Source: an optimization exercise on an open RTL-to-GDS flow (aim: small area and a short achievable clock period). Production flows keep margins and buffers that such runs may drop. The RTL was checked by simulation tests, not by an equivalence proof against the original design. The series may have gaps, and a smaller design here may also do less where the tests do not look. Power and IR drop assume default switching activity.

### Met3 routing, run 1

Scale: 1 px per um.
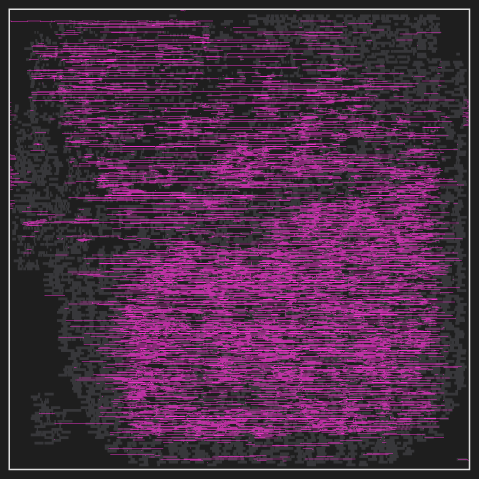
### The metal 1 layer, run 1

Scale: 1 px per um.
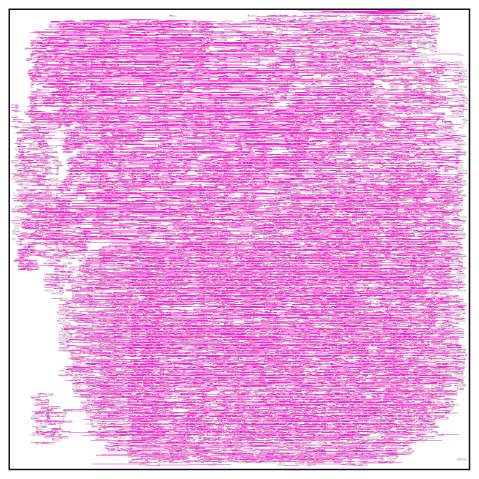
### Where the registers sit, run 1

Scale: 1 px per um. Other sequential cells in the stronger gray, the rest of the logic in the fainter gray.
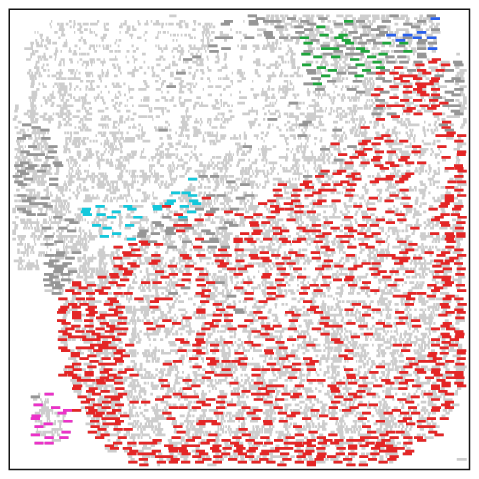
[flow/config.mk]
export PLATFORM = sky130hd
export DESIGN_NAME = mips_pipe
export DESIGN_NICKNAME = mips_pipe
export VERILOG_FILES = /design/flow/design.v
export SDC_FILE = /design/flow/constraint.sdc
export NUM_CORES = 4
export LEC_CHECK = 0
export CAP_MARGIN = 20
export CORE_MARGIN = 2
export CORE_UTILIZATION = 40
export PLACE_DENSITY = 0.55
export SLEW_MARGIN = 20
[flow/constraint.sdc]
create_clock -name core_clock -period 11.0 [get_ports {clk}]
set_input_delay 2.2000 -clock core_clock [delete_from_list [all_inputs] [get_ports {clk}]]
set_output_delay 2.2000 -clock core_clock [all_outputs]
set_load 0.01 [all_outputs]
[flow/design.v]
`timescale 1ns / 1ps
module ALU(
input signed [31:0] alu_a,
input signed [31:0] alu_b,
input [4:0] alu_op,
output [31:0] alu_out,
output reg flag
);
assign alu_out = alu_out2;
reg [31:0] alu_out2;
reg [31:0] alutp;
always @(*)
begin
	flag=0;
	alu_out2=32'b0;
	alutp=alu_a;
	case(alu_op)
		5'h0:
			alu_out2=32'b0;
		5'h1:
			alu_out2=alu_a+alu_b;
		5'h2:
			alu_out2=alu_a-alu_b;
		5'h3:
			alu_out2=alu_a&alu_b;
		5'h4:
			alu_out2=alu_a|alu_b;
		5'h5:
			alu_out2=alu_a^alu_b;
		5'h6:
			alu_out2=~(alu_a|alu_b);
		5'h7:  
			begin
				if(alu_a[31]==0 && (!(alu_a==32'b0)))
					flag=1;
				else
					flag=0;
			end
		5'h8:  
			begin
				if(alu_a[31]==0)
					flag=1;
				else
					flag=0;
			end
		5'h9:  
			begin
				if(alu_a[31]==1)
					flag=1;
				else
					flag=0;
			end
		5'hA:  
			begin
				if(alu_a[31]==1 || (alu_a==32'b0))
					flag=1;
				else
					flag=0;
			end		
		5'hB:  
			begin
				if(alu_a==alu_b)
					flag=1;
				else
					flag=0;
			end
		5'hC:  
			begin
				if(alu_a==alu_b)
					flag=0;
				else
					flag=1;
			end
		5'hD:  
			alu_out2=alu_a << alu_b;
		5'hE:  
			alu_out2=alu_a>>alu_b;
		5'hF:  
			alu_out2=alu_a>>>alu_b;
		5'h1E:  
		begin
			alutp=~(alu_a);
			if(alutp[31:0]==32'b0)
				alu_out2=32'd32;
			else if(alutp[31:1]==31'b0)
				alu_out2=32'd31;
			else if(alutp[31:2]==30'b0)
				alu_out2=32'd30;
			else if(alutp[31:3]==29'b0)
				alu_out2=32'd29;
			else if(alutp[31:4]==28'b0)
				alu_out2=32'd28;
			else if(alutp[31:5]==27'b0)
				alu_out2=32'd27;
			else if(alutp[31:6]==26'b0)
				alu_out2=32'd26;
			else if(alutp[31:7]==25'b0)
				alu_out2=32'd25;
			else if(alutp[31:8]==24'b0)
				alu_out2=32'd24;
			else if(alutp[31:9]==23'b0)
				alu_out2=32'd23;
			else if(alutp[31:10]==22'b0)
				alu_out2=32'd22;
			else if(alutp[31:11]==21'b0)
				alu_out2=32'd21;
			else if(alutp[31:12]==20'b0)
				alu_out2=32'd20;
			else if(alutp[31:13]==19'b0)
				alu_out2=32'd19;
			else if(alutp[31:14]==18'b0)
				alu_out2=32'd18;
			else if(alutp[31:15]==17'b0)
				alu_out2=32'd17;
			else if(alutp[31:16]==16'b0)
				alu_out2=32'd16;
			else if(alutp[31:17]==15'b0)
				alu_out2=32'd15;
			else if(alutp[31:18]==14'b0)
				alu_out2=32'd14;
			else if(alutp[31:19]==13'b0)
				alu_out2=32'd13;
			else if(alutp[31:20]==12'b0)
				alu_out2=32'd12;
			else if(alutp[31:21]==11'b0)
				alu_out2=32'd11;
			else if(alutp[31:22]==10'b0)
				alu_out2=32'd10;
			else if(alutp[31:23]==9'b0)
				alu_out2=32'd9;
			else if(alutp[31:24]==8'b0)
				alu_out2=32'd8;
			else if(alutp[31:25]==7'b0)
				alu_out2=32'd7;
			else if(alutp[31:26]==6'b0)
				alu_out2=32'd6;
			else if(alutp[31:27]==5'b0)
				alu_out2=32'd5;
			else if(alutp[31:28]==4'b0)
				alu_out2=32'd4;
			else if(alutp[31:29]==3'b0)
				alu_out2=32'd3;
			else if(alutp[31:30]==2'b0)
				alu_out2=32'd2;
			else if(alutp[31]==1'b0)
				alu_out2=32'd1;
			else
				alu_out2=32'd0;
		end
		5'h1F:  
		begin
			alutp=alu_a;
			if(alutp[31:0]==32'b0)
				alu_out2=32'd32;
			else if(alutp[31:1]==31'b0)
				alu_out2=32'd31;
			else if(alutp[31:2]==30'b0)
				alu_out2=32'd30;
			else if(alutp[31:3]==29'b0)
				alu_out2=32'd29;
			else if(alutp[31:4]==28'b0)
				alu_out2=32'd28;
			else if(alutp[31:5]==27'b0)
				alu_out2=32'd27;
			else if(alutp[31:6]==26'b0)
				alu_out2=32'd26;
			else if(alutp[31:7]==25'b0)
				alu_out2=32'd25;
			else if(alutp[31:8]==24'b0)
				alu_out2=32'd24;
			else if(alutp[31:9]==23'b0)
				alu_out2=32'd23;
			else if(alutp[31:10]==22'b0)
				alu_out2=32'd22;
			else if(alutp[31:11]==21'b0)
				alu_out2=32'd21;
			else if(alutp[31:12]==20'b0)
				alu_out2=32'd20;
			else if(alutp[31:13]==19'b0)
				alu_out2=32'd19;
			else if(alutp[31:14]==18'b0)
				alu_out2=32'd18;
			else if(alutp[31:15]==17'b0)
				alu_out2=32'd17;
			else if(alutp[31:16]==16'b0)
				alu_out2=32'd16;
			else if(alutp[31:17]==15'b0)
				alu_out2=32'd15;
			else if(alutp[31:18]==14'b0)
				alu_out2=32'd14;
			else if(alutp[31:19]==13'b0)
				alu_out2=32'd13;
			else if(alutp[31:20]==12'b0)
				alu_out2=32'd12;
			else if(alutp[31:21]==11'b0)
				alu_out2=32'd11;
			else if(alutp[31:22]==10'b0)
				alu_out2=32'd10;
			else if(alutp[31:23]==9'b0)
				alu_out2=32'd9;
			else if(alutp[31:24]==8'b0)
				alu_out2=32'd8;
			else if(alutp[31:25]==7'b0)
				alu_out2=32'd7;
			else if(alutp[31:26]==6'b0)
				alu_out2=32'd6;
			else if(alutp[31:27]==5'b0)
				alu_out2=32'd5;
			else if(alutp[31:28]==4'b0)
				alu_out2=32'd4;
			else if(alutp[31:29]==3'b0)
				alu_out2=32'd3;
			else if(alutp[31:30]==2'b0)
				alu_out2=32'd2;
			else if(alutp[31]==1'b0)
				alu_out2=32'd1;
			else
				alu_out2=32'd0;
		end
		5'h10:  
			begin
				alu_out2[31:16]=alu_b[15:0];
				alu_out2[15:0]=alu_a[15:0];
			end
		5'h11:  
			begin
				alu_out2[31:16]=alu_a[31:16];
				alu_out2[15:0]=alu_b[15:0];
			end
		5'h12:  
			alu_out2=alu_a;
		5'h13:
			alu_out2=alu_b;
		default:
			alu_out2=32'hcccccccc;
	endcase
end
endmodule
`timescale 1ns / 1ps
module ALUmodule(
	input clk,
	input rst_n,
	input alu_stall,
	input alu_bubble,
	input [31:0] pc,
	input [31:0] ir,
	input [4:0] regaddr1,
	input [4:0] regaddr2,
	input [4:0] regaddr3,
	input [31:0] alu_a,
	input [31:0] alu_b,
	input [4:0] op,
	input [5:0] optype,
	input [31:0] swdata,
	input [4:0] a_bwregaddr,
	input [31:0] a_bw_data,
	input a_valid,
	input [4:0] b_bwregaddr,
	input [31:0] b_bw_data,
	input b_valid,
	output [31:0] walu_out,
	output wflag,
	output reg to_valid,
	output reg [4:0] to_regaddr3,
	output reg [31:0] alu_out,  
	output reg flag,
	output reg [31:0] to_swdata,
	output reg [31:0] to_pc,
	output reg [31:0] to_ir,
	output reg [5:0] to_optype
);
reg [31:0] local_d1;
reg [31:0] local_d2;
reg [31:0] local_swdata;
always@(*)
begin
	local_d1=alu_a;
	local_d2=alu_b;
	local_swdata=swdata;
	if(optype==6'h00 || optype==6'h12)  
	begin
		if(a_bwregaddr==regaddr1 && a_valid)
		begin
			local_d1=a_bw_data;
		end
		else if(b_bwregaddr==regaddr1 && b_valid)
		begin
			local_d1=b_bw_data;
		end
		else
		begin
			local_d1=alu_a;
		end
		if(a_bwregaddr==regaddr2 && a_valid)
		begin
			local_d2=a_bw_data;
		end
		else if(b_bwregaddr==regaddr2 && b_valid)
		begin
			local_d2=b_bw_data;
		end
		else
		begin
			local_d2=alu_b;
		end
	end
	else if(optype==6'h01 || optype==6'h02 || optype==6'h04 || optype==6'h05
		|| optype==6'h10 || optype==6'h13 || optype==6'h14)
	begin  
		if(a_bwregaddr==regaddr1 && a_valid)
		begin
			local_d1=a_bw_data;
		end
		else if(b_bwregaddr==regaddr1 && b_valid)
		begin
			local_d1=b_bw_data;
		end
		else
		begin
			local_d1=alu_a;
		end
		if(a_bwregaddr==regaddr2 && a_valid)
		begin
			local_swdata=a_bw_data;
		end
		else if(b_bwregaddr==regaddr2 && b_valid)
		begin
			local_swdata=b_bw_data;
		end
		else
		begin
			local_swdata=swdata;
		end
	end
	else
	begin
	end
end
ALU u_ALU(
	.alu_a(local_d1),
	.alu_b(local_d2),
	.alu_op(op),
	.alu_out(walu_out),
	.flag(wflag)
);
always@(posedge clk or negedge rst_n)
begin
	if(~rst_n)
	begin
		alu_out<=32'hCCCC_CCCC;
		flag<=0;
	end
	else
	begin
		alu_out<=walu_out;
		flag<=wflag;
	end
end
reg [31:0] local_pc;
reg [31:0] local_ir;
reg [31:0] local_optype;
always@(*)
begin
	if(alu_stall)
	begin
		local_pc=to_pc;
		local_ir=to_ir;
		local_optype=to_optype;
	end
	else if(alu_bubble)
	begin
		local_optype=6'h3F;
	end
	begin
		local_pc=pc;
		local_ir=ir;
		local_optype=optype;
	end
end
always@(posedge clk or negedge rst_n)
begin
	if(~rst_n)
	begin
		to_pc<=32'h0;
		to_ir<=32'h0;
		to_optype<=6'h3F;
		to_regaddr3<=5'h0;
		to_valid<=0;
		to_swdata<=32'h0;
	end
	else if(alu_stall)
	begin
		to_pc<=local_pc;
		to_ir<=local_ir;
		to_optype<=local_optype;
		to_swdata<=local_swdata;
	end
	else
	begin
		to_pc<=pc;
		to_ir<=ir;
		to_optype<=optype;
		to_swdata<=local_swdata;
		to_regaddr3<=regaddr3;
		if(local_optype==6'h00 || local_optype==6'h01 || local_optype==6'h02
		|| local_optype==6'h04 || local_optype==6'h05 || local_optype==6'h06 || local_optype==6'h13)
			to_valid<=1;
		else
			to_valid<=0;
	end
end
endmodule
`timescale 1ns / 1ps
module DMemModule(
	input clk,
	input rst_n,
	input dmem_stall,
	input dmem_bubble,
	input [31:0] pc,
	input [31:0] ir,
	input [4:0] regaddr3,
	input [31:0] alu_ans,
	input [31:0] swdata,
	input [5:0] optype,
	input [6:0] sw,
	output reg [5:0] to_optype,
	output reg [4:0] to_regaddr3,
	output [31:0] outdata,
	output reg [31:0] smg,
	output reg [7:0] led,
	output dmem_we,
	output dmem_re,
	output [4:0] dmem_addr,
	output [31:0] dmem_wdata,
	input [31:0] dmem_rdata
);
wire we;
wire [31:0] douta;
assign we = optype==6'h14 ? 1 : 0;
assign dmem_we = we;
assign dmem_re = optype==6'h13 ? 1 : 0;
assign dmem_addr = alu_ans[6:2];
assign dmem_wdata = swdata;
assign douta = dmem_rdata;
reg [6:0] local_sw;
always@(posedge clk or negedge rst_n)
begin
	if(~rst_n)
	begin
		smg<=32'h0;
		led<=8'hFD;
		local_sw<=7'h0;
	end
	else
	begin
		local_sw<=sw;
		if(we && alu_ans==32'h78 )  
		begin
			smg<=swdata;
		end
		else if(we && alu_ans==32'h7C )  
		begin
			led<=swdata[7:0];
		end
		else
		begin
		end
	end
end
reg [31:0] temp_aluans;
always@(posedge clk or negedge rst_n)
begin
	if(~rst_n)
		temp_aluans<=32'hCCCC_CCCC;
	else if(!dmem_stall)
		temp_aluans<=alu_ans;
	else
	begin
	end
end
reg [31:0] local_alu_ans;
reg [5:0] local_optype;
always@(posedge clk or negedge rst_n)
begin
	if(~rst_n)
	begin
		local_alu_ans<=32'h0;
		local_optype<=6'h3f;
	end
	else
	begin
		local_alu_ans<=alu_ans;
		local_optype<=optype;
	end
end
reg [1:0] which;
always@(posedge clk or negedge rst_n)
begin
	if(~rst_n)
		which<=2'h0;
	else
		if(optype==6'h13 && alu_ans==32'h74)
			which<=2'h1;
		else if(optype==6'h13)
			which<=2'h2;
		else
			which<=2'h3;
end
assign outdata = which==2'h1 ? $unsigned(local_sw) : (which==2'h2 ? douta : local_alu_ans);
always@(posedge clk or negedge rst_n)
begin
	if(~rst_n)
	begin
		to_optype<=6'h3F;
		to_regaddr3<=5'h0;
	end
	else if(dmem_bubble)
	begin
		to_optype<=6'h3F;
	end
	else if(!dmem_stall)
	begin
		to_optype<=optype;
		to_regaddr3<=regaddr3;
	end
	else
	begin
	end
end
endmodule
`timescale 1ns / 1ps
module IMemModule(
	input clk,
	input rst_n,
	input [31:0] addr,
	output reg [31:0] pc,
	output [31:0] ir,
	output [6:0] imem_addr,
	input [31:0] imem_rdata
);
assign imem_addr = addr[8:2];
assign ir = imem_rdata;
always@(posedge clk or negedge rst_n)
begin
	if(~rst_n)
		pc<=32'h0;
	else
		pc<=addr;
end
endmodule
`timescale 1ns / 1ps
module IR_reg(
	input clk,
	input rst_n,
	input [31:0] pc,
	input [31:0] ir,
	input is_int,
	input ir_stall,
	input ir_bubble,
	input preg_we,
	input [4:0] pregaddr3,
	input [31:0] pregvalue3,
	output reg [31:0] next_pc,
	output reg [31:0] next_ir,
	output reg [4:0] regaddr1,
	output reg [4:0] regaddr2,
	output reg [4:0] regaddr3,  
	output [31:0] alu_a,
	output  [31:0] alu_b,  
	output [31:0] swdata,  
	output reg [4:0] op,
	output reg [5:0] optype,  
	output reg RTI,
	output syscall
);
assign syscall = ir==32'h0000_000C ? 1 : 0;
wire [31:0] regout1;
wire [31:0] regout2;
assign swdata = regout2;
reg [31:0] next_temppc;
reg [31:0] local_swdata;
reg [4:0] ir_local_regaddr1;
reg [4:0] ir_local_regaddr2;
reg [4:0] ir_local_regaddr3;
reg [5:0] ir_local_optype;
reg [4:0] ir_local_op;
reg [4:0] hold_op;
reg [5:0] hold_optype;
reg [31:0] hold_temppc;
reg [4:0] hold_regaddr1;
reg [4:0] hold_regaddr2;
reg [4:0] hold_regaddr3;
always@(posedge clk or negedge rst_n)
begin
	if(~rst_n)
	begin
		hold_op<=5'h0;
		hold_optype<=6'h0;
		hold_temppc<=32'h0;
		hold_regaddr1<=5'h0;
		hold_regaddr2<=5'h0;
		hold_regaddr3<=5'h0;
	end
	else
	begin
		hold_op<=ir_local_op;
		hold_optype<=ir_local_optype;
		hold_temppc<=next_temppc;
		hold_regaddr1<=ir_local_regaddr1;
		hold_regaddr2<=ir_local_regaddr2;
		hold_regaddr3<=ir_local_regaddr3;
	end
end
always@(*)
begin
	ir_local_op=hold_op;
	ir_local_optype=hold_optype;
	next_temppc=hold_temppc;
	if(ir_stall)
	begin
		ir_local_op=op;
		ir_local_optype=optype;
		next_temppc=next_pc;
	end
	else if(ir_bubble || is_int)  
	begin
		ir_local_op=5'h0;
		ir_local_optype=6'h3F;
	end
	else if(ir==32'h0)
	begin
		ir_local_op=5'h0;
		ir_local_optype=6'h3F;
	end
	else if(ir==32'h4200_0018)  
	begin
		ir_local_optype=6'h20;
	end
	else if(ir==32'h0000_000C)  
	begin
		ir_local_op=5'h12;
		ir_local_optype=6'h21;
	end
	else
	begin
		next_temppc=pc;
		case(ir[31:26])
			6'h0:
			begin
				if(ir[5:0]==6'b001000)  
				begin
					ir_local_optype=6'h10;
					ir_local_op=5'h12;  
				end
				else if(ir[5:0] == 6'b000000)  
				begin
					ir_local_op=5'hD;
					ir_local_optype=6'h01;
				end
				else if(ir[5:0] == 6'b000010)  
				begin
					ir_local_op=5'hE;
					ir_local_optype=6'h01;
				end
				else if(ir[5:0] == 6'b000011)  
				begin
					ir_local_op=5'hF;
					ir_local_optype=6'h01;
				end
				else
				begin
					ir_local_optype=6'h00;
					if(ir[5:0]==6'b10_0000)  
					begin
						ir_local_op=5'h01;
					end
					else if(ir[5:0]==6'b10_0001)  
					begin
						ir_local_op=5'h01;
					end
					else if(ir[5:0]==6'b10_0010)  
					begin
						ir_local_op=5'h02;
					end
					else if(ir[5:0]==6'b10_0011)  
					begin
						ir_local_op=5'h02;
					end
					else if(ir[5:0]==6'b10_0100)  
					begin
						ir_local_op=5'h03;
					end
					else if(ir[5:0]==6'b10_0101)  
					begin
						ir_local_op=5'h04;
					end
					else if(ir[5:0]==6'b10_0110)  
					begin
						ir_local_op=5'h05;
					end
					else if(ir[5:0]==6'b10_0111)  
					begin
						ir_local_op=5'h06;
					end
					else if(ir[5:0]==6'b00_0100)  
					begin
						ir_local_op=5'h0D;
					end
					else if(ir[5:0]==6'b00_0110)  
					begin
						ir_local_op=5'h0E;
					end
					else if(ir[5:0]==6'b00_0111)  
					begin
						ir_local_op=5'h0F;
					end
					else
					begin
					end
				end
			end  
			6'b01_1100:  
			begin
				if(ir[5:0]==6'b10_0001)  
				begin
					ir_local_optype=6'h02;
					ir_local_op=5'h1E;
				end
				else if(ir[5:0]==6'b10_0000)  
				begin
					ir_local_optype=6'h02;
					ir_local_op=5'h1F;
				end
				else
				begin
				end
			end
			6'b00_1000:  
			begin
				ir_local_optype=6'h04;
				ir_local_op=5'h01;
			end
			6'b00_1100:  
			begin
				ir_local_optype=6'h05;
				ir_local_op=5'h03;
			end
			6'b00_1101:  
			begin
				ir_local_optype=6'h05;
				ir_local_op=5'h04;
			end
			6'b00_1110:  
			begin
				ir_local_optype=6'h05;
				ir_local_op=5'h05;
			end
			6'b00_1111:  
			begin
				ir_local_optype=6'h06;
				ir_local_op=5'h10;
			end
			6'b00_1001:  
			begin
				ir_local_optype=6'h06;
				ir_local_op=5'h11;
			end
			6'b00_0010:  
			begin
				ir_local_optype=6'h11;
				ir_local_op=5'h13;  
			end
			6'b00_0100:  
			begin
				ir_local_optype=6'h12;
				ir_local_op=5'h0B;
			end
			6'b00_0101:  
			begin
				ir_local_optype=6'h12;
				ir_local_op=5'h0C;
			end
			6'b00_0111:  
			begin
				ir_local_optype=6'h12;
				ir_local_op=5'h07;
			end
			6'b00_0110:  
			begin
				ir_local_optype=6'h12;
				ir_local_op=5'h0A;
			end
			6'b00_0001:  
			begin
				if(ir[16])  
				begin
					ir_local_optype=6'h12;
					ir_local_op=5'h08;
				end
				else  
				begin
					ir_local_optype=6'h12;
					ir_local_op=5'h09;
				end
			end
			6'b10_0011:  
			begin
				ir_local_optype=6'h13;
				ir_local_op=5'h01;
			end
			6'b101011:  
			begin
				ir_local_optype=6'h14;
				ir_local_op=5'h01;
			end
			default:
			begin
			end
		endcase
	end
end
reg [31:0] tpimm;
always@(posedge clk or negedge rst_n)
begin
	if(~rst_n)
	begin
		tpimm<=32'h0;
	end
	else
	begin
		if(ir_local_optype==6'h01)
			tpimm<=$unsigned(ir[10:6]);
		else if(ir_local_optype==6'h04 || ir_local_optype==6'h13 || ir_local_optype==6'h14)
			tpimm<=$signed(ir[15:0]);
		else if(ir_local_optype==6'h05 || ir_local_optype==6'h06)
			tpimm<=$unsigned(ir[15:0]);
		else if(ir_local_optype==6'h11)
			tpimm<={$unsigned(ir[25:0]),2'h0};
		else
		begin
		end
	end
end
reg is_reg_or_imm;
always@(posedge clk or negedge rst_n)
begin
	if(~rst_n)
	begin
		is_reg_or_imm<=0;
	end
	else
	begin
		if(ir_local_optype==6'h01 || ir_local_optype==6'h04 || ir_local_optype==6'h05
	 || ir_local_optype==6'h06  || ir_local_optype==6'h13  || ir_local_optype==6'h14  || ir_local_optype==6'h11)
		begin
			is_reg_or_imm<=1;
		end
		else
			is_reg_or_imm<=0;
	end
end
reg is_shamt;
always@(posedge clk or negedge rst_n)
begin
	if(~rst_n)
		is_shamt<=0;
	else
	begin
		if(ir_local_optype==6'h01)
			is_shamt<=1;
		else
			is_shamt<=0;
	end
end
assign alu_a = is_shamt? regout2 : regout1;
assign alu_b = is_reg_or_imm ? tpimm : regout2;
always@(*)
begin
	RTI=0;
	ir_local_regaddr1=hold_regaddr1;
	ir_local_regaddr2=hold_regaddr2;
	ir_local_regaddr3=hold_regaddr3;
	if(ir_stall)
	begin
		ir_local_regaddr1=regaddr1;
		ir_local_regaddr2=regaddr2;
		ir_local_regaddr3=regaddr3;
	end
	else if(ir_local_optype==6'h3F)  
	begin
		ir_local_regaddr1=5'h0;
		ir_local_regaddr2=5'h0;
		ir_local_regaddr3=5'h0;
	end
	else if(ir_local_optype==6'h00)  
	begin
		ir_local_regaddr1=ir[25:21];
		ir_local_regaddr2=ir[20:16];
		ir_local_regaddr3=ir[15:11];
	end
	else if(ir_local_optype==6'h01)  
	begin
		ir_local_regaddr1=ir[20:16];
		ir_local_regaddr3=ir[15:11];
	end
	else if(ir_local_optype==6'h02)  
	begin
		ir_local_regaddr1=ir[25:21];
		ir_local_regaddr3=ir[15:11];
	end
	else if(ir_local_optype==6'h04)  
	begin
		ir_local_regaddr1=ir[25:21];
		ir_local_regaddr3=ir[20:16];
	end
	else if(ir_local_optype==6'h05)  
	begin
		ir_local_regaddr1=ir[25:21];
		ir_local_regaddr3=ir[20:16];
	end
	else if(ir_local_optype==6'h06)  
	begin
		ir_local_regaddr3=ir[20:16];
	end
	else if(ir_local_optype==6'h10)  
	begin
		ir_local_regaddr1=ir[25:21];
	end
	else if(ir_local_optype==6'h11)  
	begin
	end
	else if(ir_local_optype==6'h12)  
	begin
		ir_local_regaddr1=ir[25:21];
		ir_local_regaddr2=ir[20:16];
	end
	else if(ir_local_optype==6'h13)  
	begin
		ir_local_regaddr1=ir[25:21];
		ir_local_regaddr3=ir[20:16];
	end
	else if(ir_local_optype==6'h14)  
	begin
		ir_local_regaddr1=ir[25:21];
		ir_local_regaddr2=ir[20:16];
	end
	else if(ir_local_optype==6'h20)  
	begin
		RTI=1;
	end
	else if(ir_local_optype==6'h21)  
	begin
		ir_local_regaddr1=5'h2;   
	end
	else
	begin
	end
end
reg two_bubble;
always@(posedge clk or negedge rst_n)
begin
	if(~rst_n)
	begin
		optype<=6'h3F;  
		op<=5'h0;
		regaddr1<=5'h0;
		regaddr2<=5'h0;
		regaddr3<=5'h0;
		next_pc<=32'h0;
		next_ir<=32'h0;
		two_bubble<=1;
	end
	else
	begin
		next_pc<=next_temppc;
		next_ir<=ir;
		if(two_bubble)
		begin
			two_bubble<=0;
			optype<=6'h3F;
		end
		else
		begin
			optype<=ir_local_optype;
		end
		op<=ir_local_op;
		regaddr1<=ir_local_regaddr1;
		regaddr2<=ir_local_regaddr2;
		regaddr3<=ir_local_regaddr3;   
	end
end
REG_FILE u_REG_FILE(
	.clk(clk),
	.rst_n(rst_n),
	.r1_addr(ir_local_regaddr1),
	.r2_addr(ir_local_regaddr2),
	.r3_addr(pregaddr3),  
	.r3_din(pregvalue3),
	.r3_wr(preg_we),
	.r1_dout(regout1),
	.r2_dout(regout2)
);
endmodule
`timescale 1ns / 1ps
module REG_FILE(
	input clk,
	input rst_n,
	input [4:0] r1_addr,
	input [4:0] r2_addr,
	input [4:0] r3_addr,
	input [31:0] r3_din,
	input r3_wr,
	output [31:0] r1_dout,
	output [31:0] r2_dout
);
reg [31:0] now_regs[31:0];
reg [31:0] next_regs[31:0];
reg [4:0] local_r1_addr;
reg [4:0] local_r2_addr;
assign r1_dout=  (r3_wr == 1 && local_r1_addr==r3_addr) ? r3_din : now_regs[local_r1_addr][31:0];
assign r2_dout=  (r3_wr == 1 && local_r2_addr==r3_addr) ? r3_din : now_regs[local_r2_addr][31:0];
always@(posedge clk or negedge rst_n)
begin
	if(~rst_n)
	begin
		local_r1_addr<=5'h0;
		local_r2_addr<=5'h0;
	end
	else
	begin
		local_r1_addr<=r1_addr;
		local_r2_addr<=r2_addr;
	end
end
always@(posedge clk or negedge rst_n)
begin
	if(~rst_n)
	begin
		now_regs[0]<=32'b0;
		now_regs[1]<=32'b0;
		now_regs[2]<=32'b0;
		now_regs[3]<=32'b0;
		now_regs[4]<=32'b0;
		now_regs[5]<=32'b0;
		now_regs[6]<=32'b0;
		now_regs[7]<=32'b0;
		now_regs[8]<=32'b0;
		now_regs[9]<=32'b0;
		now_regs[10]<=32'b0;
		now_regs[11]<=32'b0;
		now_regs[12]<=32'b0;
		now_regs[13]<=32'b0;
		now_regs[14]<=32'b0;
		now_regs[15]<=32'b0;
		now_regs[16]<=32'b0;
		now_regs[17]<=32'b0;
		now_regs[18]<=32'b0;
		now_regs[19]<=32'b0;
		now_regs[20]<=32'b0;
		now_regs[21]<=32'b0;
		now_regs[22]<=32'b0;
		now_regs[23]<=32'b0;
		now_regs[24]<=32'b0;
		now_regs[25]<=32'b0;
		now_regs[26]<=32'b0;
		now_regs[27]<=32'b0;
		now_regs[28]<=32'b0;
		now_regs[29]<=32'b0;
		now_regs[30]<=32'b0;
		now_regs[31]<=32'b0;
	end
	else
	begin
		now_regs[0]<=next_regs[0];
		now_regs[1]<=next_regs[1];
		now_regs[2]<=next_regs[2];
		now_regs[3]<=next_regs[3];
		now_regs[4]<=next_regs[4];
		now_regs[5]<=next_regs[5];
		now_regs[6]<=next_regs[6];
		now_regs[7]<=next_regs[7];
		now_regs[8]<=next_regs[8];
		now_regs[9]<=next_regs[9];
		now_regs[10]<=next_regs[10];
		now_regs[11]<=next_regs[11];
		now_regs[12]<=next_regs[12];
		now_regs[13]<=next_regs[13];
		now_regs[14]<=next_regs[14];
		now_regs[15]<=next_regs[15];
		now_regs[16]<=next_regs[16];
		now_regs[17]<=next_regs[17];
		now_regs[18]<=next_regs[18];
		now_regs[19]<=next_regs[19];
		now_regs[20]<=next_regs[20];
		now_regs[21]<=next_regs[21];
		now_regs[22]<=next_regs[22];
		now_regs[23]<=next_regs[23];
		now_regs[24]<=next_regs[24];
		now_regs[25]<=next_regs[25];
		now_regs[26]<=next_regs[26];
		now_regs[27]<=next_regs[27];
		now_regs[28]<=next_regs[28];
		now_regs[29]<=next_regs[29];
		now_regs[30]<=next_regs[30];
		now_regs[31]<=next_regs[31];
		if(r3_wr)
			now_regs[r3_addr]<=r3_din;
		else
		begin
		end
	end
end
always@(*)
begin
	next_regs[0]=now_regs[0];
	next_regs[1]=now_regs[1];
	next_regs[2]=now_regs[2];
	next_regs[3]=now_regs[3];
	next_regs[4]=now_regs[4];
	next_regs[5]=now_regs[5];
	next_regs[6]=now_regs[6];
	next_regs[7]=now_regs[7];
	next_regs[8]=now_regs[8];
	next_regs[9]=now_regs[9];
	next_regs[10]=now_regs[10];
	next_regs[11]=now_regs[11];
	next_regs[12]=now_regs[12];
	next_regs[13]=now_regs[13];
	next_regs[14]=now_regs[14];
	next_regs[15]=now_regs[15];
	next_regs[16]=now_regs[16];
	next_regs[17]=now_regs[17];
	next_regs[18]=now_regs[18];
	next_regs[19]=now_regs[19];
	next_regs[20]=now_regs[20];
	next_regs[21]=now_regs[21];
	next_regs[22]=now_regs[22];
	next_regs[23]=now_regs[23];
	next_regs[24]=now_regs[24];
	next_regs[25]=now_regs[25];
	next_regs[26]=now_regs[26];
	next_regs[27]=now_regs[27];
	next_regs[28]=now_regs[28];
	next_regs[29]=now_regs[29];
	next_regs[30]=now_regs[30];
	next_regs[31]=now_regs[31];
end
endmodule
`timescale 1ns / 1ps
module WriteBack(
	input clk,
	input rst_n,
	input ipvalid,
	input [4:0] regaddr3,
	input [31:0] regdata,
	input [5:0] optype,
	output reg to_valid,
	output reg [4:0] to_regaddr3,
	output [31:0] to_regdata,
	output reg [31:0] delay_regdata,
	output reg reg_we
);
assign to_regdata=regdata;
wire local_reg_we;
assign local_reg_we = ( optype==6'h0 || optype==6'h1 || optype==6'h2 || optype==6'h4
	|| optype==6'h5 || optype==6'h6 || optype==6'h13) ? 1 : 0;
always@(posedge clk or negedge rst_n)
begin
	if(~rst_n)
		delay_regdata<=32'hCCCC_CCCC;
	else
		delay_regdata<=regdata;
end
always@(posedge clk or negedge rst_n)
begin
	if(~rst_n)
		to_valid<=0;
	else
		to_valid<=ipvalid;
end
always@(posedge clk or negedge rst_n)
begin
	if(~rst_n)
		reg_we<=0;
	else
		reg_we<=local_reg_we;
end
always@(posedge clk or negedge rst_n)
begin
	if(~rst_n)
		to_regaddr3<=5'h0;
	else
		to_regaddr3<=regaddr3;
end
endmodule
`timescale 1ns / 1ps
module branch(
	input clk,
	input rst_n,
	input [5:0] optype,
	input [31:0] pc,
	input [31:0] ir,
	input [31:0] walu_out,
	input wflag,
	output reg pcjump,
	output reg [31:0] real_pc,
	output reg ir_bubble
);
wire [31:0] tempdd;
assign tempdd = {$signed(ir[15:0]),2'h0};
reg ir_bubble_two;
always@(posedge clk or negedge rst_n)
begin
	if(~rst_n)
	begin
		ir_bubble_two<=0;
	end
	else
	begin
		if(!ir_bubble_two && ir_bubble==1)
			ir_bubble_two<=1;
		else
			ir_bubble_two<=0;
	end
end
always@(*)
begin
	real_pc = walu_out;
	if(optype==6'h12 && wflag)  
	begin
		ir_bubble=1;
		real_pc = pc+tempdd+32'h4;  
	end
	else if(optype==6'h10 || optype==6'h11)  
	begin
		real_pc = walu_out;
		ir_bubble=1;
	end
	else if(optype==6'h21)
	begin
		ir_bubble=1;
	end
	else
	begin
		if(!ir_bubble_two)
			ir_bubble=0;
		else
			ir_bubble=1;
	end
end
always@(*)
begin
	if((optype==6'h12 && wflag) || optype==6'h10 || optype==6'h11)
	begin
		pcjump=1;
	end
	else
		pcjump=0;
end
endmodule
`timescale 1ns / 1ps
module interrupt(
	input clk,
	input rst_n,
	input buttonint,
	input syscall,
	input RTI,
	output reg to_syscall,
	output reg to_button,
	output reg start_int,
	output reg [31:0] int_id
);
always@(posedge clk or negedge rst_n)
begin
	if(~rst_n)
	begin
		to_syscall<=0;
		to_button<=0;
	end
	else
	begin
		to_syscall<=syscall;
		to_button<=buttonint;
	end
end
reg has_int;
reg citai;
reg [15:0] count;
reg resetflag;
always@(posedge clk or negedge rst_n)
begin
	if(~rst_n)
	begin
		count<=15'h0;
		resetflag<=0;
	end
	else if(has_int)
	begin
		if(count==15'd500)
		begin
			resetflag<=1;
			count<=15'd0;
		end
		else
		begin
			resetflag<=0;
			count<=count+15'h1;
		end
	end
	else
	begin
	end
end
always@(posedge clk or negedge rst_n)
begin
	if(~rst_n)
	begin
		has_int<=0;
		start_int<=0;
		int_id<=0;
	end
	else if(!citai)
	begin
		if(buttonint)
		begin
			int_id<=32'h4;
			has_int<=1;
			start_int<=1;
		end
		else if(syscall)
		begin
			int_id<=32'h0;
			has_int<=1;
			start_int<=1;
		end
		else
		begin
		end
	end
	else
	begin
		if(RTI)
			has_int<=0;
		else if(resetflag)
			has_int<=0;
		else
			has_int<=citai;
		start_int<=0;
	end
end
always@(*)
begin
	citai=has_int;
end
endmodule
`timescale 1ns / 1ps
module pc(
	input clk,
	input rst_n,
	input syscall,
	input button,
	input [31:0] target,
	input [31:0] int_id,
	input start_int,
	input RTI,
	input pc_stall,
	input pc_jump,
	output [31:0] pc
);
assign pc=now_pc;
reg [31:0] now_pc;
reg [31:0] next_pc;
always@(posedge clk or negedge rst_n)
begin
	if(~rst_n)
		now_pc<=32'b0;
	else
		now_pc<=next_pc;
end
reg [31:0] int_pc;
always@(posedge clk or negedge rst_n)
begin
	if(~rst_n)
		int_pc<=32'b0;
	else if(start_int && syscall)
		int_pc<=now_pc-32'h4;
	else if(start_int && button)
		int_pc<=now_pc-32'h8;
	else
	begin
	end
end
reg flg;
reg [2:0] ct;
always@(posedge clk or negedge rst_n)
begin
	if(~rst_n)
	begin
		flg<=0;
		ct<=3'h0;
	end
	else
	begin
		if(start_int && button)
			flg<=1;
		else
		begin
		end
		if(ct!=3'h3 && flg)
		begin
			ct<=ct+3'h1;
		end
		else
		begin
			ct<=3'h0;
			flg<=0;
		end
	end
end
wire [31:0] base;
assign base = 32'h40;
always@(*)
begin
	if(RTI)
		next_pc=int_pc;
	else if(start_int)
		next_pc=(base+int_id)<<2;
	else if(pc_stall)
		next_pc=now_pc;
	else if(pc_jump)
		next_pc=target;
	else
		next_pc=now_pc+32'h4;
end
endmodule
`timescale 1ns / 1ps
module mips_pipe(
	input clk,
	input rst_n,
	input [6:0] sw,
	input buttonpress,
	output [6:0] imem_addr,
	input [31:0] imem_rdata,
	output dmem_we,
	output dmem_re,
	output [4:0] dmem_addr,
	output [31:0] dmem_wdata,
	input [31:0] dmem_rdata,
	output [31:0] smg_data,
	output [7:0] led
);
wire button;
assign button = buttonpress;
wire ir_to_int_syscall;
wire imem_to_int_RTI;
wire int_to_pc_start_int;
wire [31:0] int_to_pc_int_id;
wire int_to_pc_syscall;
wire int_to_pc_button;
wire [4:0] dmem_to_wb_regaddr3;
wire [4:0] wb_to_reg_regaddr3;
wire [31:0] wb_to_reg_delay_regdata;
wire wb_to_reg_reg_we;
wire [31:0] wb_to_reg_regdata;
interrupt u_interrupt(
	.clk(clk),
	.rst_n(rst_n),
	.buttonint(button),
	.syscall(ir_to_int_syscall),
	.RTI(imem_to_int_RTI),
	.to_syscall(int_to_pc_syscall),
	.to_button(int_to_pc_button),
	.start_int(int_to_pc_start_int),
	.int_id(int_to_pc_int_id)
);
wire [31:0] branch_to_pc_target;
wire pc_stall;
assign pc_stall = 0;
wire pc_jump;
wire [31:0] pc_to_imem_pc;
pc u_pc(
	.clk(clk),
	.rst_n(rst_n),
	.syscall(int_to_pc_syscall),
	.button(int_to_pc_button),
	.target(branch_to_pc_target),
	.int_id(int_to_pc_int_id),
	.start_int(int_to_pc_start_int),
	.RTI(imem_to_int_RTI),
	.pc_stall(pc_stall),
	.pc_jump(pc_jump),
	.pc(pc_to_imem_pc)
);
wire [31:0] imem_to_reg_pc;
wire [31:0] imem_to_reg_ir;
IMemModule u_IMemModule(
	.clk(clk),
	.rst_n(rst_n),
	.addr(pc_to_imem_pc),
	.pc(imem_to_reg_pc),
	.ir(imem_to_reg_ir),
	.imem_addr(imem_addr),
	.imem_rdata(imem_rdata)
);
wire ir_stall;
assign ir_stall = 0;
wire ir_bubble;
wire [31:0] reg_to_alu_pc;
wire [31:0] reg_to_alu_ir;
wire [4:0] reg_to_alu_regaddr1;
wire [4:0] reg_to_alu_regaddr2;
wire [4:0] reg_to_alu_regaddr3;
wire [31:0] reg_to_alu_alu_a;
wire [31:0] reg_to_alu_alu_b;
wire [31:0] reg_to_alu_swdata;
wire [4:0] reg_to_alu_op;
wire [5:0] reg_to_alu_optype;
IR_reg u_IR_reg(
	.clk(clk),
	.rst_n(rst_n),
	.pc(imem_to_reg_pc),
	.ir(imem_to_reg_ir),
	.is_int(buttonpress),
	.ir_stall(ir_stall),
	.ir_bubble(ir_bubble),
	.preg_we(wb_to_reg_reg_we),
	.pregaddr3(wb_to_reg_regaddr3),
	.pregvalue3(wb_to_reg_delay_regdata),
	.next_pc(reg_to_alu_pc),
	.next_ir(reg_to_alu_ir),
	.regaddr1(reg_to_alu_regaddr1),
	.regaddr2(reg_to_alu_regaddr2),
	.regaddr3(reg_to_alu_regaddr3),
	.alu_a(reg_to_alu_alu_a),
	.alu_b(reg_to_alu_alu_b),
	.swdata(reg_to_alu_swdata),
	.op(reg_to_alu_op),
	.optype(reg_to_alu_optype),
	.RTI(imem_to_int_RTI),
	.syscall(ir_to_int_syscall)
);
wire alu_stall;
assign alu_stall=0;
wire alu_bubble;
assign alu_bubble=0;
wire [31:0] walu_out;
wire wflag;
wire [4:0] alu_to_dmem_regaddr3;
wire [31:0] alu_to_dmem_alu_out;
wire alu_to_branch_flag;
wire [31:0] alu_to_dmem_swdata;
wire [31:0] alu_to_dmem_pc;
wire [31:0] alu_to_dmem_ir;
wire [5:0] alu_to_dmem_optype;
wire [4:0] alu_to_alu_bwregaddr;
wire [31:0] alu_to_alu_bwdata;
wire [4:0] bw_to_alu_bwregaddr;
wire [31:0] bw_to_alu_bwdata;
assign alu_to_alu_bwregaddr = alu_to_dmem_regaddr3;
assign alu_to_alu_bwdata = alu_to_dmem_alu_out;
assign bw_to_alu_bwregaddr = wb_to_reg_regaddr3;
assign bw_to_alu_bwdata = wb_to_reg_regdata;
wire alu_to_alu_valid;
wire dmem_to_alu_valid;
ALUmodule u_ALUmodule(
	.clk(clk),
	.rst_n(rst_n),
	.alu_stall(alu_stall),
	.alu_bubble(alu_bubble),
	.pc(reg_to_alu_pc),
	.ir(reg_to_alu_ir),
	.regaddr1(reg_to_alu_regaddr1),
	.regaddr2(reg_to_alu_regaddr2),
	.regaddr3(reg_to_alu_regaddr3),
	.alu_a(reg_to_alu_alu_a),
	.alu_b(reg_to_alu_alu_b),
	.op(reg_to_alu_op),
	.optype(reg_to_alu_optype),
	.swdata(reg_to_alu_swdata),
	.a_valid(alu_to_alu_valid),
	.a_bwregaddr(alu_to_alu_bwregaddr),
	.a_bw_data(alu_to_alu_bwdata),
	.b_valid(dmem_to_alu_valid),
	.b_bwregaddr(dmem_to_wb_regaddr3),
	.b_bw_data(bw_to_alu_bwdata),
	.walu_out(walu_out),
	.wflag(wflag),
	.to_regaddr3(alu_to_dmem_regaddr3),
	.alu_out(alu_to_dmem_alu_out),
	.flag(alu_to_branch_flag),
	.to_swdata(alu_to_dmem_swdata),
	.to_valid(alu_to_alu_valid),
	.to_pc(alu_to_dmem_pc),
	.to_ir(alu_to_dmem_ir),
	.to_optype(alu_to_dmem_optype)
);
wire dmem_stall;
wire dmem_bubble;
wire [5:0] dmem_to_wb_optype;
wire [31:0] dmem_to_wb_outdata;
assign dmem_stall = 0;
assign dmem_bubble = 0;
DMemModule u_DMemModule(
	.clk(clk),
	.rst_n(rst_n),
	.dmem_stall(dmem_stall),
	.dmem_bubble(dmem_bubble),
	.pc(alu_to_dmem_pc),
	.ir(alu_to_dmem_ir),
	.regaddr3(alu_to_dmem_regaddr3),
	.alu_ans(alu_to_dmem_alu_out),
	.swdata(alu_to_dmem_swdata),
	.optype(alu_to_dmem_optype),
	.sw(sw),
	.to_optype(dmem_to_wb_optype),
	.to_regaddr3(dmem_to_wb_regaddr3),
	.outdata(dmem_to_wb_outdata),
	.smg(smg_data),
	.led(led),
	.dmem_we(dmem_we),
	.dmem_re(dmem_re),
	.dmem_addr(dmem_addr),
	.dmem_wdata(dmem_wdata),
	.dmem_rdata(dmem_rdata)
);
WriteBack u_WriteBack(
	.clk(clk),
	.rst_n(rst_n),
	.ipvalid(alu_to_alu_valid),
	.regaddr3(dmem_to_wb_regaddr3),
	.regdata(dmem_to_wb_outdata),
	.optype(dmem_to_wb_optype),
	.to_valid(dmem_to_alu_valid),
	.to_regaddr3(wb_to_reg_regaddr3),
	.to_regdata(wb_to_reg_regdata),
	.delay_regdata(wb_to_reg_delay_regdata),
	.reg_we(wb_to_reg_reg_we)
);
branch u_branch(
	.clk(clk),
	.rst_n(rst_n),
	.optype(reg_to_alu_optype),
	.pc(reg_to_alu_pc),
	.ir(reg_to_alu_ir),
	.walu_out(walu_out),
	.wflag(wflag),
	.pcjump(pc_jump),
	.real_pc(branch_to_pc_target),
	.ir_bubble(ir_bubble)
);
endmodule
[flow/run.sh]
#!/bin/bash
# synth_recipe.tcl (not shown) runs the flow's synth.tcl, then flattens the netlist and writes it again
# the make line also repeats each setting of config.mk as NAME=value (left out here)
make -C /OpenROAD-flow-scripts/flow DESIGN_CONFIG=/design/flow/config.mk WORK_HOME=/design/flow/orfs CLKGATE_MAP_FILE= SYNTH_SCRIPT=/design/flow/synth_recipe.tcl finish
==> results.cfg, run 1 <==
[global_route]
grt_pass1_vias = 78676
grt_use_met1 = 0.6095
grt_usage = 0.4777
busiest_layer = met2
grt_first_pass_wirelength_um = 694800
grt_max_degree = 164

[critical_path]
cp_common_cell = nand4_1
critPathBufInv = 1
r2r_cells = 19
worst_ep_required_time_ns = 11.78
worstPathMaxFanout = 27
crit_chain = nand2b_1, nor2_2, buf_4, a2111oi_0, nand4_1, o221a_1, o32a_1, ha_1, nand4_1, nor4_1, nand4_1, a31oi_1, nor3b_1, a211oi_1, nor4b_4, o31a_1, nand2_1, nor2_1, a221o_1
crit_cells = 19
crit_type = flip-flop to flip-flop
cp_slowest_cell = nand4_1
slowest_delay_ns = 0.99

[finish]
multi_input_area_share = 0.4852
fin_area_um2 = 93710
multi_input_area_um2 = 45470
clock_area_frac = 0.05695
seq_area_frac = 0.3623
nNetsFinal = 8466
final_common_cell = dfrtp_1
drive_above_1_share = 0.2484
buffers = 567
n_antenna_cell = 65
finalNonFillerCells = 11154
seq_cell_count = 1353

[detailed_routing]
drt-vias-per-instance = 7.680
top_layer_used = met5
routedLengthMet1_um = 194800
wl_met2_um = 194900
wl_per_cell_um = 46.52
drt_iter0_drc = 17139
firstDrtPassIters = 13

[timing]
worst_hold_slack_ns = 0.3550
final.setup.tns_ns = 0
hold_viol = 0
period_share = 0.9578
layout_setup_ws_ns = 0.4644
tightest_slew_ns = 1.429
slew_headroom = 0.04297
finalSetupViolCount = 0

[placed_design]
pre_cts_ws_ns = 1.466
dp_cells = 10801
dp_hpwl_um = 352400
gp_congestion = 1.098

[logic_synthesis]
ys_ff_latch = 1353
syn_area_um2 = 82760
synth.yosys.warnings = 12
syn_area_per_cell_um2 = 9.910
synth_area_leader_cell = dfrtp_1
syn_inst = 8351
synth-edff-count = 0

[floorplan]
initial_core_util = 0.4033
core_area_um2 = 205200
rows = 166
dieArea_um2 = 210500

[power_and_ir_drop]
ir_drop_mv = 0.1657
leakage_nw = 42.89
p_total_mw = 16.73

[hold_path]
min-delay-path-class = flip-flop to flip-flop
hold-path-cell-count = 0

[clocking]
ctsHoldBuffers = 0
cts_made_buffers = 155
clk-insertion-delay-late_ns = 0.88
cts_buffer_depth = 3
cts_tree = built
cts.clk_slew.worst_paths_ns = 0.06

[status]
status = finished clean
## Picture notes: 'Met3 routing'
share of all routed wire: 16%
longest straight run: 245 um
met3 Track Usage GR: 0.2382
vias after detailed routing: 85666
Routed Wire Length: 518900 um

## Picture notes: 'The metal 1 layer'
nets with wire on the layer: 7955
longest straight run: 152 um
share of all routed wire: 38%
wire length on this layer: 195 mm
main direction: horizontal

## Picture notes: 'Where the registers sit'
| name in the netlist | color | placed flops |
|---|---|---|
| u_IR_reg.u_REG_FILE.now_regs | red | 1024 |
| u_IR_reg.tpimm | cyan | 29 |
| u_interrupt.count | magenta | 16 |
| u_DMemModule.led | blue | 8 |
| u_DMemModule.local_alu_ans | green | 32 |
not colored: 244
Seq group: 6.30 mW
Final Util: 0.4566
register area: 33950 um^2

## run 1: flip-flops by register name (all words and copies together) (netlist names), 7 cells and up
name                          cells
u_WriteBack.delay_regdata        32
u_pc.int_pc                       7
u_IR_reg.tpimm                   29
u_DMemModule.led                  8
u_IR_reg.next_pc                  7
u_DMemModule.local_alu_ans       32
u_DMemModule.smg                 32
u_IR_reg.next_ir                  7
u_interrupt.count                16
u_pc.now_pc                       7
u_IR_reg.u_REG_FILE.now_regs   1024
u_ALUmodule.alu_out              32
u_ALUmodule.to_swdata            32
u_IMemModule.pc                   7
u_DMemModule.local_sw             7
## run 1: report_power, final
| part | switching, mW | internal [mW] |
|---|---|---|
| Combinational | 3.53 | 1.34 |
| Clock | 2.45 | 3.11 |
| Sequential | 0.938 | 5.36 |
| Total | 6.92 | 9.81 |
## run 1: kinds of logic after synthesis
group,Yosys count,share of synthesized area
simple gates,2571,0.1669
compound gates,2015,0.1770
flops,1353,0.4100
mux,1279,0.1714
buf+inv,947,0.04950
fa+ha+maj,116,0.01781
xor+xnor,69,0.007302
other cells,1,0.00004531
==> run 2: a larger rewrite; changed files in full <==
==> flow/design.v <==
`timescale 1ns / 1ps
module mips_pipe(
	input clk,
	input rst_n,
	input [6:0] sw,
	input buttonpress,
	output [6:0] imem_addr,
	input [31:0] imem_rdata,
	output dmem_we,
	output dmem_re,
	output [4:0] dmem_addr,
	output [31:0] dmem_wdata,
	input [31:0] dmem_rdata,
	output [31:0] smg_data,
	output [7:0] led
);
localparam [3:0] OT_R   = 4'd0;   
localparam [3:0] OT_SH  = 4'd1;   
localparam [3:0] OT_CL  = 4'd2;   
localparam [3:0] OT_AI  = 4'd3;   
localparam [3:0] OT_LI  = 4'd4;   
localparam [3:0] OT_LU  = 4'd5;   
localparam [3:0] OT_JR  = 4'd6;   
localparam [3:0] OT_J   = 4'd7;   
localparam [3:0] OT_BR  = 4'd8;   
localparam [3:0] OT_LW  = 4'd9;   
localparam [3:0] OT_SW  = 4'd10;  
localparam [3:0] OT_ER  = 4'd11;  
localparam [3:0] OT_SC  = 4'd12;  
localparam [3:0] OT_NOP = 4'd13;  
reg [6:0] pc_if;
reg [6:0] pc_id;
reg to_syscall, to_button, has_int, start_int, int_id, resetflag;
reg [8:0] count;
reg [6:0] int_pc;
reg [3:0] hold_ot;
reg [4:0] op;
reg [4:0] ra1, ra2, ra3;
reg two_bubble;
reg bubble_two;
reg [31:0] sel_a, sel_b;  
reg [15:0] tp_lo;        
reg tp_hi;
reg imm_sel;
reg [6:0] tgt;           
reg ex_valid, ex_ld, ex_st, ex_br, ex_jr, ex_j, ex_sc;
reg sa_ex, sa_wbd, sa_wbl, sb_ex, sb_wbd, sb_wbl;
reg [31:0] alu_out;
reg [31:0] xm_sw;
reg [4:0] xm_rd;
reg xm_valid, xm_ld, xm_st;
reg [31:0] mw_data;
reg mw_isld;
reg [4:0] mw_rd;
reg mw_valid;
reg [31:0] rf [0:31];
reg [31:0] rfv;
reg [31:0] smg;
reg [7:0] led_r;
assign imem_addr = pc_if;
assign dmem_we = xm_st;
assign dmem_re = xm_ld;
assign dmem_addr = alu_out[6:2];
assign dmem_wdata = xm_sw;
assign smg_data = smg;
assign led = led_r;
wire [31:0] ir = imem_rdata;
wire [31:0] outdata = mw_isld ? dmem_rdata : mw_data;
reg [3:0] d_ot;
reg [4:0] d_op;
always @(*) begin
	d_ot = hold_ot;
	d_op = op;
	if (ir == 32'h0) begin
		d_ot = OT_NOP;
		d_op = 5'h0;
	end else if (ir == 32'h4200_0018) begin
		d_ot = OT_ER;
	end else if (ir == 32'h0000_000C) begin
		d_ot = OT_SC;
		d_op = 5'h12;
	end else begin
		case (ir[31:26])
		6'h00: begin
			if (ir[5:0] == 6'b001000) begin d_ot = OT_JR; d_op = 5'h12; end
			else if (ir[5:0] == 6'b000000) begin d_ot = OT_SH; d_op = 5'hD; end
			else if (ir[5:0] == 6'b000010) begin d_ot = OT_SH; d_op = 5'hE; end
			else if (ir[5:0] == 6'b000011) begin d_ot = OT_SH; d_op = 5'hF; end
			else begin
				d_ot = OT_R;
				case (ir[5:0])
				6'h20, 6'h21: d_op = 5'h01;
				6'h22, 6'h23: d_op = 5'h02;
				6'h24: d_op = 5'h03;
				6'h25: d_op = 5'h04;
				6'h26: d_op = 5'h05;
				6'h27: d_op = 5'h06;
				6'h04: d_op = 5'h0D;
				6'h06: d_op = 5'h0E;
				6'h07: d_op = 5'h0F;
				default: ;
				endcase
			end
		end
		6'h1C: begin
			if (ir[5:0] == 6'h21) begin d_ot = OT_CL; d_op = 5'h1E; end
			else if (ir[5:0] == 6'h20) begin d_ot = OT_CL; d_op = 5'h1F; end
		end
		6'h08: begin d_ot = OT_AI; d_op = 5'h01; end
		6'h0C: begin d_ot = OT_LI; d_op = 5'h03; end
		6'h0D: begin d_ot = OT_LI; d_op = 5'h04; end
		6'h0E: begin d_ot = OT_LI; d_op = 5'h05; end
		6'h0F: begin d_ot = OT_LU; d_op = 5'h10; end
		6'h09: begin d_ot = OT_LU; d_op = 5'h11; end
		6'h02: begin d_ot = OT_J;  d_op = 5'h13; end
		6'h04: begin d_ot = OT_BR; d_op = 5'h0B; end
		6'h05: begin d_ot = OT_BR; d_op = 5'h0C; end
		6'h07: begin d_ot = OT_BR; d_op = 5'h07; end
		6'h06: begin d_ot = OT_BR; d_op = 5'h0A; end
		6'h01: begin d_ot = OT_BR; d_op = ir[16] ? 5'h08 : 5'h09; end
		6'h23: begin d_ot = OT_LW; d_op = 5'h01; end
		6'h2B: begin d_ot = OT_SW; d_op = 5'h01; end
		default: ;
		endcase
	end
end
reg [4:0] d_ra1, d_ra2, d_ra3;
always @(*) begin
	d_ra1 = ra1;
	d_ra2 = ra2;
	d_ra3 = ra3;
	case (d_ot)
	OT_NOP: begin d_ra1 = 5'h0; d_ra2 = 5'h0; d_ra3 = 5'h0; end
	OT_R:  begin d_ra1 = ir[25:21]; d_ra2 = ir[20:16]; d_ra3 = ir[15:11]; end
	OT_SH: begin d_ra1 = ir[20:16]; d_ra3 = ir[15:11]; end
	OT_CL: begin d_ra1 = ir[25:21]; d_ra3 = ir[15:11]; end
	OT_AI, OT_LI, OT_LW: begin d_ra1 = ir[25:21]; d_ra3 = ir[20:16]; end
	OT_LU: d_ra3 = ir[20:16];
	OT_JR: d_ra1 = ir[25:21];
	OT_BR, OT_SW: begin d_ra1 = ir[25:21]; d_ra2 = ir[20:16]; end
	OT_SC: d_ra1 = 5'h2;
	default: ;
	endcase
end
wire [31:0] tp = {{16{tp_hi}}, tp_lo};
reg [31:0] rfa, rfb;
integer i;
always @(*) begin
	rfa = 32'h0;
	rfb = 32'h0;
	for (i = 0; i < 32; i = i + 1) begin
		rfa = rfa | ({32{sel_a[i]}} & rf[i]);
		rfb = rfb | ({32{sel_b[i]}} & rf[i]);
	end
end
wire [31:0] d1 = rfa | ({32{sa_ex}} & alu_out) | ({32{sa_wbd}} & mw_data) | ({32{sa_wbl}} & dmem_rdata);
wire [31:0] f2 = rfb | ({32{sb_ex}} & alu_out) | ({32{sb_wbd}} & mw_data) | ({32{sb_wbl}} & dmem_rdata);
wire [31:0] d2 = imm_sel ? tp : f2;
function [5:0] clz32;
	input [31:0] x;
	integer k;
	reg found;
	begin
		clz32 = 6'd32;
		found = 1'b0;
		for (k = 31; k >= 0; k = k - 1)
			if (!found && x[k]) begin
				clz32 = 31 - k;
				found = 1'b1;
			end
	end
endfunction
function [31:0] rev32;
	input [31:0] x;
	integer k;
	begin
		for (k = 0; k < 32; k = k + 1)
			rev32[k] = x[31 - k];
	end
endfunction
wire sub = (op == 5'h02);
wire [32:0] sum_t = {d1, 1'b1} + {d2 ^ {32{sub}}, sub};
wire [31:0] sum = sum_t[32:1];
wire sh_left = (op == 5'h0D);
wire fill = (op == 5'h0F) && d1[31];
wire [31:0] sh0 = sh_left ? rev32(d1) : d1;
wire [31:0] sh1 = d2[0] ? {fill, sh0[31:1]} : sh0;
wire [31:0] sh2 = d2[1] ? {{2{fill}}, sh1[31:2]} : sh1;
wire [31:0] sh3 = d2[2] ? {{4{fill}}, sh2[31:4]} : sh2;
wire [31:0] sh4 = d2[3] ? {{8{fill}}, sh3[31:8]} : sh3;
wire [31:0] sh5 = d2[4] ? {{16{fill}}, sh4[31:16]} : sh4;
wire [31:0] shr = (|d2[31:5]) ? {32{fill}} : sh5;
wire [5:0] lz = clz32((op == 5'h1E) ? ~d1 : d1);
reg [31:0] walu;
always @(*) begin
	case (op)
	5'h01, 5'h02: walu = sum;
	5'h03: walu = d1 & d2;
	5'h04: walu = d1 | d2;
	5'h05: walu = d1 ^ d2;
	5'h06: walu = ~(d1 | d2);
	5'h0D: walu = rev32(shr);
	5'h0E, 5'h0F: walu = shr;
	5'h10: walu = {d2[15:0], d1[15:0]};
	5'h11: walu = {d1[31:16], d2[15:0]};
	5'h12: walu = d1;
	5'h13: walu = d2;
	5'h1E, 5'h1F: walu = {26'h0, lz};
	default: walu = 32'h0;
	endcase
end
wire d1_zero = (d1 == 32'h0);
reg flag;
always @(*) begin
	case (op)
	5'h07: flag = !d1[31] && !d1_zero;
	5'h08: flag = !d1[31];
	5'h09: flag = d1[31];
	5'h0A: flag = d1[31] || d1_zero;
	5'h0B: flag = (d1 == d2);
	5'h0C: flag = (d1 != d2);
	default: flag = 1'b0;
	endcase
end
wire pc_jump = (ex_br && flag) || ex_jr || ex_j;
wire ir_bubble = pc_jump || ex_sc || bubble_two;
wire [6:0] target = ex_jr ? d1[8:2] : tgt;
wire bub = ir_bubble || buttonpress;
wire rti = !bub && d_ot == OT_ER;
wire [3:0] l_ot = bub ? OT_NOP : d_ot;
wire [4:0] l_op = bub ? 5'h0 : d_op;
wire [4:0] l_ra1 = bub ? 5'h0 : d_ra1;
wire [4:0] l_ra2 = bub ? 5'h0 : d_ra2;
wire [4:0] l_ra3 = bub ? 5'h0 : d_ra3;
wire kill = bub || two_bubble;
wire syscall = (ir == 32'h0000_000C);
wire rti_nj = !(ex_sc || bubble_two || buttonpress) && d_ot == OT_ER;
wire [6:0] int_vec = {1'b1, 3'b000, int_id, 2'b00};
wire [6:0] npc_j = start_int ? int_vec : target;
wire [6:0] npc_n = rti_nj ? int_pc : (start_int ? int_vec : pc_if + 7'd1);
wire [6:0] next_pc = pc_jump ? npc_j : npc_n;
always @(posedge clk or negedge rst_n) begin
	if (!rst_n) begin
		pc_if <= 7'h0;
		int_pc <= 7'h0;
		count <= 9'h0;
		resetflag <= 1'b0;
		has_int <= 1'b0;
		start_int <= 1'b0;
	end else begin
		pc_if <= next_pc;
		if (start_int && to_syscall)
			int_pc <= pc_if - 7'd1;
		else if (start_int && to_button)
			int_pc <= pc_if - 7'd2;
		if (has_int) begin
			if (count == 9'd500) begin
				resetflag <= 1'b1;
				count <= 9'h0;
			end else begin
				resetflag <= 1'b0;
				count <= count + 9'h1;
			end
			has_int <= !(rti || resetflag);
			start_int <= 1'b0;
		end else if (buttonpress || syscall) begin
			has_int <= 1'b1;
			start_int <= 1'b1;
		end
	end
end
always @(posedge clk) begin
	pc_id <= pc_if;
	to_syscall <= syscall;
	to_button <= buttonpress;
	if (!has_int && (buttonpress || syscall))
		int_id <= buttonpress;
end
always @(posedge clk or negedge rst_n) begin
	if (!rst_n) begin
		hold_ot <= OT_R;
		op <= 5'h0;
		ra1 <= 5'h0;
		ra2 <= 5'h0;
		ra3 <= 5'h0;
		two_bubble <= 1'b1;
		bubble_two <= 1'b0;
		ex_valid <= 1'b0;
		ex_ld <= 1'b0;
		ex_st <= 1'b0;
		ex_br <= 1'b0;
		ex_jr <= 1'b0;
		ex_j <= 1'b0;
		ex_sc <= 1'b0;
	end else begin
		hold_ot <= l_ot;
		op <= l_op;
		ra1 <= l_ra1;
		ra2 <= l_ra2;
		ra3 <= l_ra3;
		two_bubble <= 1'b0;
		bubble_two <= !bubble_two && ir_bubble;
		ex_valid <= !kill && (d_ot == OT_R || d_ot == OT_SH || d_ot == OT_CL || d_ot == OT_AI
			|| d_ot == OT_LI || d_ot == OT_LU || d_ot == OT_LW);
		ex_ld <= !kill && d_ot == OT_LW;
		ex_st <= !kill && d_ot == OT_SW;
		ex_br <= !kill && d_ot == OT_BR;
		ex_jr <= !kill && d_ot == OT_JR;
		ex_j <= !kill && d_ot == OT_J;
		ex_sc <= !kill && d_ot == OT_SC;
	end
end
wire fwd_a = d_ot != OT_LU;
wire [4:0] d_pa1 = (d_ot == OT_SH) ? ra2 : d_ra1;
wire [31:0] rfv_next = rfv | ({31'h0, mw_valid} << mw_rd);
wire xm_memld = xm_ld && alu_out != 32'h74;
wire fa_ex = fwd_a && ex_valid && d_ra1 == ra3;
wire fa_wb = fwd_a && xm_valid && d_ra1 == xm_rd && !fa_ex;
wire fb_ex = ex_valid && d_ra2 == ra3;
wire fb_wb = xm_valid && d_ra2 == xm_rd && !fb_ex;
always @(posedge clk) begin
	sel_a <= (fa_ex || fa_wb) ? 32'h0 : ((32'h1 << d_pa1) & rfv_next);
	sel_b <= (fb_ex || fb_wb) ? 32'h0 : ((32'h1 << d_ra2) & rfv_next);
	sa_ex <= fa_ex;
	sa_wbd <= fa_wb && !xm_memld;
	sa_wbl <= fa_wb && xm_memld;
	sb_ex <= fb_ex;
	sb_wbd <= fb_wb && !xm_memld;
	sb_wbl <= fb_wb && xm_memld;
	tp_lo <= (d_ot == OT_SH) ? {11'h0, ir[10:6]} : ir[15:0];
	tp_hi <= (d_ot == OT_AI || d_ot == OT_LW || d_ot == OT_SW) && ir[15];
	imm_sel <= d_ot == OT_SH || d_ot == OT_AI || d_ot == OT_LI || d_ot == OT_LU
		|| d_ot == OT_LW || d_ot == OT_SW || d_ot == OT_J;
	tgt <= (d_ot == OT_J) ? ir[6:0] : pc_id + ir[6:0] + 7'd1;
end
always @(posedge clk or negedge rst_n) begin
	if (!rst_n) begin
		xm_valid <= 1'b0;
		xm_ld <= 1'b0;
		xm_st <= 1'b0;
		mw_valid <= 1'b0;
		rfv <= 32'h0;
		smg <= 32'h0;
		led_r <= 8'hFD;
	end else begin
		xm_valid <= ex_valid;
		xm_ld <= ex_ld;
		xm_st <= ex_st;
		mw_valid <= xm_valid;
		if (mw_valid)
			rfv[mw_rd] <= 1'b1;
		if (xm_st && alu_out == 32'h78)
			smg <= xm_sw;
		else if (xm_st && alu_out == 32'h7C)
			led_r <= xm_sw[7:0];
	end
end
always @(posedge clk) begin
	alu_out <= walu;
	xm_sw <= f2;
	xm_rd <= ra3;
	mw_data <= (xm_ld && alu_out == 32'h74) ? {25'h0, sw} : alu_out;
	mw_isld <= xm_memld;
	mw_rd <= xm_rd;
	if (mw_valid)
		rf[mw_rd] <= outdata;
end
endmodule
==> flow/config.mk <==
export PLATFORM = sky130hd
export DESIGN_NAME = mips_pipe
export DESIGN_NICKNAME = mips_pipe
export VERILOG_FILES = /design/flow/design.v
export SDC_FILE = /design/flow/constraint.sdc
export NUM_CORES = 4
export LEC_CHECK = 0
export CAP_MARGIN = 20
export CORE_MARGIN = 2
export CORE_UTILIZATION = 40
export CTS_BUF_LIST = sky130_fd_sc_hd__clkbuf_8
export CTS_CLUSTER_SIZE = 30
export PLACE_DENSITY = 0.55
export SETUP_SLACK_MARGIN = 5
export SLEW_MARGIN = 20
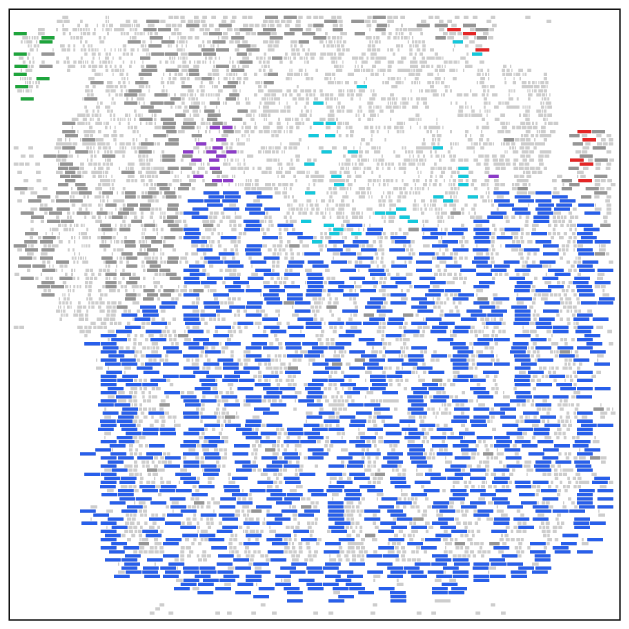
*Where the registers sit, run 2*
Scale: 1.5 px per um. Other sequential cells in the stronger gray, the rest of the logic in the fainter gray.
| name in the netlist | color | placed flops |
|---|---|---|
| rf | blue | 1024 |
| led_r | red | 8 |
| tp_lo | purple | 16 |
| alu_out | cyan | 32 |
| count | green | 9 |
not colored: 282

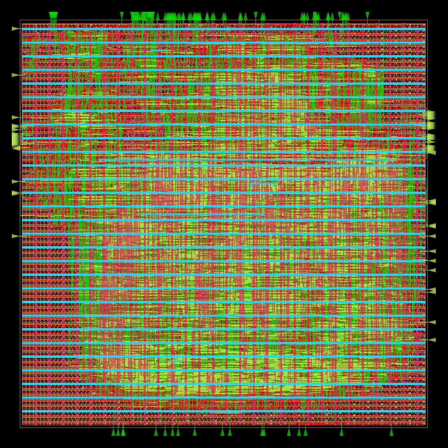
*Finished layout with every layer on, run 2*
standard-cell rows: 147
Final Util: 0.4648
fin cells: 7875

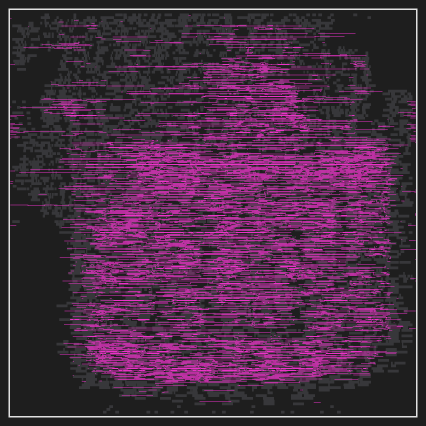
*Met3 routing, run 2*
Scale: 1 px per um.
longest straight run: 213 um
main direction: horizontal
vias after detailed routing: 58795
Routed Wire Length: 351100 um
met3 Track Usage GR: 0.1870

==> run 2 against run 1 <==
The layout now fails its checks (antenna violations). Highest routed layer unchanged. Non-clock buffer count shrank 165. Die area shrank 22%. Count of clock-buffer cells in the layout grew 43. Clock power shrank 17%. Synthesized cell count shrank 37%. Total power shrank 4.8%. Clock skew grew 0.038 ns. Worst hold slack gained 0.0060 ns. Via count shrank 31%. First-iteration DRC count shrank 20%.
==> results.cfg, run 2 <==
[global_route]
grt_first_pass_wirelength_um = 465400
grt_overflow_total = 0
busiest_layer = met2
antenna_found_initial = 17
grt_use_met1 = 0.5275
grt_usage = 0.4139
gr-usage-met2 = 0.5529
grt_max_degree = 72
grt_pass1_vias = 54953

[logic_synthesis]
yosysMostFrequentCell = edfxtp_1
synthTopCellsByCount = edfxtp_1 (1025), a22oi_1 (641), clkbuf_1 (278)
syn_inst = 5253
synth.yosys.warnings = 1
synth_top_area_share = 0.4759
synth-edff-count = 1025
synth_area_leader_cell = edfxtp_1
ys_ff_latch = 1371
yosysSeqAreaShare = 0.5936
syn_area_per_cell_um2 = 12.31
yosys_most_used_dff = edfxtp_1
synth_area_leaders = edfxtp_1 (48%), a22oi_1 (7.4%), dfxtp_1 (6.5%)
yosys.cell_types.count = 105
async_reset_ff_frac = 0.09847
syn_area_um2 = 64670
syn-num-nets = 5440

[detailed_routing]
firstDrtPassIters = 13
drt-vias-per-instance = 7.466
top_layer_used = met5
wl_per_cell_um = 44.58
wl_met2_um = 136000
wl_met3_um = 60020
drt_iter0_drc = 13645
ant_nets = 1
routedLengthMet1_um = 123000

[critical_path]
worstPathMaxFanout = 8
crit_type = input port to flip-flop
r2r_end = pc_if[0]
rrSetupSlack_ns = 5.09
crit_end = alu_out[29]
crit_chain = clkdlybuf4s50_1, a222oi_1, nand4_1, or3_1, o21ai_0, mux2_2, nand2_1, a31oi_1, mux2i_1, o32ai_2, o221ai_2, a21o_1
worst_ep_required_time_ns = 11.94
cp_slowest_cell = o21ai_0
crit_arrival_ns = 6.94
crit_path_end_kind = flip-flop
slowest_delay_ns = 0.97
worstSetupStartpoint = dmem_rdata[0]
path_delay_family = compound AO/OA/AOI/OAI gates
critPathBufInv = 1
crit_cells = 12
r2r_start = sel_b[1]
r2r_cells = 19

[clocking]
cts.clk_slew.worst_paths_ns = 0.07
cts.repair.resized = 37
cts_setup_buffers = 11
clk-insertion-delay-late_ns = 1.07
h-tree-depth = 4
root_buffer = clkbuf_8
ctsHoldBuffers = 0
cts_made_buffers = 227
cts_tree = built
cts_buffer_depth = 3

[timing]
rsz0062_at_grt = yes
final.setup.tns_ns = 0
hold_viol = 0
slew_headroom = 0.1647
layout_setup_ws_ns = 4.997
worst_hold_slack_ns = 0.3610
drv_slew = 0
finalSetupViolCount = 0
tightest_slew_ns = 1.253
finalClockSkew_ns = 0.09707
period_share = 0.5458
fmax_ghz = 0.1666

[finish]
nNetsFinal = 5672
fin_area_um2 = 74630
drive_above_1_share = 0.1551
fill_cells = 14487
syn_to_final_growth_pct = 15.39
final_common_cell = edfxtp_1
largest_reg_flops = 1024
top_register = rf

[floorplan]
core_area_um2 = 160600
die_x_um = 406.1
dieArea_um2 = 164900
initial_core_util = 0.4028
die-height_um = 406.1
pin_count = 160

[hold_path]
min-delay-path-class = flip-flop to flip-flop
hp-start = ex_st
holdPathEnd = xm_st
hold-path-cell-count = 0

[placed_design]
pre_cts_ws_ns = 3.052
dp_cells = 7383
dp_hpwl_um = 205500
dpl_cell_area_um2 = 69230
gp_congestion = 1.067

[status]
status = finished with violations
violations = antenna violations

[power_and_ir_drop]
p_comb_frac = 0.290
p_total_mw = 15.92
largestPowerGroup = sequential cells
p_comb_mw = 4.63
p_sw_mw = 5.823
leakage_nw = 26.85
ir_drop_mv = 0.1604
clockPowerShare = 0.288
sequentialPowerShare = 0.421
p_seq_mw = 6.71
netSwitchingFraction = 0.3656
power.internal_mw = 10.10
clk-power_mw = 4.59
powerDensity_nw_per_um2 = 213.4
[run 2: cell count changes after synthesis, moves of 132 or more]
cell / before / now
edfxtp_1: 0 / 1025
nor2_1: 432 / 256
mux2_2: 1098 / 87
nand2_1: 448 / 261
a2111oi_0: 151 / 1
clkbuf_1: 554 / 278
nand3_1: 358 / 73
and3_1: 596 / 59
a22oi_1: 379 / 641
a22o_1: 71 / 203
o21ai_0: 287 / 101
dfrtp_1: 1295 / 127
dfxtp_1: 0 / 211
[run 2: cell type report]
type	instances	area [um^2]	share of cell area
Multi-Input combinational cell	3379	24930	0.3341
Clock buffer	253	3482	0.04666
Sequential cell	1371	38490	0.5157
Timing Repair Buffer	402	3523	0.04721
Tap cell	2160	2703	0.03622
Inverter	104	406.6	0.005449
Clock inverter	176	1017	0.01363
Antenna cell	30	75.07	0.001006
[run 2: cells by family after synthesis]
family,share of synthesized area
AOI/OAI and AO/OA,0.2067
buffers and inverters,0.03169
xor gates and xnor gates,0.01422
and+or+nand+nor,0.09691
adders and majority gates,0.02198
DFF,0.5936
other,0.00005798
muxes,0.03477
==> run 3: changes to the inputs <==
==> flow/flow/run.sh (new file) <==
#!/bin/bash
set -euo pipefail
bash standard.sh SETUP_SLACK_MARGIN=6 finish > flow_make.log 2>&1
==> flow/standard.sh (new file) <==
#!/bin/bash
# synth_recipe.tcl (not shown) runs the flow's synth.tcl, then flattens the netlist and writes it again
# the make line also repeats each setting of config.mk as NAME=value (left out here)
make -C /OpenROAD-flow-scripts/flow DESIGN_CONFIG=/design/flow/config.mk WORK_HOME=/design/flow/orfs CLKGATE_MAP_FILE= SYNTH_SCRIPT=/design/flow/synth_recipe.tcl "${@:-finish}"
--- a/flow/config.mk
+++ b/flow/config.mk
@@ -7,9 +7,9 @@
 export LEC_CHECK = 0
 export CAP_MARGIN = 20
 export CORE_MARGIN = 2
-export CORE_UTILIZATION = 40
+export CORE_UTILIZATION = 55
 export CTS_BUF_LIST = sky130_fd_sc_hd__clkbuf_8
 export CTS_CLUSTER_SIZE = 30
-export PLACE_DENSITY = 0.55
+export PLACE_DENSITY = 0.65
 export SETUP_SLACK_MARGIN = 5
 export SLEW_MARGIN = 20
removed: flow/run.sh
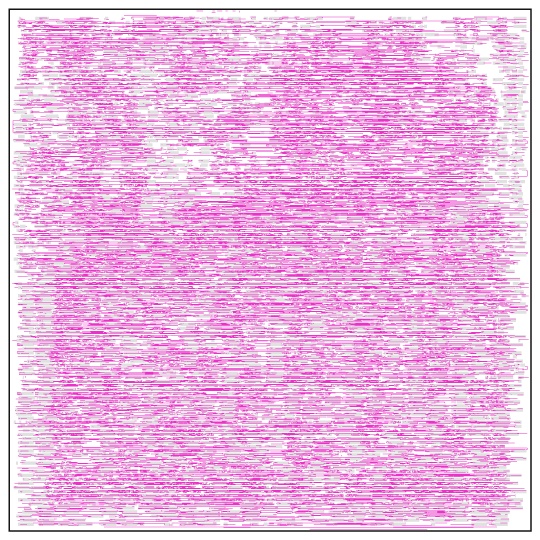
*The metal 1 layer, run 3*
Scale: 1.5 px per um.
main direction: horizontal
wire length on this layer: 109 mm
share of all routed wire: 32%
longest straight run: 167 um
nets with wire on the layer: 5527
Routed Wire Length: 341900 um
vias after detailed routing: 61362

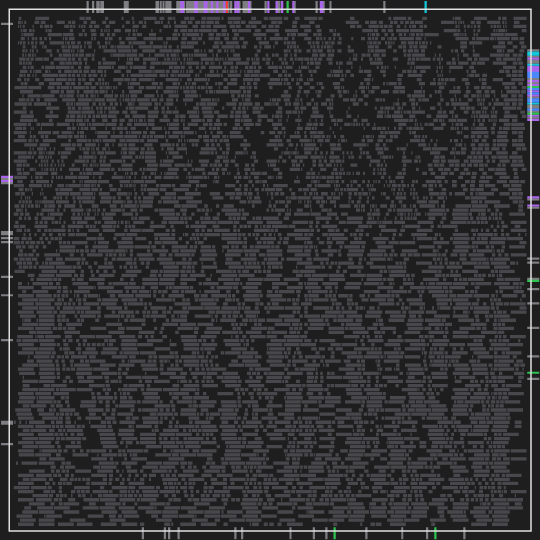
*Ports around the boundary, run 3*
Scale: 1.5 px per um. Pins as bars across the die edge, other pins in gray.
| port | color | pins | direction | edge |
|---|---|---|---|---|
| dmem_addr | cyan | 5 | output | 4 east, 1 north |
| smg_data | purple | 32 | output | 18 north, 12 east, 2 west |
| led | blue | 8 | output | east |
| sw | green | 7 | input | 4 east, 2 south, 1 north |
| dmem_re | red | 1 | output | north |

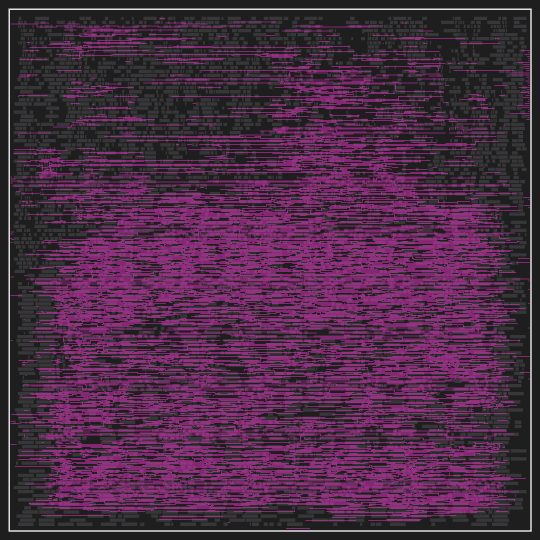
*Met3 routing, run 3*
Scale: 1.5 px per um.
share of all routed wire: 20%
nets with wire on the layer: 1252
met3 Track Usage GR: 0.3035

==> run 3 against run 2 <==
Now clean on timing, DRC and antenna. Wire length fell by 2.6%. Synthesized area did not move. Die area fell by 27%. Clock skew fell by 0.030 ns. Global-route usage rose by 14 points. Non-clock buffer count rose by 115. Critical path depth rose by 6. Via count rose by 4.4%. Sequential power rose by 0.7%.
==> results.cfg, run 3 <==
[status]
status = finished clean

[finish]
nNetsFinal = 5783
nClkBuffers = 268
largest_class = flip-flops and latches
fill_cells = 8797
multi_input_area_share = 0.3494
n_all_inverters = 105
multi_input_cells = 3382
seq_area_frac = 0.5009
mostFrequentLayoutCells = edfxtp_1 (1025), a22oi_1 (630), buf_4 (310)
final_common_cell = edfxtp_1
nonClkBufAreaFrac = 0.05866
finalNonFillerCells = 7335
final_core_util = 0.6606
n_antenna_cell = 27
clock_area_frac = 0.05928
multi_input_area_um2 = 26860
drive_above_1_share = 0.2237
buffers = 517
top_register = rf
syn_to_final_growth_pct = 18.87
seq_area_um2 = 38510
largest_reg_flops = 1024
seq_cell_count = 1371
fin_area_um2 = 76870

[global_route]
gr-usage-met2 = 0.7231
grt_pass1_vias = 56145
grt_max_degree = 72
grt_usage = 0.5513
grt_use_met1 = 0.6710
antenna_found_initial = 23
grt_overflow_total = 0
busiest_layer = met2
grt_first_pass_wirelength_um = 456100

[logic_synthesis]
yosysMostFrequentCell = edfxtp_1
synth_area_leader_cell = edfxtp_1
yosys.cell_types.count = 105
synth.yosys.warnings = 1
syn_area_per_cell_um2 = 12.31
synthAdderAreaFrac = 0.02198
async_reset_ff_frac = 0.09847
synth-edff-count = 1025
syn_inst = 5253
yosysSeqAreaShare = 0.5936
ys_ff_latch = 1371
synth_top_family_by_area = compound AO/OA/AOI/OAI gates
synth_area_leaders = edfxtp_1 (48%), a22oi_1 (7.4%), dfxtp_1 (6.5%)
synth_top_area_share = 0.4759
synthXorXnorAreaFrac = 0.01422
synth_compound_area_frac = 0.2067
synthTopCellsByCount = edfxtp_1 (1025), a22oi_1 (641), clkbuf_1 (278)
yosys.area_share.simple = 0.09691
syn_area_um2 = 64670
synth_mux_area_frac = 0.03477
yosys_most_used_dff = edfxtp_1
syn-num-nets = 5440

[critical_path]
r2r_cells = 18
crit_end = ex_br
crit_path_end_kind = flip-flop
r2r_start = sel_a[5]
start_kind = flip-flop
worstSetupStartpoint = sel_a[5]
r2r_end = ex_br
rrSetupSlack_ns = 5.54
worst_ep_required_time_ns = 11.85
crit_arrival_ns = 6.31
crit_type = flip-flop to flip-flop
worstPathMaxFanout = 17

[timing]
final.setup.tns_ns = 0
period_share = 0.4965
drv_slew = 0
layout_setup_ws_ns = 5.539
post-route-min-period_ns = 5.461
rsz0062_at_grt = yes
finalClockSkew_ns = 0.06689
slew_headroom = 0.1457
finalSetupViolCount = 0
fmax_ghz = 0.1831
hold_viol = 0
tightest_slew_ns = 1.281
worst_hold_slack_ns = 0.3447

[power_and_ir_drop]
p_sw_mw = 6.043
power.internal_mw = 10.59
leakage_nw = 27.89
clockPowerShare = 0.277
p_comb_mw = 5.27
ir_drop_mv = 0.1512
sequentialPowerShare = 0.406
largestPowerGroup = sequential cells
clk-power_mw = 4.61
powerDensity_nw_per_um2 = 216.4
netSwitchingFraction = 0.3632
p_total_mw = 16.64
p_seq_mw = 6.76
p_comb_frac = 0.317

[placed_design]
dp_hpwl_um = 192700
dp_cells = 6712
io_buffer_count = 159
dpl_cell_area_um2 = 68570
gp_congestion = 1.042
pre_cts_ws_ns = 3.091

[hold_path]
holdPathEnd = xm_ld
min-delay-path-class = flip-flop to flip-flop
hold-path-cell-count = 0
hp-start = ex_ld

[clocking]
h-tree-depth = 4
cts.sinks = 1371
cts.clk_slew.worst_paths_ns = 0.06
cts_made_buffers = 219
cts_buffer_depth = 3
cts_tree = built
root_buffer = clkbuf_8
clk-insertion-delay-late_ns = 1.00

[floorplan]
die_x_um = 346.9
dieArea_um2 = 120300
initial_core_util = 0.5558
pin_count = 160
core_area_um2 = 116400
taps = 1524
rows = 125
die-height_um = 346.9

[detailed_routing]
ant_nets = 0
firstDrtPassIters = 14
wl_per_cell_um = 46.61
drt-vias-per-instance = 8.366
drt_iter0_drc = 15253
post-route-drc-count = 0

[flow_run]
cap_viol_max_count = 0
-- run 3: cell counts after synthesis --
No cell type changed its count.
-- run 3: worst max-delay path, cell delays in order, from the launching register on --
cell	delay [ns]
dfxtp_2	1.10
buf_4	0.60
a22oi_1	0.20
nand4_1	0.12
or3_1	0.14
buf_4	0.31
clkinvlp_4	0.29
ha_1	0.39
nor4_4	0.34
nand4_1	0.17
nor2_1	0.14
o31ai_1	0.08
and4b_1	0.23
a2111oi_4	0.33
buf_6	0.18
buf_12	0.12
nand2_8	0.06
or2_4	0.30
nor4_2	0.14
-- run 3: routing by layer --
metal,wire [um],up-vias
met5,324,-
met4,36330,29
met3,67660,2403
met2,128900,7647
met1,108600,29094
li1,-,22189
-- run 3: logic make-up (layout without fill, tap and decap cells) --
logic type	count (synthesis)	count (layout)
and+or+nand+nor	1209	1211
adders and majority gates	113	113
muxes	210	210
AOI/OAI and AO/OA	1740	1742
xor gates and xnor gates	105	105
buffers and inverters	504	1031
other	1	28
DFF	1371	1371
-- run 3: repair_timing --
item,4_1_cts,5_1_grt
cloned,6,4
pin swaps,145,67
endpoints found under the setup margin,144,137
hold buffers,0,0
setup buffers,133,44
resized for setup,431,237
==> run 4: changes to the inputs <==
==> flow/flow/run.sh (replaced) <==
#!/bin/bash
# The standard layout (standard.sh: standard synthesis, floorplan, place, CTS, route),
# with these changes only:
set -euo pipefail
bash standard.sh SETUP_SLACK_MARGIN=6 MAX_REPAIR_ANTENNAS_ITER_DRT=10 \
  POST_GLOBAL_ROUTE_TCL="$PWD/flow/grt_post.tcl" finish > flow_make.log 2>&1
==> flow/flow/grt_post.tcl (new file) <==
# After the standard global-route antenna repair: one more diode pass that also treats
# nets within 20% of the antenna ratio limits as violating, so that detailed routing is
# less likely to leave a violation behind.
repair_antennas -ratio_margin 20 -iterations 3
check_placement -verbose
check_antennas -report_file $::env(REPORTS_DIR)/grt_antennas_margin.log
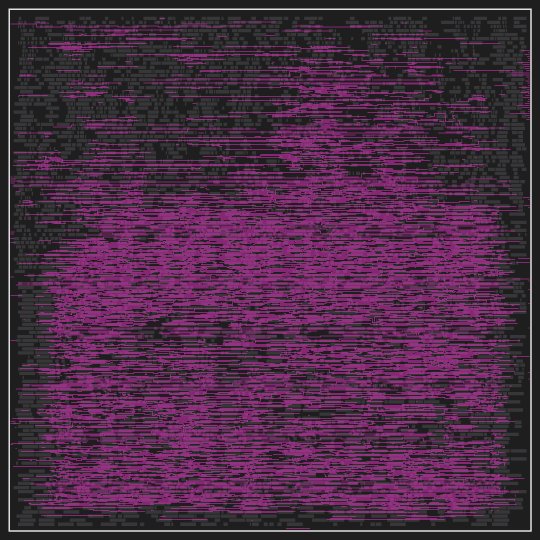
*Met3 routing, run 4*
Scale: 1.5 px per um.
longest straight run: 201 um
share of all routed wire: 20%
nets with wire on the layer: 1312
main direction: horizontal
Routed Wire Length: 341800 um
vias after detailed routing: 61569

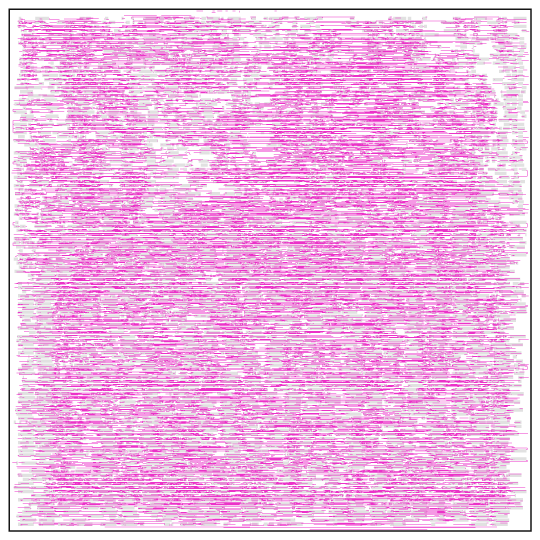
*The metal 1 layer, run 4*
Scale: 1.5 px per um.
wire length on this layer: 109 mm
share of all routed wire: 32%
longest straight run: 168 um
main direction: horizontal
nets with wire on the layer: 5517
GRT met1 Usage: 0.6710

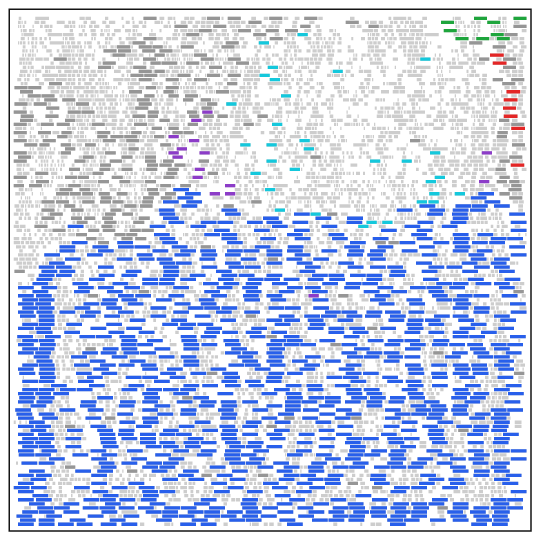
*Where the registers sit, run 4*
Scale: 1.5 px per um. Other sequential cells in the stronger gray, the rest of the logic in the fainter gray.
| name in the netlist | color | placed flops |
|---|---|---|
| tp_lo | purple | 16 |
| alu_out | cyan | 32 |
| rf | blue | 1024 |
| led_r | red | 8 |
| count | green | 9 |
not colored: 282

==> run 4 against run 3 <==
Sequential cell count is the same. Largest power group unchanged. Highest routed layer unchanged. Sequential power is essentially flat. Critical path type unchanged. Still clean on timing, DRC and antenna. Register-to-register slack gained 0.03 ns. Combinational power is essentially flat. Critical endpoint unchanged.
==> results.cfg, run 4 <==
[power_and_ir_drop]
leakage_nw = 27.89
powerDensity_nw_per_um2 = 216.4
power.internal_mw = 10.60
sequentialPowerShare = 0.406
clockPowerShare = 0.277
p_seq_mw = 6.76
clk-power_mw = 4.60
p_comb_mw = 5.27
netSwitchingFraction = 0.3633
largestPowerGroup = sequential cells
p_total_mw = 16.64
ir_drop_mv = 0.1529
p_comb_frac = 0.317
p_sw_mw = 6.045

[logic_synthesis]
synth_compound_area_frac = 0.2067
synthAdderAreaFrac = 0.02198
yosysSeqAreaShare = 0.5936
synth_area_leader_cell = edfxtp_1
synth-edff-count = 1025
synth_top_area_share = 0.4759
syn_area_um2 = 64670
yosysMostFrequentCell = edfxtp_1
yosys.area_share.simple = 0.09691
async_reset_ff_frac = 0.09847
syn_area_per_cell_um2 = 12.31
yosys.cell_types.count = 105
synth_area_leaders = edfxtp_1 (48%), a22oi_1 (7.4%), dfxtp_1 (6.5%)
synth.yosys.warnings = 1
synthTopCellsByCount = edfxtp_1 (1025), a22oi_1 (641), clkbuf_1 (278)
synthXorXnorAreaFrac = 0.01422
syn-num-nets = 5440
synth_mux_area_frac = 0.03477
yosys_most_used_dff = edfxtp_1
ys_ff_latch = 1371
synth_top_family_by_area = compound AO/OA/AOI/OAI gates
syn_inst = 5253

[clocking]
cts_buffer_depth = 3
cts_made_buffers = 219
h-tree-depth = 4
root_buffer = clkbuf_8
cts.clk_slew.worst_paths_ns = 0.06
cts_setup_buffers = 133
cts.sinks = 1371
cts.repair.resized = 431
clk-insertion-delay-late_ns = 1.00
cts_tree = built
ctsHoldBuffers = 0

[detailed_routing]
ant_nets = 0
firstDrtPassIters = 15
post-route-drc-count = 0
wl_per_cell_um = 46.54
drt-vias-per-instance = 8.382
drt_iter0_drc = 15490

[placed_design]
dpl_cell_area_um2 = 68570
pre_cts_ws_ns = 3.091
gp_congestion = 1.042
io_buffer_count = 159
dp_hpwl_um = 192700
dp_cells = 6712

[global_route]
grt_max_degree = 72
grt_pass1_vias = 56145
antenna_found_initial = 23
grt_overflow_total = 0
grt_first_pass_wirelength_um = 456100
grt_usage = 0.5513

[finish]
syn_to_final_growth_pct = 18.91
final_common_cell = edfxtp_1
largest_reg_flops = 1024
mostFrequentLayoutCells = edfxtp_1 (1025), a22oi_1 (630), buf_4 (310)
top_register = rf
drive_above_1_share = 0.2237
fin_area_um2 = 76900
final_core_util = 0.6609
nNetsFinal = 5783
finalNonFillerCells = 7345
fill_cells = 8800

[hold_path]
min-delay-path-class = flip-flop to flip-flop

[flow_run]
cap_viol_max_count = 0

[timing]
final.setup.tns_ns = 0
fmax_ghz = 0.1842
layout_setup_ws_ns = 5.571
finalSetupViolCount = 0
slew_headroom = 0.1435
tightest_slew_ns = 1.278
worst_hold_slack_ns = 0.3479
period_share = 0.4936
hold_viol = 0
post-route-min-period_ns = 5.429
finalClockSkew_ns = 0.06521
drv_slew = 0

[floorplan]
pin_count = 160
initial_core_util = 0.5558
rows = 125
die-height_um = 346.9
core_area_um2 = 116400
dieArea_um2 = 120300
die_x_um = 346.9

[critical_path]
slowest_delay_ns = 1.09
crit_chain = buf_4, a22oi_1, nand4_1, or3_1, buf_4, clkinvlp_4, ha_1, nor4_4, nand4_1, nor2_1, o31ai_1, and4b_1, a2111oi_4, buf_6, buf_12, nand2_8, or2_4, nor4_2
worst_ep_required_time_ns = 11.86
crit_path_end_kind = flip-flop
crit_type = flip-flop to flip-flop
path_delay_family = simple AND/OR/NAND/NOR gates
crit_arrival_ns = 6.29
critPathBufInv = 5
cp_slowest_cell = dfxtp_2
worstPathMaxFanout = 17
start_kind = flip-flop

[status]
status = finished clean
run 4: routing by layer:
metal | global-route usage | share of wire
met5 | 0.009604 | 0.0010
met4 | 0.4147 | 0.11
met3 | 0.3035 | 0.20
met2 | 0.7231 | 0.38
met1 | 0.6710 | 0.32
run 4: final timing paths:
| check | from | end | slack [ns] | depth (start not counted) |
|---|---|---|---|---|
| setup reg to reg | sel_a[5] | ex_br | 5.57 | 18 |
| min in group asynchronous | rst_n | smg[3] | 1.24 | 1 |
| max in group asynchronous | rst_n | rfv[22] | 8.34 | 2 |
| hold reg to reg | ex_ld | xm_ld | 0.35 | 0 |
| hold / removal | ex_ld | xm_ld | 0.35 | 0 |
| setup / recovery | sel_a[5] | ex_br | 5.57 | 18 |
run 4: final cells by class:
type,instances,area [um^2],area share
repair inverters,1,8.758,0.0001139
well taps,1524,1907,0.02480
flip-flops and latches,1371,38510,0.5008
clock buffers,268,3689,0.04797
repair buffers,517,4509,0.05864
multi-input cells,3382,26860,0.3493
clock inverters,141,868.3,0.01129
diodes,37,92.59,0.001204
inverters,104,454.2,0.005906
==> run 5: changes to the inputs <==
--- a/flow/config.mk
+++ b/flow/config.mk
@@ -7,9 +7,9 @@
 export LEC_CHECK = 0
 export CAP_MARGIN = 20
 export CORE_MARGIN = 2
-export CORE_UTILIZATION = 55
+export CORE_UTILIZATION = 60
 export CTS_BUF_LIST = sky130_fd_sc_hd__clkbuf_8
 export CTS_CLUSTER_SIZE = 30
-export PLACE_DENSITY = 0.65
+export PLACE_DENSITY = 0.7
 export SETUP_SLACK_MARGIN = 5
 export SLEW_MARGIN = 20
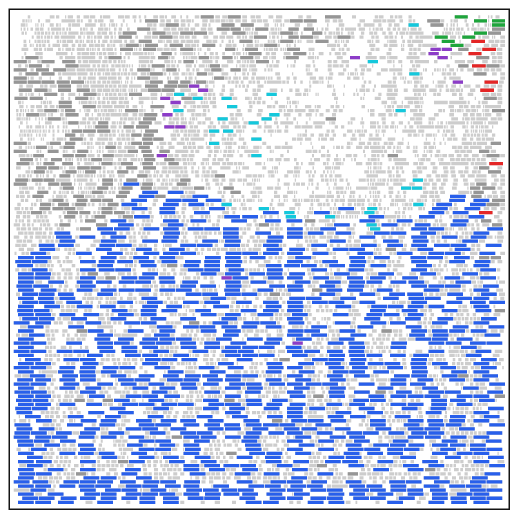
*Where the registers sit, run 5*
Scale: 1.5 px per um. Other sequential cells in the stronger gray, the rest of the logic in the fainter gray.
| name in the netlist | color | placed flops |
|---|---|---|
| count | green | 9 |
| rf | blue | 1024 |
| alu_out | cyan | 32 |
| tp_lo | purple | 16 |
| led_r | red | 8 |
not colored: 282
sequential share of cell area: 0.5045
Seq group: 6.74 mW
register area: 38490 um^2
Final Util: 0.7126

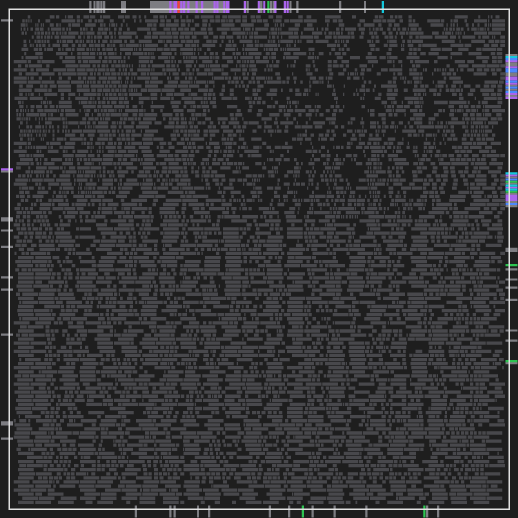
*Ports around the boundary, run 5*
Scale: 1.5 px per um. Pins as bars across the die edge, other pins in gray.
| port | color | pins | direction | edge |
|---|---|---|---|---|
| led | blue | 8 | output | east |
| smg_data | purple | 32 | output | 19 north, 12 east, 1 west |
| sw | green | 7 | input | 4 east, 2 south, 1 north |
| dmem_re | red | 1 | output | north |
| dmem_addr | cyan | 5 | output | 4 east, 1 north |
all pins by edge: 83 north, 50 east, 14 south, 13 west

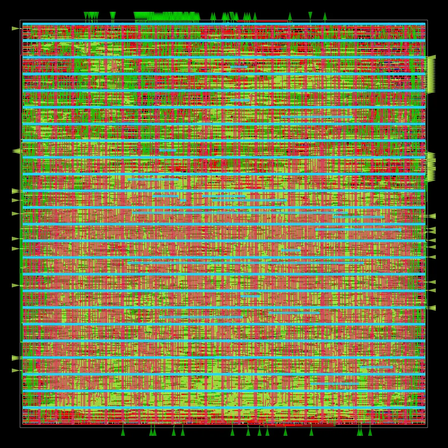
*Finished layout with every layer on, run 5*
Die X: 332.3 um
I/O Pins: 160
standard-cell rows: 120

==> run 5 against run 4 <==
Critical path type unchanged. Synthesized area stayed put. Via count is 0.54% higher. Worst hold slack better by 0.0052 ns. Worst setup slack worse by 0.17 ns. Sequential power hardly changed. Clock skew is 0.0088 ns lower. Die area is 8.2% lower. Synthesized cell count stayed put. Global-route usage is 3.3 points higher. Still clean.
==> results.cfg, run 5 <==
[placed_design]
pre_cts_ws_ns = 2.950
dp_hpwl_um = 186800
dp_cells = 6585
io_buffer_count = 159
dpl_cell_area_um2 = 68380
gp_congestion = 1.078

[logic_synthesis]
ys_ff_latch = 1371
async_reset_ff_frac = 0.09847
syn_area_per_cell_um2 = 12.31
synthAdderAreaFrac = 0.02198
synthTopCellsByCount = edfxtp_1 (1025), a22oi_1 (641), clkbuf_1 (278)
yosys.cell_types.count = 105
synth_mux_area_frac = 0.03477
synth_top_family_by_area = compound AO/OA/AOI/OAI gates
synth_top_area_share = 0.4759
syn_inst = 5253
yosysSeqAreaShare = 0.5936
synth_area_leader_cell = edfxtp_1
syn-num-nets = 5440
yosys_most_used_dff = edfxtp_1
synth-edff-count = 1025
synth_area_leaders = edfxtp_1 (48%), a22oi_1 (7.4%), dfxtp_1 (6.5%)
synth_compound_area_frac = 0.2067
synth.yosys.warnings = 1

[timing]
drv_slew = 0
tightest_slew_ns = 1.263
period_share = 0.5090
slew_headroom = 0.1583
worst_hold_slack_ns = 0.3531
final.setup.tns_ns = 0
finalSetupViolCount = 0
fmax_ghz = 0.1786
post-route-min-period_ns = 5.599
layout_setup_ws_ns = 5.401
finalClockSkew_ns = 0.05638
hold_viol = 0

[clocking]
cts_made_buffers = 211
cts_buffer_depth = 3
h-tree-depth = 4
cts_tree = built
root_buffer = clkbuf_8
cts.repair.resized = 459
ctsHoldBuffers = 0
cts.sinks = 1371
cts.clk_slew.worst_paths_ns = 0.07

[status]
status = finished clean

[critical_path]
crit_path_end_kind = flip-flop
slowest_delay_ns = 0.97
critPathBufInv = 3
path_delay_family = simple AND/OR/NAND/NOR gates
crit_chain = buf_4, a22o_1, a221oi_1, nand4_1, or3_4, nor2_1, nor2_1, inv_1, ha_1, nor4_4, nand4_1, o21ai_0, o211ai_1, o31ai_1, a211o_1, a2111oi_4, buf_6, nand2_8, or2_4, nor4_2
r2r_cells = 20
crit_arrival_ns = 6.43
r2r_start = sel_b[3]
cp_slowest_cell = dfxtp_2
r2r_end = ex_br
crit_type = flip-flop to flip-flop
worst_ep_required_time_ns = 11.83
worstPathMaxFanout = 21

[global_route]
grt_pass1_vias = 56667
antenna_found_initial = 22
gr-usage-met2 = 0.7590
grt_overflow_total = 0
grt_first_pass_wirelength_um = 446000
busiest_layer = met2
use_met3 = 0.3566
grt_use_met1 = 0.6958

[detailed_routing]
wl_per_cell_um = 46.26
post-route-drc-count = 0
top_layer_used = met5
drt-vias-per-instance = 8.602
routed_wl_um = 332900
drt_iter0_drc = 17048
firstDrtPassIters = 33
wl_met3_um = 68430
routedLengthMet1_um = 102500
wl_met2_um = 123300

[power_and_ir_drop]
sequentialPowerShare = 0.411
largestPowerGroup = sequential cells
power.internal_mw = 10.38
leakage_nw = 27.68
p_total_mw = 16.41
clk-power_mw = 4.33
powerDensity_nw_per_um2 = 215.1
p_sw_mw = 6.027
p_comb_mw = 5.34
clockPowerShare = 0.264
ir_drop_mv = 0.2128
p_comb_frac = 0.326

[finish]
drive_above_1_share = 0.2195
fin_area_um2 = 76290
nNetsFinal = 5773
mostFrequentLayoutCells = edfxtp_1 (1025), a22oi_1 (634), buf_4 (316)
top_register = rf
largest_reg_flops = 1024
final_common_cell = edfxtp_1
fill_cells = 7454

[hold_path]
hp-start = ex_ld
hold-path-cell-count = 0
min-delay-path-class = flip-flop to flip-flop
holdPathEnd = xm_ld

[floorplan]
initial_core_util = 0.6041
core_area_um2 = 107100
dieArea_um2 = 110400

[flow_run]
cap_viol_max_count = 0
[run 5: cell count changes in the layout (fill, tap and decap cells not counted), moves of 9 or more]
cell | previous run | this run
clkbuf_2 | 13 | 2
inv_1 | 163 | 149
diode_2 | 37 | 26
buf_6 | 40 | 31
nor2_4 | 42 | 31
clkinv_2 | 26 | 38
clkinv_1 | 19 | 41
clkbuf_8 | 268 | 235
dfxtp_4 | 11 | 2
[run 5: worst max path at each step]
| stage | cells after the start | startpoint | endpoint |
|---|---|---|---|
| 2_1_floorplan | 17 | dmem_rdata[1] | ex_br |
| 3_3_place_gp | 17 | dmem_rdata[16] | ex_br |
| 3_5_place_dp | 17 | dmem_rdata[16] | ex_br |
| 4_1_cts | 23 | dmem_rdata[2] | alu_out[28] |
| 6_report | 20 | sel_b[3] | ex_br |
[run 5: cell type report]
class / instances / area [um^2] / area share
flip-flops and latches: 1371 / 38490 / 0.5045
multi-input cells: 3382 / 26830 / 0.3517
repair buffers: 515 / 4511 / 0.05913
clock buffers: 235 / 3234 / 0.04240
well taps: 1403 / 1755 / 0.02301
clock inverters: 159 / 949.7 / 0.01245
inverters: 104 / 445.4 / 0.005839
diodes: 26 / 65.06 / 0.0008529
repair inverters: 1 / 8.758 / 0.0001148
==> run 6: changes to the inputs <==
--- a/flow/config.mk
+++ b/flow/config.mk
@@ -9,7 +9,8 @@
 export CORE_MARGIN = 2
 export CORE_UTILIZATION = 60
 export CTS_BUF_LIST = sky130_fd_sc_hd__clkbuf_8
-export CTS_CLUSTER_SIZE = 30
+export CTS_CLUSTER_DIAMETER = 100
+export CTS_CLUSTER_SIZE = 12
 export PLACE_DENSITY = 0.7
 export SETUP_SLACK_MARGIN = 5
 export SLEW_MARGIN = 20
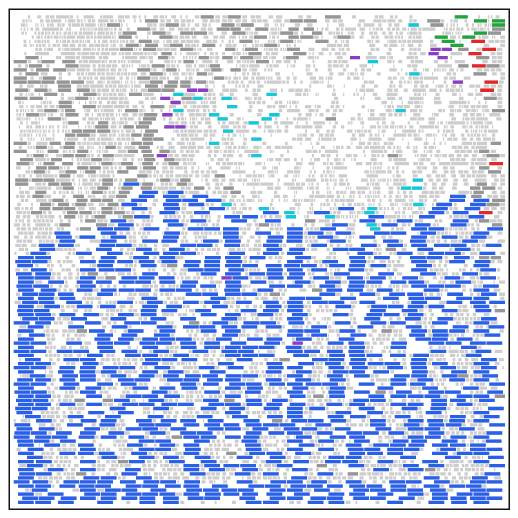
*Where the registers sit, run 6*
Scale: 1.5 px per um. Other sequential cells in the stronger gray, the rest of the logic in the fainter gray.
| name in the netlist | color | placed flops |
|---|---|---|
| led_r | red | 8 |
| rf | blue | 1024 |
| count | green | 9 |
| tp_lo | purple | 16 |
| alu_out | cyan | 32 |

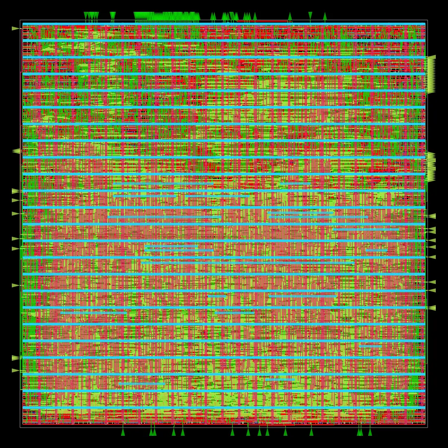
*Finished layout with every layer on, run 6*
Die ar.: 110400 um^2
post-route cell area: 75100 um^2
Routed Wire Length: 332500 um
Die Span Y: 332.3 um
Final Util: 0.7015

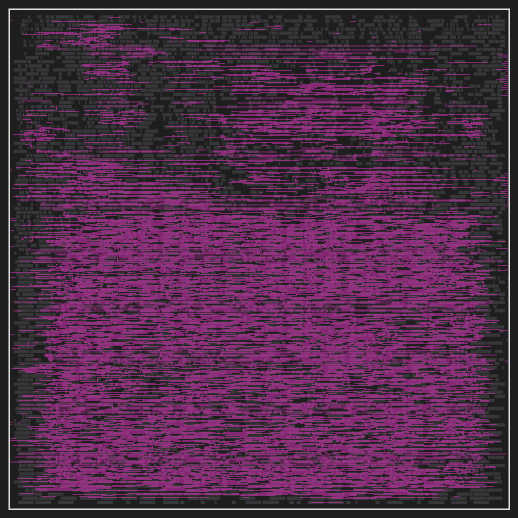
*Met3 routing, run 6*
Scale: 1.5 px per um.
main direction: horizontal
longest straight run: 160 um
share of all routed wire: 21%
nets with wire on the layer: 1356
wire length on this layer: 69.1 mm
vias after detailed routing: 61729
met3 Track Usage GR: 0.3607

==> run 6 against run 5 <==
Highest routed layer unchanged. Final cell count decreased by 1.7%. Worst hold slack improved by 0.0033 ns. Count of clock-buffer cells in the layout decreased by 101. Sequential power about the same. Critical path depth increased by 3.
==> results.cfg, run 6 <==
[logic_synthesis]
ys_ff_latch = 1371
syn_area_um2 = 64670
synth_top_area_share = 0.4759
yosys.cell_types.count = 105
syn_inst = 5253
synth_area_leader_cell = edfxtp_1
yosysSeqAreaShare = 0.5936
synthTopCellsByCount = edfxtp_1 (1025), a22oi_1 (641), clkbuf_1 (278)
synth_area_leaders = edfxtp_1 (48%), a22oi_1 (7.4%), dfxtp_1 (6.5%)
yosys_most_used_dff = edfxtp_1
syn_area_per_cell_um2 = 12.31
yosysMostFrequentCell = edfxtp_1
async_reset_ff_frac = 0.09847
synth-edff-count = 1025
syn-num-nets = 5440
synth.yosys.warnings = 1

[finish]
final_common_cell = edfxtp_1
largest_class = flip-flops and latches
n_antenna_cell = 33
seq_area_um2 = 38490
mostFrequentLayoutCells = edfxtp_1 (1025), a22oi_1 (635), buf_4 (340)
multi_input_cells = 3381
multi_input_area_share = 0.3613
finalNonFillerCells = 7071
seq_cell_count = 1371
multi_input_area_um2 = 27130
n_all_inverters = 105
largest_reg_flops = 1024
nClkBuffers = 134
syn_to_final_growth_pct = 16.12
nNetsFinal = 5726
drive_above_1_share = 0.2135
clock_area_frac = 0.03051
nonClkBufAreaFrac = 0.06511
seq_area_frac = 0.5125
buffers = 548
top_register = rf
fill_cells = 7581

[critical_path]
crit_arrival_ns = 6.24
critPathBufInv = 4
worstPathMaxFanout = 17
crit_path_end_kind = flip-flop
worst_ep_required_time_ns = 11.80
cp_slowest_cell = dfxtp_2
start_kind = flip-flop
crit_type = flip-flop to flip-flop
crit_chain = buf_4, a22oi_1, nand4_1, nor4_1, nand2_1, mux2i_4, buf_12, inv_16, xnor2_2, ha_2, and2_4, o21ai_2, nand2_1, a41oi_2, o31ai_4, o211ai_1, buf_4, o21a_4, o311ai_4, a41o_1, xnor2_2, o221ai_1, a21o_1
slowest_delay_ns = 1.12
path_delay_family = compound AO/OA/AOI/OAI gates

[power_and_ir_drop]
p_total_mw = 15.21
leakage_nw = 26.98
powerDensity_nw_per_um2 = 202.5
ir_drop_mv = 0.1623

[timing]
final.setup.tns_ns = 0
layout_setup_ws_ns = 5.557
drv_slew = 0
slew_headroom = 0.1493
post-route-min-period_ns = 5.443
tightest_slew_ns = 1.273
worst_hold_slack_ns = 0.3565
hold_viol = 0
fmax_ghz = 0.1837
finalSetupViolCount = 0
finalClockSkew_ns = 0.05604
period_share = 0.4948

[hold_path]
min-delay-path-class = flip-flop to flip-flop

[global_route]
antenna_found_initial = 25
grt_max_degree = 81
grt_overflow_total = 0
grt_first_pass_wirelength_um = 443800
grt_usage = 0.5824
grt_pass1_vias = 55962

[detailed_routing]
post-route-drc-count = 0
ant_nets = 0
firstDrtPassIters = 22
drt_iter0_drc = 16860
drt-vias-per-instance = 8.730
wl_per_cell_um = 47.02

[floorplan]
core_area_um2 = 107100
taps = 1403
die_x_um = 332.3
rows = 120
pin_count = 160
initial_core_util = 0.6041

[placed_design]
io_buffer_count = 159
gp_congestion = 1.078
dp_cells = 6585
pre_cts_ws_ns = 2.950
dp_hpwl_um = 186800
dpl_cell_area_um2 = 68380

[status]
status = finished clean

[clocking]
h-tree-depth = 4
cts_tree = built
cts_made_buffers = 132
cts.repair.resized = 484
cts_buffer_depth = 3
cts.sinks = 1371
ctsHoldBuffers = 0
cts_setup_buffers = 140
cts.clk_slew.worst_paths_ns = 0.09
clk-insertion-delay-late_ns = 0.92
root_buffer = clkbuf_8

[flow_run]
cap_viol_max_count = 0
[run 6: cell types whose count changed in the layout (fill, tap and decap cells not counted), sizes merged, moves of 4 or more]
cell	before	now
clkinv	79	2
clkbuf	238	136
diode	26	33
clkinvlp	7	3
buf	385	418
inv	169	196
bufinv	9	0
[run 6: worst paths after layout]
check	cells after the start	to	slack [ns]	startpoint
worst max-delay path	23	alu_out[28]	5.56	sel_b[9]
worst min-delay path	0	xm_ld	0.36	ex_ld
worst max register to register	23	alu_out[28]	5.56	sel_b[9]
worst min register to register	0	xm_ld	0.36	ex_ld
max in group asynchronous	2	hold_ot[3]	8.50	rst_n
min in group asynchronous	1	smg[10]	1.27	rst_n
[run 6: cell families after synthesis]
group	synth area share
AO/OA/AOI/OAI	0.2067
flip-flops	0.5936
AND/OR/NAND/NOR	0.09691
buffers and inverters	0.03169
multiplexers	0.03477
adder cells (fa/ha/maj)	0.02198
XOR/XNOR	0.01422
other	0.00005798
[run 6: report_power, final]
part	internal [mW]	switching [mW]
clock network	1.15	1.88
registers	6.27	0.448
logic	2.00	3.46
[run 6: layer usage]
metal  global-route usage  wire (um)
met5              0.03213        983
met4               0.4273      37390
met3               0.3607      69060
met2               0.7509     122900
met1               0.6973     102100

## Gallery

Finished layout with every layer on.
image #1
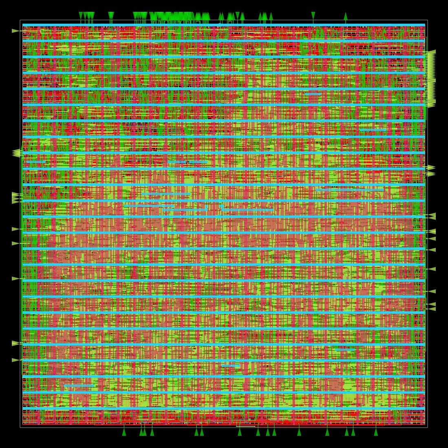
image #2
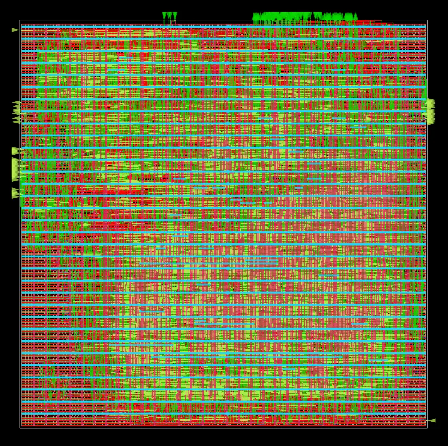
Of these, most cells: image #2
Of these, most wire: image #2
image #1: run 4
image #2: run 1


==> screenshots <==
Ports around the boundary.
Plate I
Scale: 1 px per um. Pins as bars across the die edge, other pins in gray.
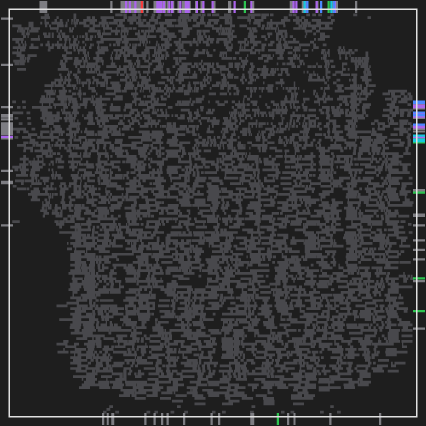
Plate II
Scale: 1 px per um. Pins as bars across the die edge, other pins in gray.
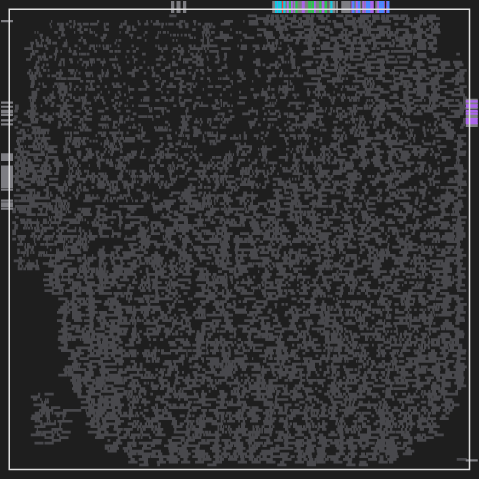
Plate III
Scale: 1.5 px per um. Pins as bars across the die edge, other pins in gray.
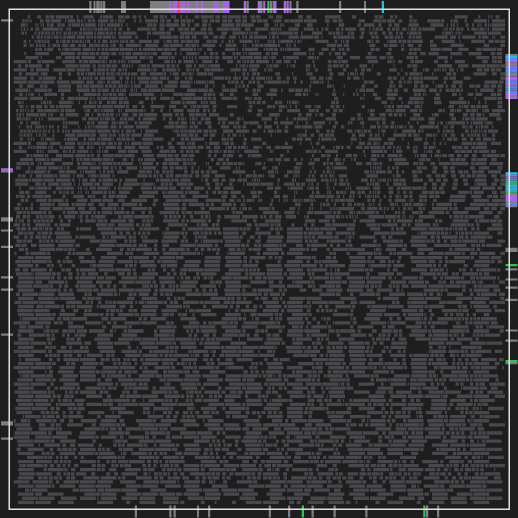
Plate I comes from run 2.
Plate II comes from run 1.
Plate III comes from run 6.
- smallest die: Plate III
- largest die: Plate II

==> what the ideal ports hide <==
The results above use ideal ports. As a check the final layouts listed here were re-extracted and re-timed, cells and wires unchanged. Step 1 sets driving cells, clkbuf_16 on the clock port and buf_2 on the other inputs (assumed; they add their load-dependent delay and slew). Step 2 times the ports against the registers' clock, not the clock port: input delays grow and output delays shrink by t, the midpoint of the rising clock arrivals with the driver on. a / b / c = ideal / step 1 / step 2; a / b = the first two.
run	t (ns)	setup slack, ns	worst data-port slew with drivers (ns)
run 1	0.952	0.464 / 0.464 / 0.464	0.19
run 2	1.099	4.997 / 5.046 / 3.947	0.05
run 3	1.050	5.539 / 5.539 / 4.697	0.07
run 4	1.054	5.571 / 5.571 / 4.738	0.07
run 5	1.019	5.401 / 5.401 / 4.624	0.06
run 6	0.974	5.557 / 5.557 / 4.747	0.14
The setup slack of run 2, which loses most, moves by +0.049 ns with the drivers and by -1.050 ns with both steps.
